This is an optimization exercise on Yosys and OpenROAD, whose aim is small area, a short achievable clock period and few clock cycles, not a production implementation.
Function was checked by simulation only, so behaviour that the tests miss may differ from the original.
Power is estimated from default activity; no workload was simulated.

===== flow/design.v =====
`timescale 1ns / 1ps
`timescale 1ns / 1ps
 `timescale 1ns / 1ps
module pc_reg( 
	input	clk,
	input rst,
	input [5:0] stall,
	input branch_flag_i,
	input [31:0] branch_target_address_i,
	output reg [31:0] pc,
	output reg ce
);
	always@(posedge clk)
	begin
		if(ce==1'b0)
		begin
			pc<=32'h00000000;
		end
		else if(stall[0]==1'b0)
		begin
		  	if(branch_flag_i==1'b1)
			begin
				pc<=branch_target_address_i;
			end
			else 
			begin
		  		pc<=pc+4'h4;
		  	end
		end
	end
	always@(posedge clk)
	begin
		if(rst==1'b1)
		begin
			ce<=1'b0;
		end
		else
		begin
			ce<=1'b1;
		end
	end
endmodule
`timescale 1ns / 1ps
 `timescale 1ns / 1ps
module if_id(
	input	clk,
	input rst,
	input [5:0] stall,	
	input [31:0]	if_pc,
	input [31:0] if_inst,
	output reg[31:0] id_pc,
	output reg[31:0] id_inst  
);
	always@(posedge clk)
	begin
		if(rst==1'b1)
		begin
			id_pc<=32'h00000000;
			id_inst<=32'h00000000;
		end
		else if(stall[1] == 1'b1 && stall[2] == 1'b0)
		begin
			id_pc<=32'h00000000;
			id_inst<=32'h00000000;	
	   end
		else if(stall[1] == 1'b0)
		begin
		  id_pc <= if_pc;
		  id_inst <= if_inst;
		end
	end
endmodule
`timescale 1ns / 1ps
 `timescale 1ns / 1ps
module id(
	input rst,
	input [31:0]	pc_i,
	input [31:0] inst_i,
   input [7:0] ex_aluop_i,
	input ex_wreg_i,
	input [31:0] ex_wdata_i,
	input [4:0] ex_wd_i,
	input mem_wreg_i,
	input [31:0] mem_wdata_i,
	input [4:0] mem_wd_i,
	input [31:0] reg1_data_i,
	input [31:0] reg2_data_i,
	input is_in_delayslot_i,
	output reg reg1_read_o,
	output reg reg2_read_o,     
	output reg [4:0] reg1_addr_o,
	output reg [4:0] reg2_addr_o, 	      
	output reg [7:0] aluop_o,
	output reg [2:0] alusel_o,
	output reg [31:0] reg1_o,
	output reg [31:0] reg2_o,
	output reg [4:0] wd_o,
	output reg wreg_o,
	output [31:0] inst_o,
	output reg next_inst_in_delayslot_o,
	output reg branch_flag_o,
	output reg [31:0] branch_target_address_o,       
	output reg [31:0] link_addr_o,
	output reg is_in_delayslot_o,
	output stallreq	
);
   wire [5:0] op=inst_i[31:26];
   wire [4:0] op2=inst_i[10:6];
   wire [5:0] op3=inst_i[5:0];
   wire [4:0] op4=inst_i[20:16];
   reg [31:0]imm;
   reg instvalid;
   wire [31:0] pc_plus_8;
   wire [31:0] pc_plus_4;
   wire [31:0] imm_sll2_signedext;  
   reg stallreq_for_reg1_loadrelate;
   reg stallreq_for_reg2_loadrelate;
   wire pre_inst_is_load;
   assign pc_plus_8=pc_i+8;
   assign pc_plus_4=pc_i+4;
   assign imm_sll2_signedext={{14{inst_i[15]}},inst_i[15:0],2'b00};  
   assign stallreq=stallreq_for_reg1_loadrelate | stallreq_for_reg2_loadrelate;
   assign pre_inst_is_load=((ex_aluop_i==8'b11100000)||(ex_aluop_i == 8'b11100100)||(ex_aluop_i==8'b11100001)||
  			(ex_aluop_i==8'b11100101)||(ex_aluop_i==8'b11100011)||(ex_aluop_i==8'b11100110)||(ex_aluop_i==8'b11100010)||
  			(ex_aluop_i==8'b11110000)||(ex_aluop_i==8'b11111000)) ? 1'b1 : 1'b0;
   assign inst_o=inst_i;
	always@(*)
	begin	
		if(rst==1'b1)
		begin
			aluop_o<=8'b00000000;
			alusel_o<=3'b000;
			wd_o<=5'b00000;
			wreg_o<=1'b0;
			instvalid<=1'b0;
			reg1_read_o<=1'b0;
			reg2_read_o<=1'b0;
			reg1_addr_o<=5'b00000;
			reg2_addr_o<=5'b00000;
			imm<=32'h00000000;	
			link_addr_o<=32'h00000000;
			branch_target_address_o<=32'h00000000;
			branch_flag_o<=1'b0;
			next_inst_in_delayslot_o<=1'b0;					
	  end
	  else
	  begin
			aluop_o<=8'b00000000;
			alusel_o<=3'b000;
			wd_o<= inst_i[15:11];
			wreg_o<=1'b0;
			instvalid<=1'b1;	   
			reg1_read_o<=1'b0;
			reg2_read_o<=1'b0;
			reg1_addr_o<=inst_i[25:21];
			reg2_addr_o<=inst_i[20:16];		
			imm<=32'h00000000;
			link_addr_o<=32'h00000000;
			branch_target_address_o<=32'h00000000;
			branch_flag_o<=1'b0;	
			next_inst_in_delayslot_o<=1'b0; 			
		  case(op)
		    6'b000000:
			 begin
		    	case(op2)
		    		5'b00000:begin
		    			case(op3)
		    				6'b100101:
							begin
		    					wreg_o<=1'b1;aluop_o<=8'b00100101;
		  						alusel_o<=3'b001;reg1_read_o<=1'b1;reg2_read_o<=1'b1;
		  						instvalid<=1'b0;	
							end  
		    				6'b100100:
							begin
		    					wreg_o<=1'b1;aluop_o<=8'b00100100;
		  						alusel_o<=3'b001;reg1_read_o<=1'b1;reg2_read_o<=1'b1;	
		  						instvalid<=1'b0;	
							end  	
		    				6'b100110:
							begin
		    					wreg_o<=1'b1;aluop_o <=8'b00100110;
		  						alusel_o<=3'b001;reg1_read_o<=1'b1;reg2_read_o<=1'b1;	
		  						instvalid<=1'b0;	
							end  				
		    				6'b100111:
							begin
		    					wreg_o<=1'b1;aluop_o <=8'b00100111;
		  						alusel_o<=3'b001;reg1_read_o<=1'b1;reg2_read_o<=1'b1;	
		  						instvalid<=1'b0;	
							end 
							6'b000100:
							begin
								wreg_o<=1'b1;aluop_o<=8'b01111100;
		  						alusel_o<=3'b010;reg1_read_o<=1'b1;reg2_read_o<=1'b1;
		  						instvalid<=1'b0;	
							end 
							6'b000110:
							begin
								wreg_o<=1'b1;aluop_o<=8'b00000010;
		  						alusel_o<=3'b010;reg1_read_o<=1'b1;reg2_read_o<=1'b1;
		  						instvalid<=1'b0;	
							end 					
							6'b000111:
							begin
								wreg_o<=1'b1;aluop_o<=8'b00000011;
		  						alusel_o<=3'b010;reg1_read_o<=1'b1;reg2_read_o<=1'b1;
		  						instvalid<=1'b0;			
		  					end
							6'b010000: 
							begin
								wreg_o<=1'b1;aluop_o<=8'b00010000;
		  						alusel_o<=3'b011;reg1_read_o<=1'b0;reg2_read_o<=1'b0;
		  						instvalid<=1'b0;	
							end
							6'b010010: 
							begin
								wreg_o<=1'b1;aluop_o<=8'b00010010;
		  						alusel_o<=3'b011;reg1_read_o<=1'b0;reg2_read_o<=1'b0;
		  						instvalid<=1'b0;	
							end
							6'b010001: 
							begin
								wreg_o<=1'b0;aluop_o<=8'b00010001;
		  						reg1_read_o<=1'b1;reg2_read_o<=1'b0;instvalid<=1'b0;	
							end
							6'b010011: 
							begin
								wreg_o<=1'b0;aluop_o<=8'b00010011;
		  						reg1_read_o<= 1'b1;reg2_read_o<=1'b0;instvalid<=1'b0;	
							end
							6'b001011:
							begin
								aluop_o<=8'b00001011;
		  						alusel_o<=3'b011;reg1_read_o<=1'b1;reg2_read_o<=1'b1;
		  						instvalid<=1'b0;
								if(reg2_o != 32'h00000000)
								begin
	 								wreg_o<=1'b1;
	 							end
								else
								begin
	 								wreg_o<=1'b0;
	 							end
							end
							6'b001010: 
							begin
								aluop_o<=8'b00001010;
		  						alusel_o<=3'b011;reg1_read_o<=1'b1;reg2_read_o<=1'b1;
		  						instvalid<=1'b0;
								if(reg2_o == 32'h00000000) 
								begin
	 								wreg_o<=1'b1;
	 							end 
								else 
								begin
	 								wreg_o<=1'b0;
	 							end		  							
							end
							6'b101010: 
							begin
								wreg_o<=1'b1;aluop_o<=8'b00101010;
		  						alusel_o<=3'b100;reg1_read_o<=1'b1;reg2_read_o<=1'b1;
		  						instvalid<=1'b0;	
							end
							6'b101011: 
							begin
								wreg_o<=1'b1;aluop_o<=8'b00101011;
		  						alusel_o<=3'b100;reg1_read_o<=1'b1;reg2_read_o<=1'b1;
		  						instvalid<=1'b0;	
							end
							6'b001111: 
							begin
								wreg_o<=1'b0;aluop_o<=8'b00000000;
		  						alusel_o<=3'b000;reg1_read_o<=1'b0;reg2_read_o<=1'b1;
		  						instvalid<=1'b0;	
							end								
							6'b100000: 
							begin
								wreg_o<=1'b1;aluop_o<=8'b00100000;
		  						alusel_o<=3'b100;reg1_read_o<=1'b1;reg2_read_o<=1'b1;
		  						instvalid<=1'b0;	
							end
							6'b100001: 
							begin
								wreg_o<=1'b1;aluop_o<=8'b00100001;
		  						alusel_o<=3'b100;reg1_read_o<=1'b1;reg2_read_o<=1'b1;
		  						instvalid<=1'b0;	
							end
							6'b100010: 
							begin
									wreg_o<=1'b1;aluop_o<=8'b00100010;
		  						alusel_o<=3'b100;reg1_read_o<=1'b1;reg2_read_o<=1'b1;
		  						instvalid<=1'b0;	
							end
							6'b100011: 
							begin
								wreg_o<=1'b1;aluop_o<=8'b00100011;
		  						alusel_o<=3'b100;reg1_read_o<=1'b1;reg2_read_o<=1'b1;
		  						instvalid<=1'b0;	
							end
							6'b011000: 
							begin
								wreg_o<=1'b0;aluop_o<=8'b00011000;
		  						reg1_read_o<=1'b1;reg2_read_o<=1'b1;instvalid<=1'b0;	
							end
							6'b011001: 
							begin
								wreg_o<=1'b0;aluop_o<=8'b00011001;
		  						reg1_read_o<=1'b1;reg2_read_o<=1'b1;instvalid<=1'b0;	
							end			
							6'b001000: 
							begin
								wreg_o<=1'b0;aluop_o<=8'b00001000;
		  						alusel_o<=3'b110;reg1_read_o<=1'b1;reg2_read_o<=1'b0;
		  						link_addr_o<=32'h00000000;
			            	branch_target_address_o<=reg1_o;
			            	branch_flag_o<=1'b1;
								next_inst_in_delayslot_o<=1'b1;
								instvalid<=1'b0;	
							end
							6'b001001: 
							begin
								wreg_o<=1'b1;aluop_o<=8'b00001001;
		  						alusel_o<=3'b110;reg1_read_o<=1'b1;reg2_read_o<=1'b0;
		  						wd_o<=inst_i[15:11];
		  						link_addr_o<=pc_plus_8;
			            	branch_target_address_o<=reg1_o;
			            	branch_flag_o<=1'b1;
								next_inst_in_delayslot_o<=1'b1;
								instvalid<=1'b0;	
								end													 											  											
						    default:begin end
						  endcase
						 end
						default: begin end
					endcase	
					end									  
		  	6'b001101:
			begin                        
		  		wreg_o<=1'b1;aluop_o<=8'b00100101;
		  		alusel_o<=3'b001;reg1_read_o<=1'b1;reg2_read_o<=1'b0;	  	
				imm<={16'h0,inst_i[15:0]};wd_o<=inst_i[20:16];
				instvalid<=1'b0;	
		  	end
		  	6'b001100:			
			begin
		  		wreg_o<=1'b1;aluop_o<=8'b00100100;
		  		alusel_o<=3'b001;reg1_read_o<=1'b1;reg2_read_o<=1'b0;	  	
				imm<={16'h0,inst_i[15:0]};wd_o<=inst_i[20:16];		  	
				instvalid<=1'b0;	
			end	 	
		  	6'b001110:			
			begin
		  		wreg_o<=1'b1;aluop_o<=8'b00100110;
		  		alusel_o<=3'b001;reg1_read_o<=1'b1;reg2_read_o<=1'b0;	  	
				imm<={16'h0,inst_i[15:0]};wd_o<=inst_i[20:16];		  	
				instvalid<=1'b0;	
			end	 		
		  	6'b001111:			
			begin
		  		wreg_o<=1'b1;aluop_o<=8'b00100101;
		  		alusel_o<=3'b001;reg1_read_o<=1'b1;reg2_read_o<=1'b0;	  	
				imm<={inst_i[15:0],16'h0};wd_o<=inst_i[20:16];		  	
				instvalid<=1'b0;	
			end			
			6'b001010:			
			begin
		  		wreg_o<=1'b1;aluop_o<=8'b00101010;
		  		alusel_o<=3'b100; reg1_read_o<=1'b1;reg2_read_o<=1'b0;	  	
				imm<={{16{inst_i[15]}},inst_i[15:0]};wd_o<=inst_i[20:16];		  	
				instvalid<=1'b0;	
			end
			6'b001011:			
			begin
		  		wreg_o<=1'b1;aluop_o<=8'b00101011;
		  		alusel_o<=3'b100; reg1_read_o<=1'b1;reg2_read_o<=1'b0;	  	
				imm<={{16{inst_i[15]}},inst_i[15:0]};wd_o<=inst_i[20:16];		  	
				instvalid<=1'b0;	
			end
			6'b110011:			
			begin
		  		wreg_o<=1'b0;aluop_o<=8'b00000000;
		  		alusel_o<=3'b000;reg1_read_o<=1'b0;reg2_read_o<=1'b0;	  	  	
				instvalid<=1'b0;	
			end						
			6'b001000:			
			begin
		  		wreg_o<=1'b1;aluop_o<=8'b01010101;
		  		alusel_o<=3'b100; reg1_read_o<=1'b1;reg2_read_o<=1'b0;	  	
				imm<={{16{inst_i[15]}},inst_i[15:0]};wd_o<=inst_i[20:16];		  	
				instvalid<=1'b0;	
			end
			6'b001001:			
			begin
		  		wreg_o<=1'b1;aluop_o<=8'b01010110;
		  		alusel_o<=3'b100; reg1_read_o<=1'b1;reg2_read_o<=1'b0;	  	
				imm<={{16{inst_i[15]}},inst_i[15:0]};wd_o<=inst_i[20:16];		  	
				instvalid<=1'b0;	
			end
			6'b000010:			
			begin
		  		wreg_o<=1'b0;aluop_o<=8'b01001111;
		  		alusel_o<=3'b110; reg1_read_o<=1'b0;	reg2_read_o<=1'b0;
		  		link_addr_o<=32'h00000000;
			    branch_target_address_o<={pc_plus_4[31:28],inst_i[25:0],2'b00};
			    branch_flag_o<=1'b1;
			    next_inst_in_delayslot_o<=1'b1;		  	
			    instvalid<=1'b0;	
				end
			6'b000011:			
			begin
		  		wreg_o<=1'b1;aluop_o<=8'b01010000;
		  		alusel_o<=3'b110; reg1_read_o<=1'b0;	reg2_read_o<=1'b0;
		  		wd_o<=5'b11111;	
		  		link_addr_o<=pc_plus_8;
			   branch_target_address_o<={pc_plus_4[31:28],inst_i[25:0],2'b00};
			   branch_flag_o<=1'b1;
			   next_inst_in_delayslot_o<=1'b1;		  	
			   instvalid<=1'b0;	
			end
			6'b000100:			
			begin
		  		wreg_o<=1'b0;aluop_o<=8'b01010001;
		  		alusel_o<=3'b110; reg1_read_o<=1'b1;reg2_read_o<=1'b1;
		  		instvalid<=1'b0;	
		  		if(reg1_o == reg2_o) 
				begin
			    	branch_target_address_o<=pc_plus_4+imm_sll2_signedext;
			    	branch_flag_o<=1'b1;
			    	next_inst_in_delayslot_o<=1'b1;		  	
			   end
			end
			6'b000111:			
			begin
		  		wreg_o<=1'b0;aluop_o<=8'b01010100;
		  		alusel_o<=3'b110; reg1_read_o<=1'b1;reg2_read_o<=1'b0;
		  		instvalid<=1'b0;	
		  		if((reg1_o[31]==1'b0) && (reg1_o!=32'h00000000)) begin
			    	branch_target_address_o<=pc_plus_4+imm_sll2_signedext;
			    	branch_flag_o<=1'b1;
			    	next_inst_in_delayslot_o<=1'b1;		  	
			   end
			end
			6'b000110:			begin
		  		wreg_o<=1'b0;aluop_o<=8'b01010011;
		  		alusel_o<=3'b110; reg1_read_o<=1'b1;reg2_read_o<=1'b0;
		  		instvalid<=1'b0;	
		  		if((reg1_o[31]==1'b1) || (reg1_o==32'h00000000)) 
				begin
			    	branch_target_address_o<=pc_plus_4+imm_sll2_signedext;
			    	branch_flag_o<=1'b1;
			    	next_inst_in_delayslot_o<=1'b1;		  	
			   end
			end
			6'b000101:			
			begin
		  		wreg_o<=1'b0;aluop_o<=8'b01010011;
		  		alusel_o<=3'b110; reg1_read_o<=1'b1;reg2_read_o<=1'b1;
		  		instvalid<=1'b0;	
		  		if(reg1_o!=reg2_o) 
				begin
			    	branch_target_address_o<=pc_plus_4+imm_sll2_signedext;
			    	branch_flag_o<=1'b1;
			    	next_inst_in_delayslot_o<=1'b1;		  	
			   end
			end
			6'b100000:			
			begin
		  		wreg_o<=1'b1;aluop_o<=8'b11100000;
		  		alusel_o<=3'b111;reg1_read_o<=1'b1;reg2_read_o<=1'b0;	  	
				wd_o<=inst_i[20:16];instvalid<=1'b0;	
			end
			6'b100100:			
			begin
		  		wreg_o<=1'b1;aluop_o<=8'b11100100;
		  		alusel_o<=3'b111;reg1_read_o<=1'b1;reg2_read_o<=1'b0;	  	
				wd_o<=inst_i[20:16];instvalid<=1'b0;	
			end
			6'b100001:			
			begin
		  		wreg_o<=1'b1;aluop_o<=8'b11100001;
		  		alusel_o<=3'b111;reg1_read_o<=1'b1;reg2_read_o<=1'b0;	  	
				wd_o<=inst_i[20:16];instvalid<=1'b0;	
			end
			6'b100101:			
			begin
		  		wreg_o<=1'b1;aluop_o<=8'b11100101;
		  		alusel_o<=3'b111;reg1_read_o<=1'b1;reg2_read_o<=1'b0;	  	
				wd_o<=inst_i[20:16];instvalid<=1'b0;	
			end
			6'b100011:			
			begin
		  		wreg_o<=1'b1;aluop_o<=8'b11100011;
		  		alusel_o<=3'b111;reg1_read_o<=1'b1;reg2_read_o<=1'b0;	  	
				wd_o<=inst_i[20:16]; instvalid<=1'b0;	
			end
			6'b110000:			
			begin
		  		wreg_o<=1'b1;aluop_o<=8'b11110000;
		  		alusel_o<=3'b111;reg1_read_o<=1'b1;reg2_read_o<=1'b0;	  	
				wd_o<=inst_i[20:16]; instvalid<=1'b0;	
			end
			6'b100010:			
			begin
		  		wreg_o<=1'b1;aluop_o<=8'b11100010;
		  		alusel_o<=3'b111;reg1_read_o<=1'b1;reg2_read_o<=1'b1;	  	
				wd_o<=inst_i[20:16]; instvalid<=1'b0;	
			end
			6'b100110:			
			begin
		  		wreg_o<=1'b1;aluop_o<=8'b11100110;
		  		alusel_o<=3'b111;reg1_read_o<=1'b1;reg2_read_o<=1'b1;	  	
				wd_o<=inst_i[20:16]; instvalid<=1'b0;	
			end			
			6'b101000:			
			begin
		  		wreg_o<=1'b0;aluop_o<=8'b11101000;
		  		reg1_read_o<=1'b1;reg2_read_o<=1'b1;instvalid<=1'b0;	
		  		alusel_o<=3'b111; 
			end
			6'b101001:			
			begin
		  		wreg_o<=1'b0;aluop_o<=8'b11101001;
		  		reg1_read_o<=1'b1;reg2_read_o<=1'b1;instvalid<=1'b0;	
		  		alusel_o<=3'b111; 
			end
			6'b101011:			
			begin
		  		wreg_o<=1'b0;aluop_o<=8'b11101011;
		  		reg1_read_o<=1'b1;reg2_read_o<=1'b1;instvalid<=1'b0;	
		  		alusel_o<=3'b111; 
			end
			6'b101010:			
			begin
		  		wreg_o<=1'b0;aluop_o<=8'b11101010;
		  		reg1_read_o<=1'b1;reg2_read_o<=1'b1;instvalid<=1'b0;	
		  		alusel_o<=3'b111; 
			end
			6'b101110:			
			begin
		  		wreg_o<=1'b0;aluop_o<=8'b11101110;
		  		reg1_read_o<=1'b1;reg2_read_o<=1'b1;instvalid<=1'b0;	
		  		alusel_o<=3'b111; 
			end
			6'b111000:			
			begin
		  		wreg_o<=1'b1;aluop_o<=8'b11111000;
		  		alusel_o<=3'b111; reg1_read_o<=1'b1;reg2_read_o<=1'b1;	  	
				wd_o<=inst_i[20:16]; instvalid<=1'b0;	
				alusel_o<=3'b111; 
			end				
			6'b000001:		
			begin
					case(op4)
						5'b00001:
						begin
							wreg_o<=1'b0;aluop_o<=8'b01000001;
							alusel_o<=3'b110;reg1_read_o<=1'b1;reg2_read_o<=1'b0;
							instvalid<=1'b0;	
							if(reg1_o[31] == 1'b0) 
							begin
								branch_target_address_o<=pc_plus_4+imm_sll2_signedext;
								branch_flag_o<=1'b1;
								next_inst_in_delayslot_o<=1'b1;		  	
			   			end
						end
						5'b10001:		
						begin
							wreg_o<=1'b1;aluop_o<=8'b01001011;
							alusel_o<=3'b110;reg1_read_o<=1'b1;reg2_read_o<=1'b0;
							link_addr_o<=pc_plus_8; 
							wd_o<=5'b11111;instvalid<=1'b0;
							if(reg1_o[31] == 1'b0) 
							begin
								branch_target_address_o<=pc_plus_4+imm_sll2_signedext;
								branch_flag_o<=1'b1;
								next_inst_in_delayslot_o<=1'b1;
			   			end
						end
						5'b00000:		
						begin
							wreg_o<=1'b0;aluop_o<=8'b01001011;
							alusel_o<=3'b110;reg1_read_o<=1'b1;reg2_read_o<=1'b0;
							instvalid<=1'b0;	
							if(reg1_o[31] == 1'b1) 
							begin
								branch_target_address_o<=pc_plus_4+imm_sll2_signedext;
								branch_flag_o<=1'b1;
								next_inst_in_delayslot_o<=1'b1;		  	
			   			end
						end
						5'b10000:		
						begin
							wreg_o<=1'b1;aluop_o<=8'b01001011;
							alusel_o<=3'b110;reg1_read_o<=1'b1;reg2_read_o<=1'b0;
							link_addr_o<=pc_plus_8;	
							wd_o<=5'b11111;instvalid<=1'b0;
							if(reg1_o[31]==1'b1) 
							begin
								branch_target_address_o<=pc_plus_4+imm_sll2_signedext;
								branch_flag_o<=1'b1;
								next_inst_in_delayslot_o<=1'b1;
			   			end
						end
						default:	begin end
					endcase
				end								
				6'b011100:		
				begin
					case(op3)
						6'b100000:		
						begin
							wreg_o<=1'b1;aluop_o<=8'b10110000;
							alusel_o<=3'b100;reg1_read_o<=1'b1;reg2_read_o<=1'b0;	  	
							instvalid<=1'b0;	
						end
						6'b100001:		
						begin
							wreg_o<=1'b1;aluop_o<=8'b10110001;
							alusel_o<=3'b100;reg1_read_o<=1'b1;reg2_read_o<=1'b0;	  	
							instvalid<=1'b0;	
						end
						6'b000010:		
						begin
							wreg_o<=1'b1;aluop_o<=8'b10101001;
							alusel_o<=3'b101;reg1_read_o<=1'b1;reg2_read_o<=1'b1;	
							instvalid<=1'b0;	  			
						end
						6'b000000:		
						begin
							wreg_o<=1'b0;aluop_o<=8'b10100110;
							alusel_o<=3'b101;reg1_read_o<=1'b1;reg2_read_o<=1'b1;	  			
							instvalid<=1'b0;	
						end
						6'b000001:		
						begin
							wreg_o<=1'b0;aluop_o<=8'b10101000;
							alusel_o<=3'b101;reg1_read_o<=1'b1;reg2_read_o<=1'b1;	  			
							instvalid<=1'b0;	
						end
						6'b000100:		
						begin
							wreg_o<=1'b0;aluop_o<=8'b10101010;
							alusel_o<=3'b101;reg1_read_o<=1'b1;reg2_read_o<=1'b1;	  			
							instvalid<=1'b0;	
						end
						6'b000101:		
						begin
							wreg_o<=1'b0;aluop_o<=8'b10101011;
							alusel_o<=3'b101;reg1_read_o<=1'b1;reg2_read_o<=1'b1;	  			
							instvalid<=1'b0;	
						end						
						default:begin end
					endcase       
				end																		  	
		    default:begin end
		  endcase		   
		  if(inst_i[31:21]==11'b00000000000) 
		  begin
				if(op3==6'b000000) 
				begin
					wreg_o<=1'b1;aluop_o<=8'b01111100;
					alusel_o<=3'b010;reg1_read_o<=1'b0;reg2_read_o<=1'b1;	  	
					imm[4:0]<=inst_i[10:6];wd_o<=inst_i[15:11];
					instvalid<=1'b0;	
				end 
				else if(op3==6'b000010) 
				begin
					wreg_o<=1'b1;aluop_o<=8'b00000010;
					alusel_o<=3'b010;reg1_read_o<=1'b0;reg2_read_o<=1'b1;	  	
					imm[4:0]<=inst_i[10:6];wd_o<=inst_i[15:11];
					instvalid<=1'b0;	
				end 
				else if(op3==6'b000011) 
				begin
					wreg_o<=1'b1;aluop_o<=8'b00000011;
					alusel_o<=3'b010;reg1_read_o<=1'b0;reg2_read_o<=1'b1;	  	
					imm[4:0]<=inst_i[10:6];wd_o<=inst_i[15:11];
					instvalid<=1'b0;	
				end
			end		  
		end   
	end       
	always@(*)
	begin
		stallreq_for_reg1_loadrelate<=1'b0;
		reg1_o<=32'h00000000;
		if(rst == 1'b1) 
		begin
			reg1_o<=32'h00000000;	
		end
		else if(pre_inst_is_load==1'b1 && ex_wd_i==reg1_addr_o && reg1_read_o==1'b1) 
		begin
		  stallreq_for_reg1_loadrelate<=1'b1;							
		end 
		else if((reg1_read_o==1'b1) && (ex_wreg_i==1'b1) && (ex_wd_i==reg1_addr_o) && (reg1_addr_o!=5'b00000)) 
		begin
			reg1_o<=ex_wdata_i; 
		end 
		else if((reg1_read_o==1'b1) && (mem_wreg_i==1'b1) && (mem_wd_i==reg1_addr_o) && (reg1_addr_o!=5'b00000)) 
		begin
			reg1_o<=mem_wdata_i; 			
	   end 
		else if(reg1_read_o==1'b1) 
		begin
			reg1_o<=reg1_data_i;
	   end 
		else if(reg1_read_o==1'b0) 
		begin
			reg1_o<=imm;
		end 
		else 
		begin
			reg1_o<=32'h00000000;
		end
	end
	always@(*)
	begin
		stallreq_for_reg2_loadrelate<=1'b0;
		reg2_o<=32'h00000000;
		if(rst==1'b1) 
		begin
			reg2_o<=32'h00000000;
		end 
		else if(pre_inst_is_load==1'b1 && ex_wd_i==reg2_addr_o && reg2_read_o==1'b1) 
		begin
		  stallreq_for_reg2_loadrelate<=1'b1;			
		end 
		else if((reg2_read_o==1'b1) && (ex_wreg_i==1'b1) && (ex_wd_i==reg2_addr_o) && (reg2_addr_o!=5'b00000)) 
		begin
			reg2_o<=ex_wdata_i; 
		end 
		else if((reg2_read_o==1'b1) && (mem_wreg_i==1'b1) && (mem_wd_i==reg2_addr_o) && (reg2_addr_o!=5'b00000)) 
		begin
			reg2_o<=mem_wdata_i;			
	   end 
		else if(reg2_read_o==1'b1) 
		begin
			reg2_o<=reg2_data_i;
	   end 
		else if(reg2_read_o==1'b0)
		begin
			reg2_o<=imm;
	   end 
		else 
		begin
			reg2_o<=32'h00000000;
	   end
	end
	always@(*)
	begin
		if(rst==1'b1) 
		begin
			is_in_delayslot_o<=1'b0;
		end 
		else 
		begin
		  is_in_delayslot_o<=is_in_delayslot_i;		
	   end
	end
endmodule
`timescale 1ns / 1ps
 `timescale 1ns / 1ps
module regfile(
	input	clk,
	input rst,
	input we,
	input [4:0] waddr,
	input [31:0] wdata,
	input re1,
	input [4:0]	raddr1,
	output reg [31:0]  rdata1,
	input re2,
	input [4:0] raddr2,
	output reg [31:0] rdata2	
);
	reg[31:0] regs[0:32-1];
	always@(posedge clk) 
	begin
		if(rst==1'b0) 
		begin
			if((we==1'b1) && (waddr!=5'h0)) 
			begin
				regs[waddr]<=wdata;
			end
		end
	end
	always@(*) 
	begin
		if(rst==1'b1) 
		begin
			rdata1<=32'h00000000;
	   end 
	   else if(raddr1==5'h0) 
	   begin
	  		rdata1<=32'h00000000;
	   end 
	   else if((raddr1==waddr) && (we==1'b1) && (re1==1'b1)) 
		begin
			rdata1<=wdata;
	   end 
		else if(re1==1'b1) 
		begin
	      rdata1<=regs[raddr1];
	   end 
		else 
		begin
	      rdata1<=32'h00000000;
	   end
	end
	always@(*) 
	begin
		if(rst==1'b1) 
		begin
			  rdata2<=32'h00000000;
		end 
		else if(raddr2==5'h0) 
		begin
	  		rdata2<=32'h00000000;
		end 
		else if((raddr2==waddr) && (we==1'b1) && (re2==1'b1)) 
		begin
	  	  rdata2<=wdata;
		end 
		else if(re2 == 1'b1) 
		begin
	      rdata2 <= regs[raddr2];
		end 
		else 
		begin
	      rdata2 <= 32'h00000000;
		end
	end
endmodule
`timescale 1ns / 1ps
 `timescale 1ns / 1ps
module id_ex(
	input	clk,
	input rst,
	input [5:0]	stall,
	input [7:0] id_aluop,
	input [2:0] id_alusel,
	input [31:0] id_reg1,
	input [31:0] id_reg2,
	input [4:0] id_wd,
	input id_wreg,
	input [31:0] id_link_address,
	input id_is_in_delayslot,
	input next_inst_in_delayslot_i,		
	input [31:0] id_inst,		
	output reg [7:0] ex_aluop,
	output reg [2:0] ex_alusel,
	output reg [31:0] ex_reg1,
	output reg [31:0] ex_reg2,
	output reg [4:0] ex_wd,
	output reg ex_wreg,
	output reg [31:0] ex_link_address,
   output reg ex_is_in_delayslot,
	output reg                    is_in_delayslot_o,
	output reg[31:0]           ex_inst	
);
	always@(posedge clk) 
	begin
		if(rst==1'b1) 
		begin
			ex_aluop<=8'b00000000;
			ex_alusel<=3'b000;
			ex_reg1<=32'h00000000;
			ex_reg2<=32'h00000000;
			ex_wd<=5'b00000;
			ex_wreg<=1'b0;
			ex_link_address<=32'h00000000;
			ex_is_in_delayslot<=1'b0;
			is_in_delayslot_o<=1'b0;		
			ex_inst <= 32'h00000000;	
		end 
		else if(stall[2]==1'b1 && stall[3]==1'b0) 
		begin
			ex_aluop<=8'b00000000;
			ex_alusel<=3'b000;
			ex_reg1<=32'h00000000;
			ex_reg2<=32'h00000000;
			ex_wd<=5'b00000;
			ex_wreg<=1'b0;	
			ex_link_address<=32'h00000000;
			ex_is_in_delayslot<=1'b0;
			ex_inst <= 32'h00000000;			
		end 
		else if(stall[2]==1'b0) 
		begin		
			ex_aluop<=id_aluop;
			ex_alusel<=id_alusel;
			ex_reg1<=id_reg1;
			ex_reg2<=id_reg2;
			ex_wd<=id_wd;
			ex_wreg<=id_wreg;		
			ex_link_address<=id_link_address;
			ex_is_in_delayslot<=id_is_in_delayslot;
	    is_in_delayslot_o<=next_inst_in_delayslot_i;
	    ex_inst<=id_inst;				
		end
	end
endmodule
`timescale 1ns / 1ps
 `timescale 1ns / 1ps
module ex(
	input rst,
	input [7:0] aluop_i,
	input [2:0] alusel_i,
	input [31:0] reg1_i,
	input [31:0] reg2_i,
	input [4:0] wd_i,
	input wreg_i,
	input [31:0] inst_i,
	input [31:0] hi_i,
	input [31:0] lo_i,
	input [31:0] wb_hi_i,
	input [31:0] wb_lo_i,
	input wb_whilo_i,
	input [31:0] mem_hi_i,
	input [31:0]  mem_lo_i,
	input mem_whilo_i,
	input [63:0] hilo_temp_i,
	input [1:0] cnt_i,
	input [31:0] link_address_i,
	input is_in_delayslot_i,	
	output reg [4:0] wd_o,
	output reg wreg_o,
	output reg [31:0] wdata_o,
	output reg [31:0] hi_o,
	output reg [31:0] lo_o,
	output reg whilo_o,
	output reg [63:0] hilo_temp_o,
	output reg [1:0] cnt_o,
	output [7:0] aluop_o,
	output [31:0] mem_addr_o,
	output [31:0] reg2_o,
	output reg stallreq       				
);
	reg [31:0] logicout;
	reg [31:0] shiftres;
	reg [31:0] moveres;
	reg [31:0] arithmeticres;
	reg [63:0] mulres;	
	reg [31:0] HI;
	reg [31:0] LO;
	wire [31:0] reg2_i_mux;
	wire [31:0] reg1_i_not;	
	wire [31:0] result_sum;
	wire ov_sum;
	wire reg1_eq_reg2;
	wire reg1_lt_reg2;
	wire [31:0] opdata1_mult;
	wire [31:0] opdata2_mult;
	wire [63:0] hilo_temp;
	reg [63:0] hilo_temp1;
	reg stallreq_for_madd_msub;			
   assign aluop_o=aluop_i;
   assign mem_addr_o=reg1_i+{{16{inst_i[15]}},inst_i[15:0]};
   assign reg2_o=reg2_i;			
	always@(*)
	begin
		if(rst==1'b1) 
		begin
			logicout<=32'h00000000;
		end 
		else begin
			case(aluop_i)
				8'b00100101:			
				begin
					logicout<=reg1_i | reg2_i;
				end
				8'b00100100:		
				begin
					logicout<=reg1_i & reg2_i;
				end
				8'b00100111:		
				begin
					logicout<=~(reg1_i |reg2_i);
				end
				8'b00100110:		
				begin
					logicout<=reg1_i ^ reg2_i;
				end
				default:				
				begin
					logicout<=32'h00000000;
				end
			endcase
		end   
	end    
	always@(*)
	begin
		if(rst==1'b1) 
		begin
			shiftres<=32'h00000000;
		end 
		else 
		begin
			case(aluop_i)
				8'b01111100:			
				begin
					shiftres<=reg2_i << reg1_i[4:0] ;
				end
				8'b00000010:		
				begin
					shiftres<=reg2_i >> reg1_i[4:0];
				end
				8'b00000011:		
				begin
					shiftres<=({32{reg2_i[31]}} << (6'd32-{1'b0,reg1_i[4:0]})) | reg2_i >> reg1_i[4:0];
				end
				default:				
				begin
					shiftres<=32'h00000000;
				end
			endcase
		end   
	end      
	assign reg2_i_mux=((aluop_i==8'b00100010) || (aluop_i==8'b00100011) || (aluop_i==8'b00101010) )  ? (~reg2_i)+1 : reg2_i;
	assign result_sum=reg1_i+reg2_i_mux;										 
	assign ov_sum=((!reg1_i[31] && !reg2_i_mux[31]) && result_sum[31]) || ((reg1_i[31] && reg2_i_mux[31]) && (!result_sum[31]));  							
	assign reg1_lt_reg2=((aluop_i==8'b00101010)) ? ((reg1_i[31] && !reg2_i[31]) || (!reg1_i[31] && !reg2_i[31] && result_sum[31])||
			(reg1_i[31] && reg2_i[31] && result_sum[31])) :	(reg1_i < reg2_i);
   assign reg1_i_not=~reg1_i;
	always@(*)
	begin
		if(rst==1'b1) 
		begin
			arithmeticres<=32'h00000000;
		end 
		else 
		begin
			case(aluop_i)
				8'b00101010,8'b00101011:		
				begin
					arithmeticres<=reg1_lt_reg2 ;
				end
				8'b00100000,8'b00100001,8'b01010101,8'b01010110:		
				begin
					arithmeticres<=result_sum; 
				end
				8'b00100010,8'b00100011:		
				begin
					arithmeticres<=result_sum; 
				end		
				8'b10110000:		
				begin
					arithmeticres<=reg1_i[31] ? 0 : reg1_i[30] ? 1 : reg1_i[29] ? 2 :
					reg1_i[28] ? 3 : reg1_i[27] ? 4 : reg1_i[26] ? 5 :reg1_i[25] ? 6 : 
					reg1_i[24] ? 7 : reg1_i[23] ? 8 :  reg1_i[22] ? 9 : reg1_i[21] ? 10 : 
					reg1_i[20] ? 11 :reg1_i[19] ? 12 : reg1_i[18] ? 13 : reg1_i[17] ? 14 : 
					reg1_i[16] ? 15 : reg1_i[15] ? 16 : reg1_i[14] ? 17 : reg1_i[13] ? 18 : 
					reg1_i[12] ? 19 : reg1_i[11] ? 20 : reg1_i[10] ? 21 : reg1_i[9] ? 22 : 
					reg1_i[8] ? 23 : reg1_i[7] ? 24 : reg1_i[6] ? 25 : reg1_i[5] ? 26 : 
					reg1_i[4] ? 27 : reg1_i[3] ? 28 : reg1_i[2] ? 29 : reg1_i[1] ? 30 : 
					reg1_i[0] ? 31 : 32;
				end
				8'b10110001:		
				begin
					arithmeticres<=(reg1_i_not[31] ? 0 : reg1_i_not[30] ? 1 : reg1_i_not[29] ? 2 : 
					reg1_i_not[28] ? 3 : reg1_i_not[27] ? 4 : reg1_i_not[26] ? 5 : reg1_i_not[25] ? 6 : 
					reg1_i_not[24] ? 7 : reg1_i_not[23] ? 8 : reg1_i_not[22] ? 9 : reg1_i_not[21] ? 10 : 
					reg1_i_not[20] ? 11 : reg1_i_not[19] ? 12 : reg1_i_not[18] ? 13 : reg1_i_not[17] ? 14 : 
					reg1_i_not[16] ? 15 : reg1_i_not[15] ? 16 : reg1_i_not[14] ? 17 : reg1_i_not[13] ? 18 : 
					reg1_i_not[12] ? 19 : reg1_i_not[11] ? 20 : reg1_i_not[10] ? 21 : reg1_i_not[9] ? 22 : 
					reg1_i_not[8] ? 23 : reg1_i_not[7] ? 24 : reg1_i_not[6] ? 25 : reg1_i_not[5] ? 26 : 
					reg1_i_not[4] ? 27 : reg1_i_not[3] ? 28 : reg1_i_not[2] ? 29 : reg1_i_not[1] ? 30 : 
					reg1_i_not[0] ? 31 : 32) ;
				end
				default:				
				begin
					arithmeticres<=32'h00000000;
				end
			endcase
		end
	end
	assign opdata1_mult=(((aluop_i==8'b10101001) || (aluop_i==8'b00011000) || (aluop_i==8'b10100110) 
								|| (aluop_i==8'b10101010)) && (reg1_i[31]==1'b1)) ? (~reg1_i+1) : reg1_i;
   assign opdata2_mult=(((aluop_i==8'b10101001) || (aluop_i==8'b00011000) || (aluop_i==8'b10100110) 
								|| (aluop_i==8'b10101010)) && (reg2_i[31]==1'b1)) ? (~reg2_i+1) : reg2_i;	
   assign hilo_temp=opdata1_mult*opdata2_mult;																				
	always@(*)begin
		if(rst==1'b1) begin
			mulres<={32'h00000000,32'h00000000};
		end 
		else if((aluop_i==8'b00011000) || (aluop_i==8'b10101001) || (aluop_i==8'b10100110) || (aluop_i==8'b10101010))
		begin
			if(reg1_i[31] ^ reg2_i[31]==1'b1) 
			begin
				mulres<=~hilo_temp+1;
			end 
			else 
			begin
				mulres<=hilo_temp;
			end
		end 
		else 
		begin
			mulres<=hilo_temp;
		end
	end
	always@(*)
	begin
		if(rst==1'b1) 
		begin
			{HI,LO}<={32'h00000000,32'h00000000};
		end 
		else if(mem_whilo_i==1'b1) 
		begin
			{HI,LO}<={mem_hi_i,mem_lo_i};
		end 
		else if(wb_whilo_i==1'b1) 
		begin
			{HI,LO}<={wb_hi_i,wb_lo_i};
		end 
		else 
		begin
			{HI,LO}<={hi_i,lo_i};			
		end
	end	
  always@(*)
  begin
		stallreq=stallreq_for_madd_msub;
  end
	always@(*)
	begin
		if(rst==1'b1) 
		begin
			hilo_temp_o<={32'h00000000,32'h00000000};
			cnt_o<=2'b00;
			stallreq_for_madd_msub<=1'b0;
			hilo_temp1<={32'h00000000,32'h00000000};
		end 
		else 
		begin
		hilo_temp_o<={32'h00000000,32'h00000000};
		cnt_o<=2'b00;
		stallreq_for_madd_msub<=1'b0;
		hilo_temp1<={32'h00000000,32'h00000000};
		case(aluop_i) 
				8'b10100110,8'b10101000:		
				begin
					if(cnt_i==2'b00) 
					begin
						hilo_temp_o<=mulres;
						cnt_o<=2'b01;
						stallreq_for_madd_msub<=1'b1;
						hilo_temp1<={32'h00000000,32'h00000000};
					end 
					else if(cnt_i==2'b01) 
					begin
						hilo_temp_o<={32'h00000000,32'h00000000};						
						cnt_o<=2'b10;
						hilo_temp1<=hilo_temp_i+{HI,LO};
						stallreq_for_madd_msub<=1'b0;
					end
				end
				8'b10101010,8'b10101011:		
				begin
					if(cnt_i==2'b00) 
					begin
						hilo_temp_o<= ~mulres+1 ;
						cnt_o<=2'b01;
						stallreq_for_madd_msub<=1'b1;
					end 
					else if(cnt_i==2'b01)
					begin
						hilo_temp_o<={32'h00000000,32'h00000000};						
						cnt_o<=2'b10;
						hilo_temp1<=hilo_temp_i+{HI,LO};
						stallreq_for_madd_msub<=1'b0;
					end				
				end
				default:
				begin
					hilo_temp_o<={32'h00000000,32'h00000000};
					cnt_o<=2'b00;
					stallreq_for_madd_msub<=1'b0;				
				end
			endcase
		end
	end	
	always@(*)
	begin
		if(rst==1'b1) 
		begin
			moveres<=32'h00000000;
	   end 
		else 
		begin
			moveres<=32'h00000000;
			case(aluop_i)
	   	8'b00010000:		
			begin
	   		moveres<=HI;
	   	end
	   	8'b00010010:		
			begin
	   		moveres<=LO;
	   	end
	   	8'b00001010:		
			begin
	   		moveres<=reg1_i;
	   	end
	   	8'b00001011:		
			begin
	   		moveres<=reg1_i;
	   	end
	   	default:begin end
	   endcase
	  end
	end	 
	always@(*)
	begin
		wd_o<=wd_i; 	 	
		if(((aluop_i==8'b00100000) || (aluop_i==8'b01010101) || (aluop_i==8'b00100010)) && (ov_sum==1'b1)) 
		begin
			wreg_o<=1'b0;
		end 
		else 
		begin
			wreg_o<=wreg_i;
		end
		case(alusel_i) 
			3'b001:		
			begin
				wdata_o<=logicout;
			end
			3'b010:		
			begin
				wdata_o<=shiftres;
			end	 	
			3'b011:		
			begin
				wdata_o<=moveres;
			end	 	
			3'b100:	
			begin
				wdata_o<=arithmeticres;
			end
			3'b101:		
			begin
				wdata_o<=mulres[31:0];
			end	 	
			3'b110:	
			begin
				wdata_o<=link_address_i;
			end	 	
			default:					
			begin
				wdata_o<=32'h00000000;
			end
		endcase
	end	
	always@(*)
	begin
		if(rst==1'b1) 
		begin
			whilo_o<=1'b0;
			hi_o<=32'h00000000;
			lo_o<=32'h00000000;		
		end 
		else if((aluop_i==8'b00011000) || (aluop_i==8'b00011001)) 
		begin
			whilo_o<=1'b1;
			hi_o<=mulres[63:32];
			lo_o<=mulres[31:0];			
		end 
		else if((aluop_i==8'b10100110) || (aluop_i==8'b10101000)) 
		begin
			whilo_o<=1'b1;
			hi_o<=hilo_temp1[63:32];
			lo_o<=hilo_temp1[31:0];
		end 
		else if((aluop_i==8'b10101010) || (aluop_i==8'b10101011)) 
		begin
			whilo_o<=1'b1;
			hi_o<=hilo_temp1[63:32];
			lo_o<=hilo_temp1[31:0];		
		end 
		else if(aluop_i==8'b00010001) 
		begin
			whilo_o<=1'b1;
			hi_o<=reg1_i;
			lo_o<=LO;
		end 
		else if(aluop_i==8'b00010011) 
		begin
			whilo_o<=1'b1;
			hi_o<=HI;
			lo_o<=reg1_i;
		end 
		else 
		begin
			whilo_o<=1'b0;
			hi_o<=32'h00000000;
			lo_o<=32'h00000000;
		end				
	end			
endmodule
`timescale 1ns / 1ps
 `timescale 1ns / 1ps
module ex_mem(
	input	clk,
	input rst,
	input [5:0]	stall,	
	input [4:0] ex_wd,
	input ex_wreg,
	input [31:0] ex_wdata, 	
	input [31:0] ex_hi,
	input [31:0] ex_lo,
	input ex_whilo, 	
   input [7:0] ex_aluop,
	input [31:0] ex_mem_addr,
	input [31:0] ex_reg2,
	input [63:0] hilo_i,	
	input [1:0] cnt_i,	
	output reg [4:0] mem_wd,
	output reg mem_wreg,
	output reg [31:0] mem_wdata,
	output reg [31:0] mem_hi,
	output reg [31:0] mem_lo,
	output reg  mem_whilo,
   output reg [7:0] mem_aluop,
	output reg [31:0] mem_mem_addr,
	output reg [31:0] mem_reg2,
	output reg [63:0] hilo_o,
	output reg [1:0] cnt_o
);
	always@(posedge clk) 
	begin
		if(rst==1'b1) 
		begin
			mem_wd<=5'b00000;
			mem_wreg<=1'b0;
			mem_wdata<=32'h00000000;	
			mem_hi<=32'h00000000;
			mem_lo<=32'h00000000;
			mem_whilo<=1'b0;		
			hilo_o<={32'h00000000, 32'h00000000};
			cnt_o<=2'b00;	
			mem_aluop<=8'b00000000;
			mem_mem_addr<=32'h00000000;
			mem_reg2<=32'h00000000;			
		end 
		else if(stall[3]==1'b1 && stall[4]==1'b0) 
		begin
			mem_wd<=5'b00000;
			mem_wreg<=1'b0;
			mem_wdata<=32'h00000000;
			mem_hi<=32'h00000000;
			mem_lo<=32'h00000000;
			mem_whilo<=1'b0;
			hilo_o<=hilo_i;
			cnt_o<=cnt_i;	
			mem_aluop<=8'b00000000;
			mem_mem_addr<=32'h00000000;
			mem_reg2<=32'h00000000;						  				    
		end 
		else if(stall[3]==1'b0) 
		begin
			mem_wd<=ex_wd;
			mem_wreg<=ex_wreg;
			mem_wdata<=ex_wdata;	
			mem_hi<=ex_hi;
			mem_lo<=ex_lo;
			mem_whilo<=ex_whilo;	
			hilo_o<={32'h00000000, 32'h00000000};
			cnt_o<=2'b00;	
			mem_aluop<=ex_aluop;
			mem_mem_addr<=ex_mem_addr;
			mem_reg2<=ex_reg2;			
		end 
		else 
		begin
			hilo_o<=hilo_i;
			cnt_o<=cnt_i;											
		end   
	end    
endmodule
`timescale 1ns / 1ps
 `timescale 1ns / 1ps
module mem(
	input rst,
	input [4:0] wd_i,
	input wreg_i,
	input [31:0] wdata_i,
	input [31:0] hi_i,
	input [31:0] lo_i,
	input whilo_i,	
   input [7:0] aluop_i,
	input [31:0] mem_addr_i,
	input [31:0] reg2_i,
	input [31:0] mem_data_i,
	output reg [4:0] wd_o,
	output reg wreg_o,
	output reg [31:0]	wdata_o,
	output reg [31:0] hi_o,
	output reg [31:0] lo_o,
	output reg whilo_o,
	output reg [31:0] mem_addr_o,
	output mem_we_o,
	output reg [3:0] mem_sel_o,
	output reg [31:0] mem_data_o,
	output reg mem_ce_o	
);
	wire [31:0] zero32;
	reg mem_we;
	assign mem_we_o=mem_we ;
	assign zero32=32'h00000000;
	always@(*)
	begin
		if(rst==1'b1) 
		begin
			wd_o<=5'b00000;
			wreg_o<=1'b0;
			wdata_o<=32'h00000000;
			hi_o<=32'h00000000;
			lo_o<=32'h00000000;
			whilo_o<=1'b0;		
			mem_addr_o<=32'h00000000;
			mem_we<=1'b0;
			mem_sel_o<=4'b0000;
			mem_data_o<=32'h00000000;
			mem_ce_o<=1'b0;		      
		end 
		else 
		begin
			wd_o<=wd_i;
			wreg_o<=wreg_i;
			wdata_o<=wdata_i;
			hi_o<=hi_i;
			lo_o<=lo_i;
			whilo_o<=whilo_i;		
			mem_we<=1'b0;
			mem_addr_o<=32'h00000000;
			mem_sel_o<=4'b1111;
			mem_data_o<=32'h00000000;
			mem_ce_o<=1'b0;		
			case(aluop_i)
				8'b11100000:		
				begin
					mem_addr_o<=mem_addr_i;
					mem_we<=1'b0;
					mem_ce_o<=1'b1;
					case(mem_addr_i[1:0])
						2'b00:	
						begin
							wdata_o<={{24{mem_data_i[31]}},mem_data_i[31:24]};
							mem_sel_o<=4'b1000;
						end
						2'b01:	
						begin
							wdata_o<={{24{mem_data_i[23]}},mem_data_i[23:16]};
							mem_sel_o<=4'b0100;
						end
						2'b10:	
						begin
							wdata_o<={{24{mem_data_i[15]}},mem_data_i[15:8]};
							mem_sel_o<=4'b0010;
						end
						2'b11:	
						begin
							wdata_o<={{24{mem_data_i[7]}},mem_data_i[7:0]};
							mem_sel_o<=4'b0001;
						end
						default:	
						begin
							wdata_o<=32'h00000000;
						end
					endcase
				end
				8'b11100100:		
				begin
					mem_addr_o<=mem_addr_i;
					mem_we<=1'b0;
					mem_ce_o<=1'b1;
					case(mem_addr_i[1:0])
						2'b00:	
						begin
							wdata_o<={{24{1'b0}},mem_data_i[31:24]};
							mem_sel_o<=4'b1000;
						end
						2'b01:	
						begin
							wdata_o<={{24{1'b0}},mem_data_i[23:16]};
							mem_sel_o<=4'b0100;
						end
						2'b10:	
						begin
							wdata_o<={{24{1'b0}},mem_data_i[15:8]};
							mem_sel_o<=4'b0010;
						end
						2'b11:	
						begin
							wdata_o<={{24{1'b0}},mem_data_i[7:0]};
							mem_sel_o<=4'b0001;
						end
						default:	
						begin
							wdata_o<=32'h00000000;
						end
					endcase				
				end
				8'b11100001:		
				begin
					mem_addr_o<=mem_addr_i;
					mem_we<=1'b0;
					mem_ce_o<=1'b1;
					case(mem_addr_i[1:0])
						2'b00:	
						begin
							wdata_o<={{16{mem_data_i[31]}},mem_data_i[31:16]};
							mem_sel_o<=4'b1100;
						end
						2'b10:	
						begin
							wdata_o<={{16{mem_data_i[15]}},mem_data_i[15:0]};
							mem_sel_o<=4'b0011;
						end
						default:	
						begin
							wdata_o<=32'h00000000;
						end
					endcase					
				end
				8'b11100101:		
				begin
					mem_addr_o<=mem_addr_i;
					mem_we<=1'b0;
					mem_ce_o<=1'b1;
					case(mem_addr_i[1:0])
						2'b00:	
						begin
							wdata_o<={{16{1'b0}},mem_data_i[31:16]};
							mem_sel_o<=4'b1100;
						end
						2'b10:	
						begin
							wdata_o<={{16{1'b0}},mem_data_i[15:0]};
							mem_sel_o<=4'b0011;
						end
						default:	
						begin
							wdata_o<=32'h00000000;
						end
					endcase				
				end
				8'b11100011:		
				begin
					mem_addr_o<=mem_addr_i;
					mem_we<=1'b0;
					wdata_o<=mem_data_i;
					mem_sel_o<=4'b1111;		
					mem_ce_o<=1'b1;
				end
				8'b11100010:		
				begin
					mem_addr_o<={mem_addr_i[31:2], 2'b00};
					mem_we<=1'b0;
					mem_sel_o<=4'b1111;
					mem_ce_o<=1'b1;
					case (mem_addr_i[1:0])
						2'b00:	
						begin
							wdata_o<=mem_data_i[31:0];
						end
						2'b01:	
						begin
							wdata_o<={mem_data_i[23:0],reg2_i[7:0]};
						end
						2'b10:	
						begin
							wdata_o<={mem_data_i[15:0],reg2_i[15:0]};
						end
						2'b11:	
						begin
							wdata_o<={mem_data_i[7:0],reg2_i[23:0]};	
						end
						default:	
						begin
							wdata_o<=32'h00000000;
						end
					endcase				
				end
				8'b11100110:		
				begin
					mem_addr_o<={mem_addr_i[31:2], 2'b00};
					mem_we<=1'b0;
					mem_sel_o<=4'b1111;
					mem_ce_o<=1'b1;
					case (mem_addr_i[1:0])
						2'b00:	
						begin
							wdata_o<={reg2_i[31:8],mem_data_i[31:24]};
						end
						2'b01:	
						begin
							wdata_o<={reg2_i[31:16],mem_data_i[31:16]};
						end
						2'b10:	
						begin
							wdata_o<={reg2_i[31:24],mem_data_i[31:8]};
						end
						2'b11:	
						begin
							wdata_o<=mem_data_i;	
						end
						default:	
						begin
							wdata_o<=32'h00000000;
						end
					endcase					
				end				
				8'b11101000:		
				begin
					mem_addr_o<=mem_addr_i;
					mem_we<=1'b1;
					mem_data_o<={reg2_i[7:0],reg2_i[7:0],reg2_i[7:0],reg2_i[7:0]};
					mem_ce_o<=1'b1;
					case(mem_addr_i[1:0])
						2'b00:	
						begin
							mem_sel_o<=4'b1000;
						end
						2'b01:	
						begin
							mem_sel_o<=4'b0100;
						end
						2'b10:	
						begin
							mem_sel_o<=4'b0010;
						end
						2'b11:	
						begin
							mem_sel_o<=4'b0001;	
						end
						default:	
						begin
							mem_sel_o<=4'b0000;
						end
					endcase				
				end
				8'b11101001:		
				begin
					mem_addr_o<=mem_addr_i;
					mem_we<=1'b1;
					mem_data_o<={reg2_i[15:0],reg2_i[15:0]};
					mem_ce_o<=1'b1;
					case (mem_addr_i[1:0])
						2'b00:	
						begin
							mem_sel_o<=4'b1100;
						end
						2'b10:	
						begin
							mem_sel_o<=4'b0011;
						end
						default:	
						begin
							mem_sel_o<=4'b0000;
						end
					endcase						
				end
				8'b11101011:		
				begin
					mem_addr_o<=mem_addr_i;
					mem_we<=1'b1;
					mem_data_o<=reg2_i;
					mem_sel_o<=4'b1111;			
					mem_ce_o<=1'b1;
				end
				8'b11101010:		
				begin
					mem_addr_o<={mem_addr_i[31:2],2'b00};
					mem_we<=1'b1;
					mem_ce_o<=1'b1;
					case (mem_addr_i[1:0])
						2'b00:	
						begin						  
							mem_sel_o<=4'b1111;
							mem_data_o<=reg2_i;
						end
						2'b01:	
						begin
							mem_sel_o<=4'b0111;
							mem_data_o<={zero32[7:0],reg2_i[31:8]};
						end
						2'b10:	
						begin
							mem_sel_o<=4'b0011;
							mem_data_o<={zero32[15:0],reg2_i[31:16]};
						end
						2'b11:	
						begin
							mem_sel_o<=4'b0001;	
							mem_data_o<={zero32[23:0],reg2_i[31:24]};
						end
						default:	
						begin
							mem_sel_o<=4'b0000;
						end
					endcase							
				end
				8'b11101110:		
				begin
					mem_addr_o<={mem_addr_i[31:2], 2'b00};
					mem_we<=1'b1;
					mem_ce_o<=1'b1;
					case(mem_addr_i[1:0])
						2'b00:	
						begin						  
							mem_sel_o<=4'b1000;
							mem_data_o<={reg2_i[7:0],zero32[23:0]};
						end
						2'b01:	
						begin
							mem_sel_o<=4'b1100;
							mem_data_o<={reg2_i[15:0],zero32[15:0]};
						end
						2'b10:	
						begin
							mem_sel_o<=4'b1110;
							mem_data_o<={reg2_i[23:0],zero32[7:0]};
						end
						2'b11:	
						begin
							mem_sel_o<=4'b1111;	
							mem_data_o<=reg2_i[31:0];
						end
						default:	
						begin
							mem_sel_o<=4'b0000;
						end
					endcase											
				end 				
				default:begin end
			endcase							
		end   
	end    
endmodule
`timescale 1ns / 1ps
 `timescale 1ns / 1ps
module mem_wb(
	input	wire										clk,
	input wire										rst,
	input wire[5:0]               stall,	
	input wire[4:0]       mem_wd,
	input wire                    mem_wreg,
	input wire[31:0]					 mem_wdata,
	input wire[31:0]           mem_hi,
	input wire[31:0]           mem_lo,
	input wire                    mem_whilo,	
	output reg[4:0]      wb_wd,
	output reg                   wb_wreg,
	output reg[31:0]					 wb_wdata,
	output reg[31:0]          wb_hi,
	output reg[31:0]          wb_lo,
	output reg                   wb_whilo	       
);
	always @ (posedge clk) begin
		if(rst == 1'b1) begin
			wb_wd <= 5'b00000;
			wb_wreg <= 1'b0;
		  wb_wdata <= 32'h00000000;	
		  wb_hi <= 32'h00000000;
		  wb_lo <= 32'h00000000;
		  wb_whilo <= 1'b0;		  	
		end else if(stall[4] == 1'b1 && stall[5] == 1'b0) begin
			wb_wd <= 5'b00000;
			wb_wreg <= 1'b0;
		  wb_wdata <= 32'h00000000;
		  wb_hi <= 32'h00000000;
		  wb_lo <= 32'h00000000;
		  wb_whilo <= 1'b0;	  	  	  
		end else if(stall[4] == 1'b0) begin
			wb_wd <= mem_wd;
			wb_wreg <= mem_wreg;
			wb_wdata <= mem_wdata;
			wb_hi <= mem_hi;
			wb_lo <= mem_lo;
			wb_whilo <= mem_whilo;				
		end     
	end       
endmodule
`timescale 1ns / 1ps
 `timescale 1ns / 1ps
module hilo_reg(
	input	clk,
	input rst,
	input we,
	input [31:0] hi_i,
	input [31:0] lo_i,
	output reg[31:0] hi_o,
	output reg[31:0] lo_o
);
	always@(posedge clk) 
	begin
		if(rst==1'b1) 
		begin
			hi_o<=32'h00000000;
			lo_o<=32'h00000000;
		end 
		else if((we==1'b1)) 
		begin
			hi_o<=hi_i;
			lo_o<=lo_i;
		end
	end
endmodule
`timescale 1ns / 1ps
 `timescale 1ns / 1ps
module ctrl(
	input rst,
	input stallreq_from_id,
	input stallreq_from_ex,
	output reg [5:0] stall       
);
	always@(*)begin
		if(rst==1'b1) 
		begin
			stall<= 6'b000000;
		end 
		else if(stallreq_from_ex==1'b1) 
		begin
			stall<=6'b001111;
		end 
		else if(stallreq_from_id==1'b1) 
		begin
			stall<=6'b000111;			
		end 
		else 
		begin
			stall<=6'b000000;
		end   
	end     
endmodule
`timescale 1ns / 1ps
 `timescale 1ns / 1ps
module cpu(
	input	clk,
	input	rst,
	input [31:0] rom_data_i,
	output [31:0] rom_addr_o,
	output rom_ce_o,
	input [31:0] ram_data_i,
	output [31:0] ram_addr_o,
	output [31:0] ram_data_o,
	output ram_we_o,
	output [3:0] ram_sel_o,
	output ram_ce_o
);
	wire [31:0] pc;
	assign rom_addr_o=pc;
	wire [31:0] id_pc_i;
	wire [31:0] id_inst_i;
	wire [7:0] id_aluop_o;
	wire [2:0] id_alusel_o;
	wire [31:0] id_reg1_o;
	wire [31:0] id_reg2_o;
	wire  id_wreg_o;
	wire [4:0] id_wd_o;
	wire  id_is_in_delayslot_o;
   wire [31:0] id_link_address_o;	
   wire [31:0] id_inst_o;
	wire [7:0] ex_aluop_i;
	wire [2:0] ex_alusel_i;
	wire [31:0] ex_reg1_i;
	wire [31:0] ex_reg2_i;
	wire  ex_wreg_i;
	wire [4:0] ex_wd_i;
	wire  ex_is_in_delayslot_i;	
   wire [31:0] ex_link_address_i;	
   wire [31:0] ex_inst_i;
	wire  ex_wreg_o;
	wire [4:0] ex_wd_o;
	wire [31:0] ex_wdata_o;
	wire [31:0] ex_hi_o;
	wire [31:0] ex_lo_o;
	wire  ex_whilo_o;
	wire [7:0] ex_aluop_o;
	wire [31:0] ex_mem_addr_o;
	wire [31:0] ex_reg1_o;
	wire [31:0] ex_reg2_o;	
	wire  mem_wreg_i;
	wire [4:0] mem_wd_i;
	wire [31:0] mem_wdata_i;
	wire [31:0] mem_hi_i;
	wire [31:0] mem_lo_i;
	wire  mem_whilo_i;		
	wire [7:0] mem_aluop_i;
	wire [31:0] mem_mem_addr_i;
	wire [31:0] mem_reg1_i;
	wire [31:0] mem_reg2_i;		
	wire  mem_wreg_o;
	wire [4:0] mem_wd_o;
	wire [31:0] mem_wdata_o;
	wire [31:0] mem_hi_o;
	wire [31:0] mem_lo_o;
	wire  mem_whilo_o;	
	wire  mem_LLbit_value_o;
	wire  mem_LLbit_we_o;		
	wire wb_wreg_i;
	wire [4:0] wb_wd_i;
	wire [31:0] wb_wdata_i;
	wire [31:0] wb_hi_i;
	wire [31:0] wb_lo_i;
	wire wb_whilo_i;	
	wire wb_LLbit_value_i;
	wire wb_LLbit_we_i;	
   wire reg1_read;
   wire reg2_read;
   wire [31:0] reg1_data;
   wire [31:0] reg2_data;
   wire [4:0] reg1_addr;
   wire [4:0] reg2_addr;
	wire [31:0] hi;
	wire [31:0] lo;
	wire [63:0] hilo_temp_o;
	wire [1:0] cnt_o;
	wire [63:0] hilo_temp_i;
	wire [1:0] cnt_i;
	wire is_in_delayslot_i;
	wire is_in_delayslot_o;
	wire next_inst_in_delayslot_o;
	wire id_branch_flag_o;
	wire [31:0] branch_target_address;
	wire [5:0] stall;
	wire stallreq_from_id;	
	wire stallreq_from_ex;
	pc_reg pc_reg0(
		.clk(clk),
		.rst(rst),
		.stall(stall),
		.branch_flag_i(id_branch_flag_o),
		.branch_target_address_i(branch_target_address),		
		.pc(pc),
		.ce(rom_ce_o)	
	);
	if_id if_id0(
		.clk(clk),
		.rst(rst),
		.stall(stall),
		.if_pc(pc),
		.if_inst(rom_data_i),
		.id_pc(id_pc_i),
		.id_inst(id_inst_i)      	
	);
	id id0(
		.rst(rst),
		.pc_i(id_pc_i),
		.inst_i(id_inst_i),
		.ex_aluop_i(ex_aluop_o),
		.reg1_data_i(reg1_data),
		.reg2_data_i(reg2_data),
		.ex_wreg_i(ex_wreg_o),
		.ex_wdata_i(ex_wdata_o),
		.ex_wd_i(ex_wd_o),
		.mem_wreg_i(mem_wreg_o),
		.mem_wdata_i(mem_wdata_o),
		.mem_wd_i(mem_wd_o),
	   .is_in_delayslot_i(is_in_delayslot_i),
		.reg1_read_o(reg1_read),
		.reg2_read_o(reg2_read), 	  
		.reg1_addr_o(reg1_addr),
		.reg2_addr_o(reg2_addr), 
		.aluop_o(id_aluop_o),
		.alusel_o(id_alusel_o),
		.reg1_o(id_reg1_o),
		.reg2_o(id_reg2_o),
		.wd_o(id_wd_o),
		.wreg_o(id_wreg_o),
		.inst_o(id_inst_o),
	 	.next_inst_in_delayslot_o(next_inst_in_delayslot_o),	
		.branch_flag_o(id_branch_flag_o),
		.branch_target_address_o(branch_target_address),       
		.link_addr_o(id_link_address_o),
		.is_in_delayslot_o(id_is_in_delayslot_o),
		.stallreq(stallreq_from_id)		
	);
	regfile regfile1(
		.clk(clk),
		.rst(rst),
		.we(wb_wreg_i),
		.waddr(wb_wd_i),
		.wdata(wb_wdata_i),
		.re1(reg1_read),
		.raddr1(reg1_addr),
		.rdata1(reg1_data),
		.re2(reg2_read),
		.raddr2(reg2_addr),
		.rdata2(reg2_data)
	);
	id_ex id_ex0(
		.clk(clk),
		.rst(rst),
		.stall(stall),
		.id_aluop(id_aluop_o),
		.id_alusel(id_alusel_o),
		.id_reg1(id_reg1_o),
		.id_reg2(id_reg2_o),
		.id_wd(id_wd_o),
		.id_wreg(id_wreg_o),
		.id_link_address(id_link_address_o),
		.id_is_in_delayslot(id_is_in_delayslot_o),
		.next_inst_in_delayslot_i(next_inst_in_delayslot_o),		
		.id_inst(id_inst_o),		
		.ex_aluop(ex_aluop_i),
		.ex_alusel(ex_alusel_i),
		.ex_reg1(ex_reg1_i),
		.ex_reg2(ex_reg2_i),
		.ex_wd(ex_wd_i),
		.ex_wreg(ex_wreg_i),
		.ex_link_address(ex_link_address_i),
		.ex_is_in_delayslot(ex_is_in_delayslot_i),
		.is_in_delayslot_o(is_in_delayslot_i),
		.ex_inst(ex_inst_i)		
	);		
	ex ex0(
		.rst(rst),
		.aluop_i(ex_aluop_i),
		.alusel_i(ex_alusel_i),
		.reg1_i(ex_reg1_i),
		.reg2_i(ex_reg2_i),
		.wd_i(ex_wd_i),
		.wreg_i(ex_wreg_i),
		.hi_i(hi),
		.lo_i(lo),
		.inst_i(ex_inst_i),
	   .wb_hi_i(wb_hi_i),
	   .wb_lo_i(wb_lo_i),
	   .wb_whilo_i(wb_whilo_i),
	   .mem_hi_i(mem_hi_o),
	   .mem_lo_i(mem_lo_o),
	   .mem_whilo_i(mem_whilo_o),
	   .hilo_temp_i(hilo_temp_i),
	   .cnt_i(cnt_i),
	   .link_address_i(ex_link_address_i),
		.is_in_delayslot_i(ex_is_in_delayslot_i),	  
		.wd_o(ex_wd_o),
		.wreg_o(ex_wreg_o),
		.wdata_o(ex_wdata_o),
		.hi_o(ex_hi_o),
		.lo_o(ex_lo_o),
		.whilo_o(ex_whilo_o),
		.hilo_temp_o(hilo_temp_o),
		.cnt_o(cnt_o),
		.aluop_o(ex_aluop_o),
		.mem_addr_o(ex_mem_addr_o),
		.reg2_o(ex_reg2_o),
		.stallreq(stallreq_from_ex)     				
	);
  ex_mem ex_mem0(
		.clk(clk),
		.rst(rst),
	   .stall(stall),
		.ex_wd(ex_wd_o),
		.ex_wreg(ex_wreg_o),
		.ex_wdata(ex_wdata_o),
		.ex_hi(ex_hi_o),
		.ex_lo(ex_lo_o),
		.ex_whilo(ex_whilo_o),		
		.ex_aluop(ex_aluop_o),
		.ex_mem_addr(ex_mem_addr_o),
		.ex_reg2(ex_reg2_o),			
		.hilo_i(hilo_temp_o),
		.cnt_i(cnt_o),	
		.mem_wd(mem_wd_i),
		.mem_wreg(mem_wreg_i),
		.mem_wdata(mem_wdata_i),
		.mem_hi(mem_hi_i),
		.mem_lo(mem_lo_i),
		.mem_whilo(mem_whilo_i),
		.mem_aluop(mem_aluop_i),
		.mem_mem_addr(mem_mem_addr_i),
		.mem_reg2(mem_reg2_i),
		.hilo_o(hilo_temp_i),
		.cnt_o(cnt_i)
	);
	mem mem0(
		.rst(rst),
		.wd_i(mem_wd_i),
		.wreg_i(mem_wreg_i),
		.wdata_i(mem_wdata_i),
		.hi_i(mem_hi_i),
		.lo_i(mem_lo_i),
		.whilo_i(mem_whilo_i),		
		.aluop_i(mem_aluop_i),
		.mem_addr_i(mem_mem_addr_i),
		.reg2_i(mem_reg2_i),
		.mem_data_i(ram_data_i),
		.wd_o(mem_wd_o),
		.wreg_o(mem_wreg_o),
		.wdata_o(mem_wdata_o),
		.hi_o(mem_hi_o),
		.lo_o(mem_lo_o),
		.whilo_o(mem_whilo_o),
		.mem_addr_o(ram_addr_o),
		.mem_we_o(ram_we_o),
		.mem_sel_o(ram_sel_o),
		.mem_data_o(ram_data_o),
		.mem_ce_o(ram_ce_o)		
	);
	mem_wb mem_wb0(
		.clk(clk),
		.rst(rst),
		.stall(stall),
		.mem_wd(mem_wd_o),
		.mem_wreg(mem_wreg_o),
		.mem_wdata(mem_wdata_o),
		.mem_hi(mem_hi_o),
		.mem_lo(mem_lo_o),
		.mem_whilo(mem_whilo_o),		
		.wb_wd(wb_wd_i),
		.wb_wreg(wb_wreg_i),
		.wb_wdata(wb_wdata_i),
		.wb_hi(wb_hi_i),
		.wb_lo(wb_lo_i),
		.wb_whilo(wb_whilo_i)	
	);
	hilo_reg hilo_reg0(
		.clk(clk),
		.rst(rst),
		.we(wb_whilo_i),
		.hi_i(wb_hi_i),
		.lo_i(wb_lo_i),
		.hi_o(hi),
		.lo_o(lo)	
	);
	ctrl ctrl0(
		.rst(rst),
		.stallreq_from_id(stallreq_from_id),
		.stallreq_from_ex(stallreq_from_ex),
		.stall(stall)       	
	);
endmodule

===== flow/run.sh =====
#!/bin/bash
# synth_recipe.tcl (not shown) runs the flow's synth.tcl, then flattens the netlist and writes it again
# the make line also repeats each setting of config.mk as NAME=value (left out here)
make -C /OpenROAD-flow-scripts/flow DESIGN_CONFIG=/design/flow/config.mk WORK_HOME=/design/flow/orfs CLKGATE_MAP_FILE= SYNTH_SCRIPT=/design/flow/synth_recipe.tcl finish

===== flow/config.mk =====
export PLATFORM = sky130hd
export DESIGN_NAME = cpu
export DESIGN_NICKNAME = cpu
export VERILOG_FILES = /design/flow/design.v
export SDC_FILE = /design/flow/constraint.sdc
export NUM_CORES = 8
export LEC_CHECK = 0
export CAP_MARGIN = 40
export CORE_MARGIN = 2
export CORE_UTILIZATION = 40
export SETUP_SLACK_MARGIN = 0.4
export SLEW_MARGIN = 30

===== flow/constraint.sdc =====
create_clock -name core_clock -period 13.5 [get_ports {clk}]
set_input_delay 2.7000 -clock core_clock [delete_from_list [all_inputs] [get_ports {clk}]]
set_output_delay 2.7000 -clock core_clock [all_outputs]
set_load 0.01 [all_outputs]

**Floorplan with the power grid**

Pins as bars on the die edge. Tap cells in gray.
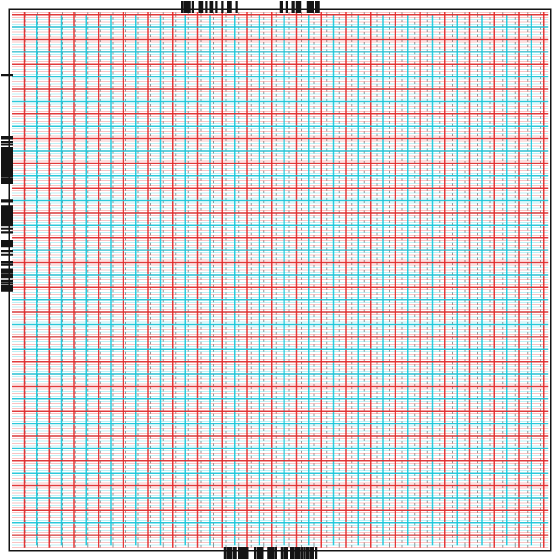
color	net
red	VSS
cyan	VDD
signal pins	169
rows	216
tap cells	4578
Core ar.: 346000 um^2
Max IR drop VDD: 0.120 mV
die height: 593 um
die width: 593 um

**Cells colored by class**

Drawn at 1 px/um.
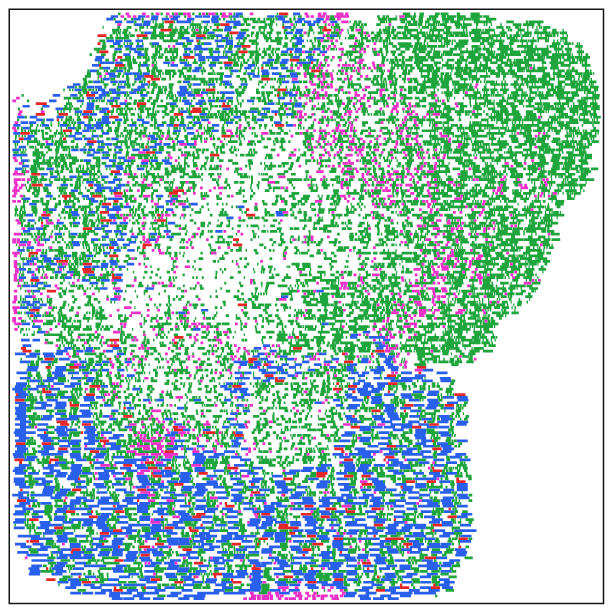
color	class	cells
blue	flip-flops	1658
green	all other logic	12152
magenta	other buffers and delay cells	1560
red	clock drivers and dummy loads	325
Seq area share: 26.9%
floorplan row count: 216

**Clock wires, drivers and flops**

Drawn at 1 px/um.
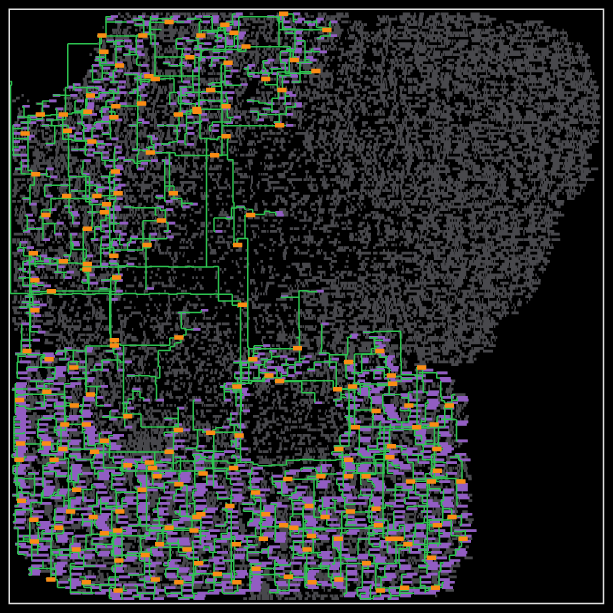
[green] clock wires | length: 23.0 mm
[orange] cells driving clock nets | count: 182
[purple] flip-flops | count: 1658
flops lie	spread over the die

**Metal layers overlaid**

Drawn at 1 px/um.
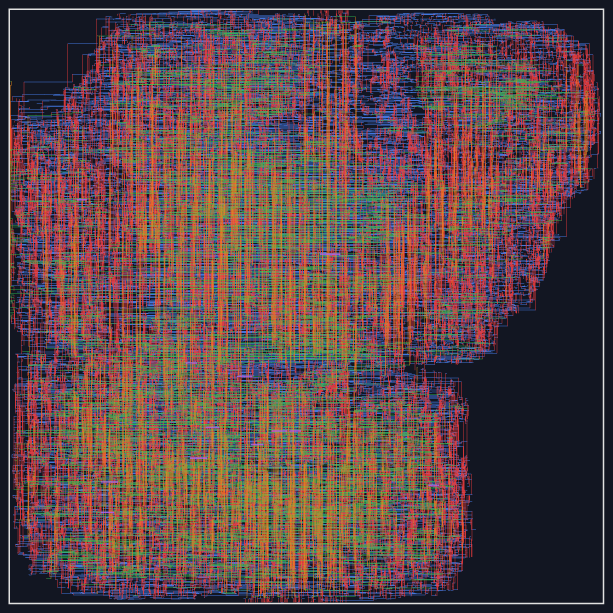
color	layer	wire length
green	met3	97.2 mm
blue	met1	269 mm
orange	met4	53.8 mm
red	met2	272 mm
purple	met5	151 um

==> results.ini <==
[sta]
hold_slack_ps = 439
hold_viol = 0
rsz0062_at_grt = true
slew_viol_final = 0
relSlewSlack_pct = 22.4
period_minus_slack_ps = 13050
timing.fmax_mhz = 76.6
fin_crit_sh_pct = 96.7
setup_violations = 0

[logic_synthesis]
yosysTopAreaCell = edfxtp_1
synthTopCellsByArea = edfxtp_1, fa_1, dfxtp_1
synthMuxAreaShare_pct = 9.35
synth_area_per_cell_um2 = 9.32
synth_top_area_share_pct = 22.2
netlist_area_um2 = 139000
synth_fa_ha_area_share_pct = 17.8
synthArstFlopShare_pct = 0
synth-seq-cells = 1658
synth-xor-area-share_pct = 3.39
synth-edff-count = 1024
ys_warn_count = 11
synth_most_common_cell = nand2_1
synth_top_family_by_area = adder cells
yosysUniqueCellTypes = 120
synthCells = 14900
synthTopCellsByCount = nand2_1, nor2_1, inv_1
ys_dominant_reg_cell = edfxtp_1

[clocking]
post_cts_buffers = 6
cts_hold_buf = 0
cts_max_level = 4
clkLatencyLatePin_ps = 960
cts_root_buf = clkbuf_16
cts.sinks = 1658
cts_buffer_depth = 4
cts_tree = done
cts_resized = 62

[grt]
met3_usage_pct = 13.2
overflow = 0
track_usage_pct = 38.5
grt_max_degree = 167
grt_util_met2_pct = 52.6
grt_util_met1_pct = 51.7
antenna_found_initial = 55
grt_pass1_wl_um = 961000
gr-max-usage-layer = met2
first_global_vias = 123000

[layout]
fin_cells = 20300
drive_gt1_share_pct = 16.6
largest_reg_flops = 1024
dominant_cells = multi-input combinational cells
ff_latch_area_um2 = 43500
buffers_excl_clock = 1560
fill_cells = 32800
inv_count = 1069
clk_share_pct = 3.62
largest-register = regfile1.regs
final_core_util_pct = 46.8
multiInputGateArea_um2 = 89000
nFlopsAndLatches = 1658
multi_input_cells = 11100
num_antenna_cells = 20
top_regs = regfile1.regs x1024, ex_mem0.hilo_o x64
fin_nets = 17000
syn_to_final_growth_pct = 16.6

[detailed_routing]
drtIter0Drc = 19600
wl_met1_um = 269000
wire_per_inst_um = 34.1
route.met3.wl_um = 97200
ant_nets = 0
vias = 131000
drc = 0
route.met2.wl_um = 272000
vias_per_cell = 6.43
highest_layer = met5
wirelength_um = 691000

[setup_path]
reg2reg_setup_slack_ps = 450
timing.rr.start = id_ex0.ex_aluop[4]
crit_arrival_ps = 13750
slowest_delay_ps = 800
crit_buf_inv = 12
crit_cells = 45
crit_fanout = 14
cp-startpoint = id_ex0.ex_aluop[4]
crit_family = adder cells
crit_end = pc_reg0.pc[4]
slowest_stage = xor2_1
start_kind = flip-flop

[power]
seq_cell_power_mw = 5.43
combPwrFrac_pct = 17.3
p_int_mw = 8.97
leakage_nw = 61.4
pwr-share-clk_pct = 40.1
pwr.group.clock_mw = 5.10
comb_power_mw = 2.20
p_seq_share_pct = 42.6
p_per_area_nw_per_um2 = 78.7

[place]
routabilityCongestion = 1.10
dp.final_hpwl_um = 513000
port_buffers = 168
post-place-ws_ps = -191

[floorplan]
dieArea_um2 = 351000
initial_core_util_pct = 40.1
ios = 169
n_tap_cell = 4578

[run]
maxCapViolCount = 0

[worst_hold_path]
hold_end = mem_wb0.wb_lo[31]
hold_path_depth = 2
hp-class = reg2reg

[run_status]
status = finished clean

==> static timing again, ports no longer ideal <==
How much do the figures lean on ideal ports? The routed layout below was timed once more, with nothing changed but the port constraints. Step 1: set_driving_cell puts a clkbuf_16 on clk and a buf_2 on each other input, an assumption about the parent block. Step 2 times the ports against the registers' clock, not the clock port: input delays grow and output delays shrink by t, the midpoint of the rising clock arrivals with the driver on. Three values: no drivers, after step 1, after step 2; two values: the first two.
t (ns): 0.980
setup slack, ns: 0.452 / 0.452 / 0.452
worst hold slack (ns): 0.439 / 0.439 / 0.439
After both steps setup and hold are still met in this run. For this run, drivers alone change the setup slack by 0.000 ns; drivers and shift together by 0.000 ns.
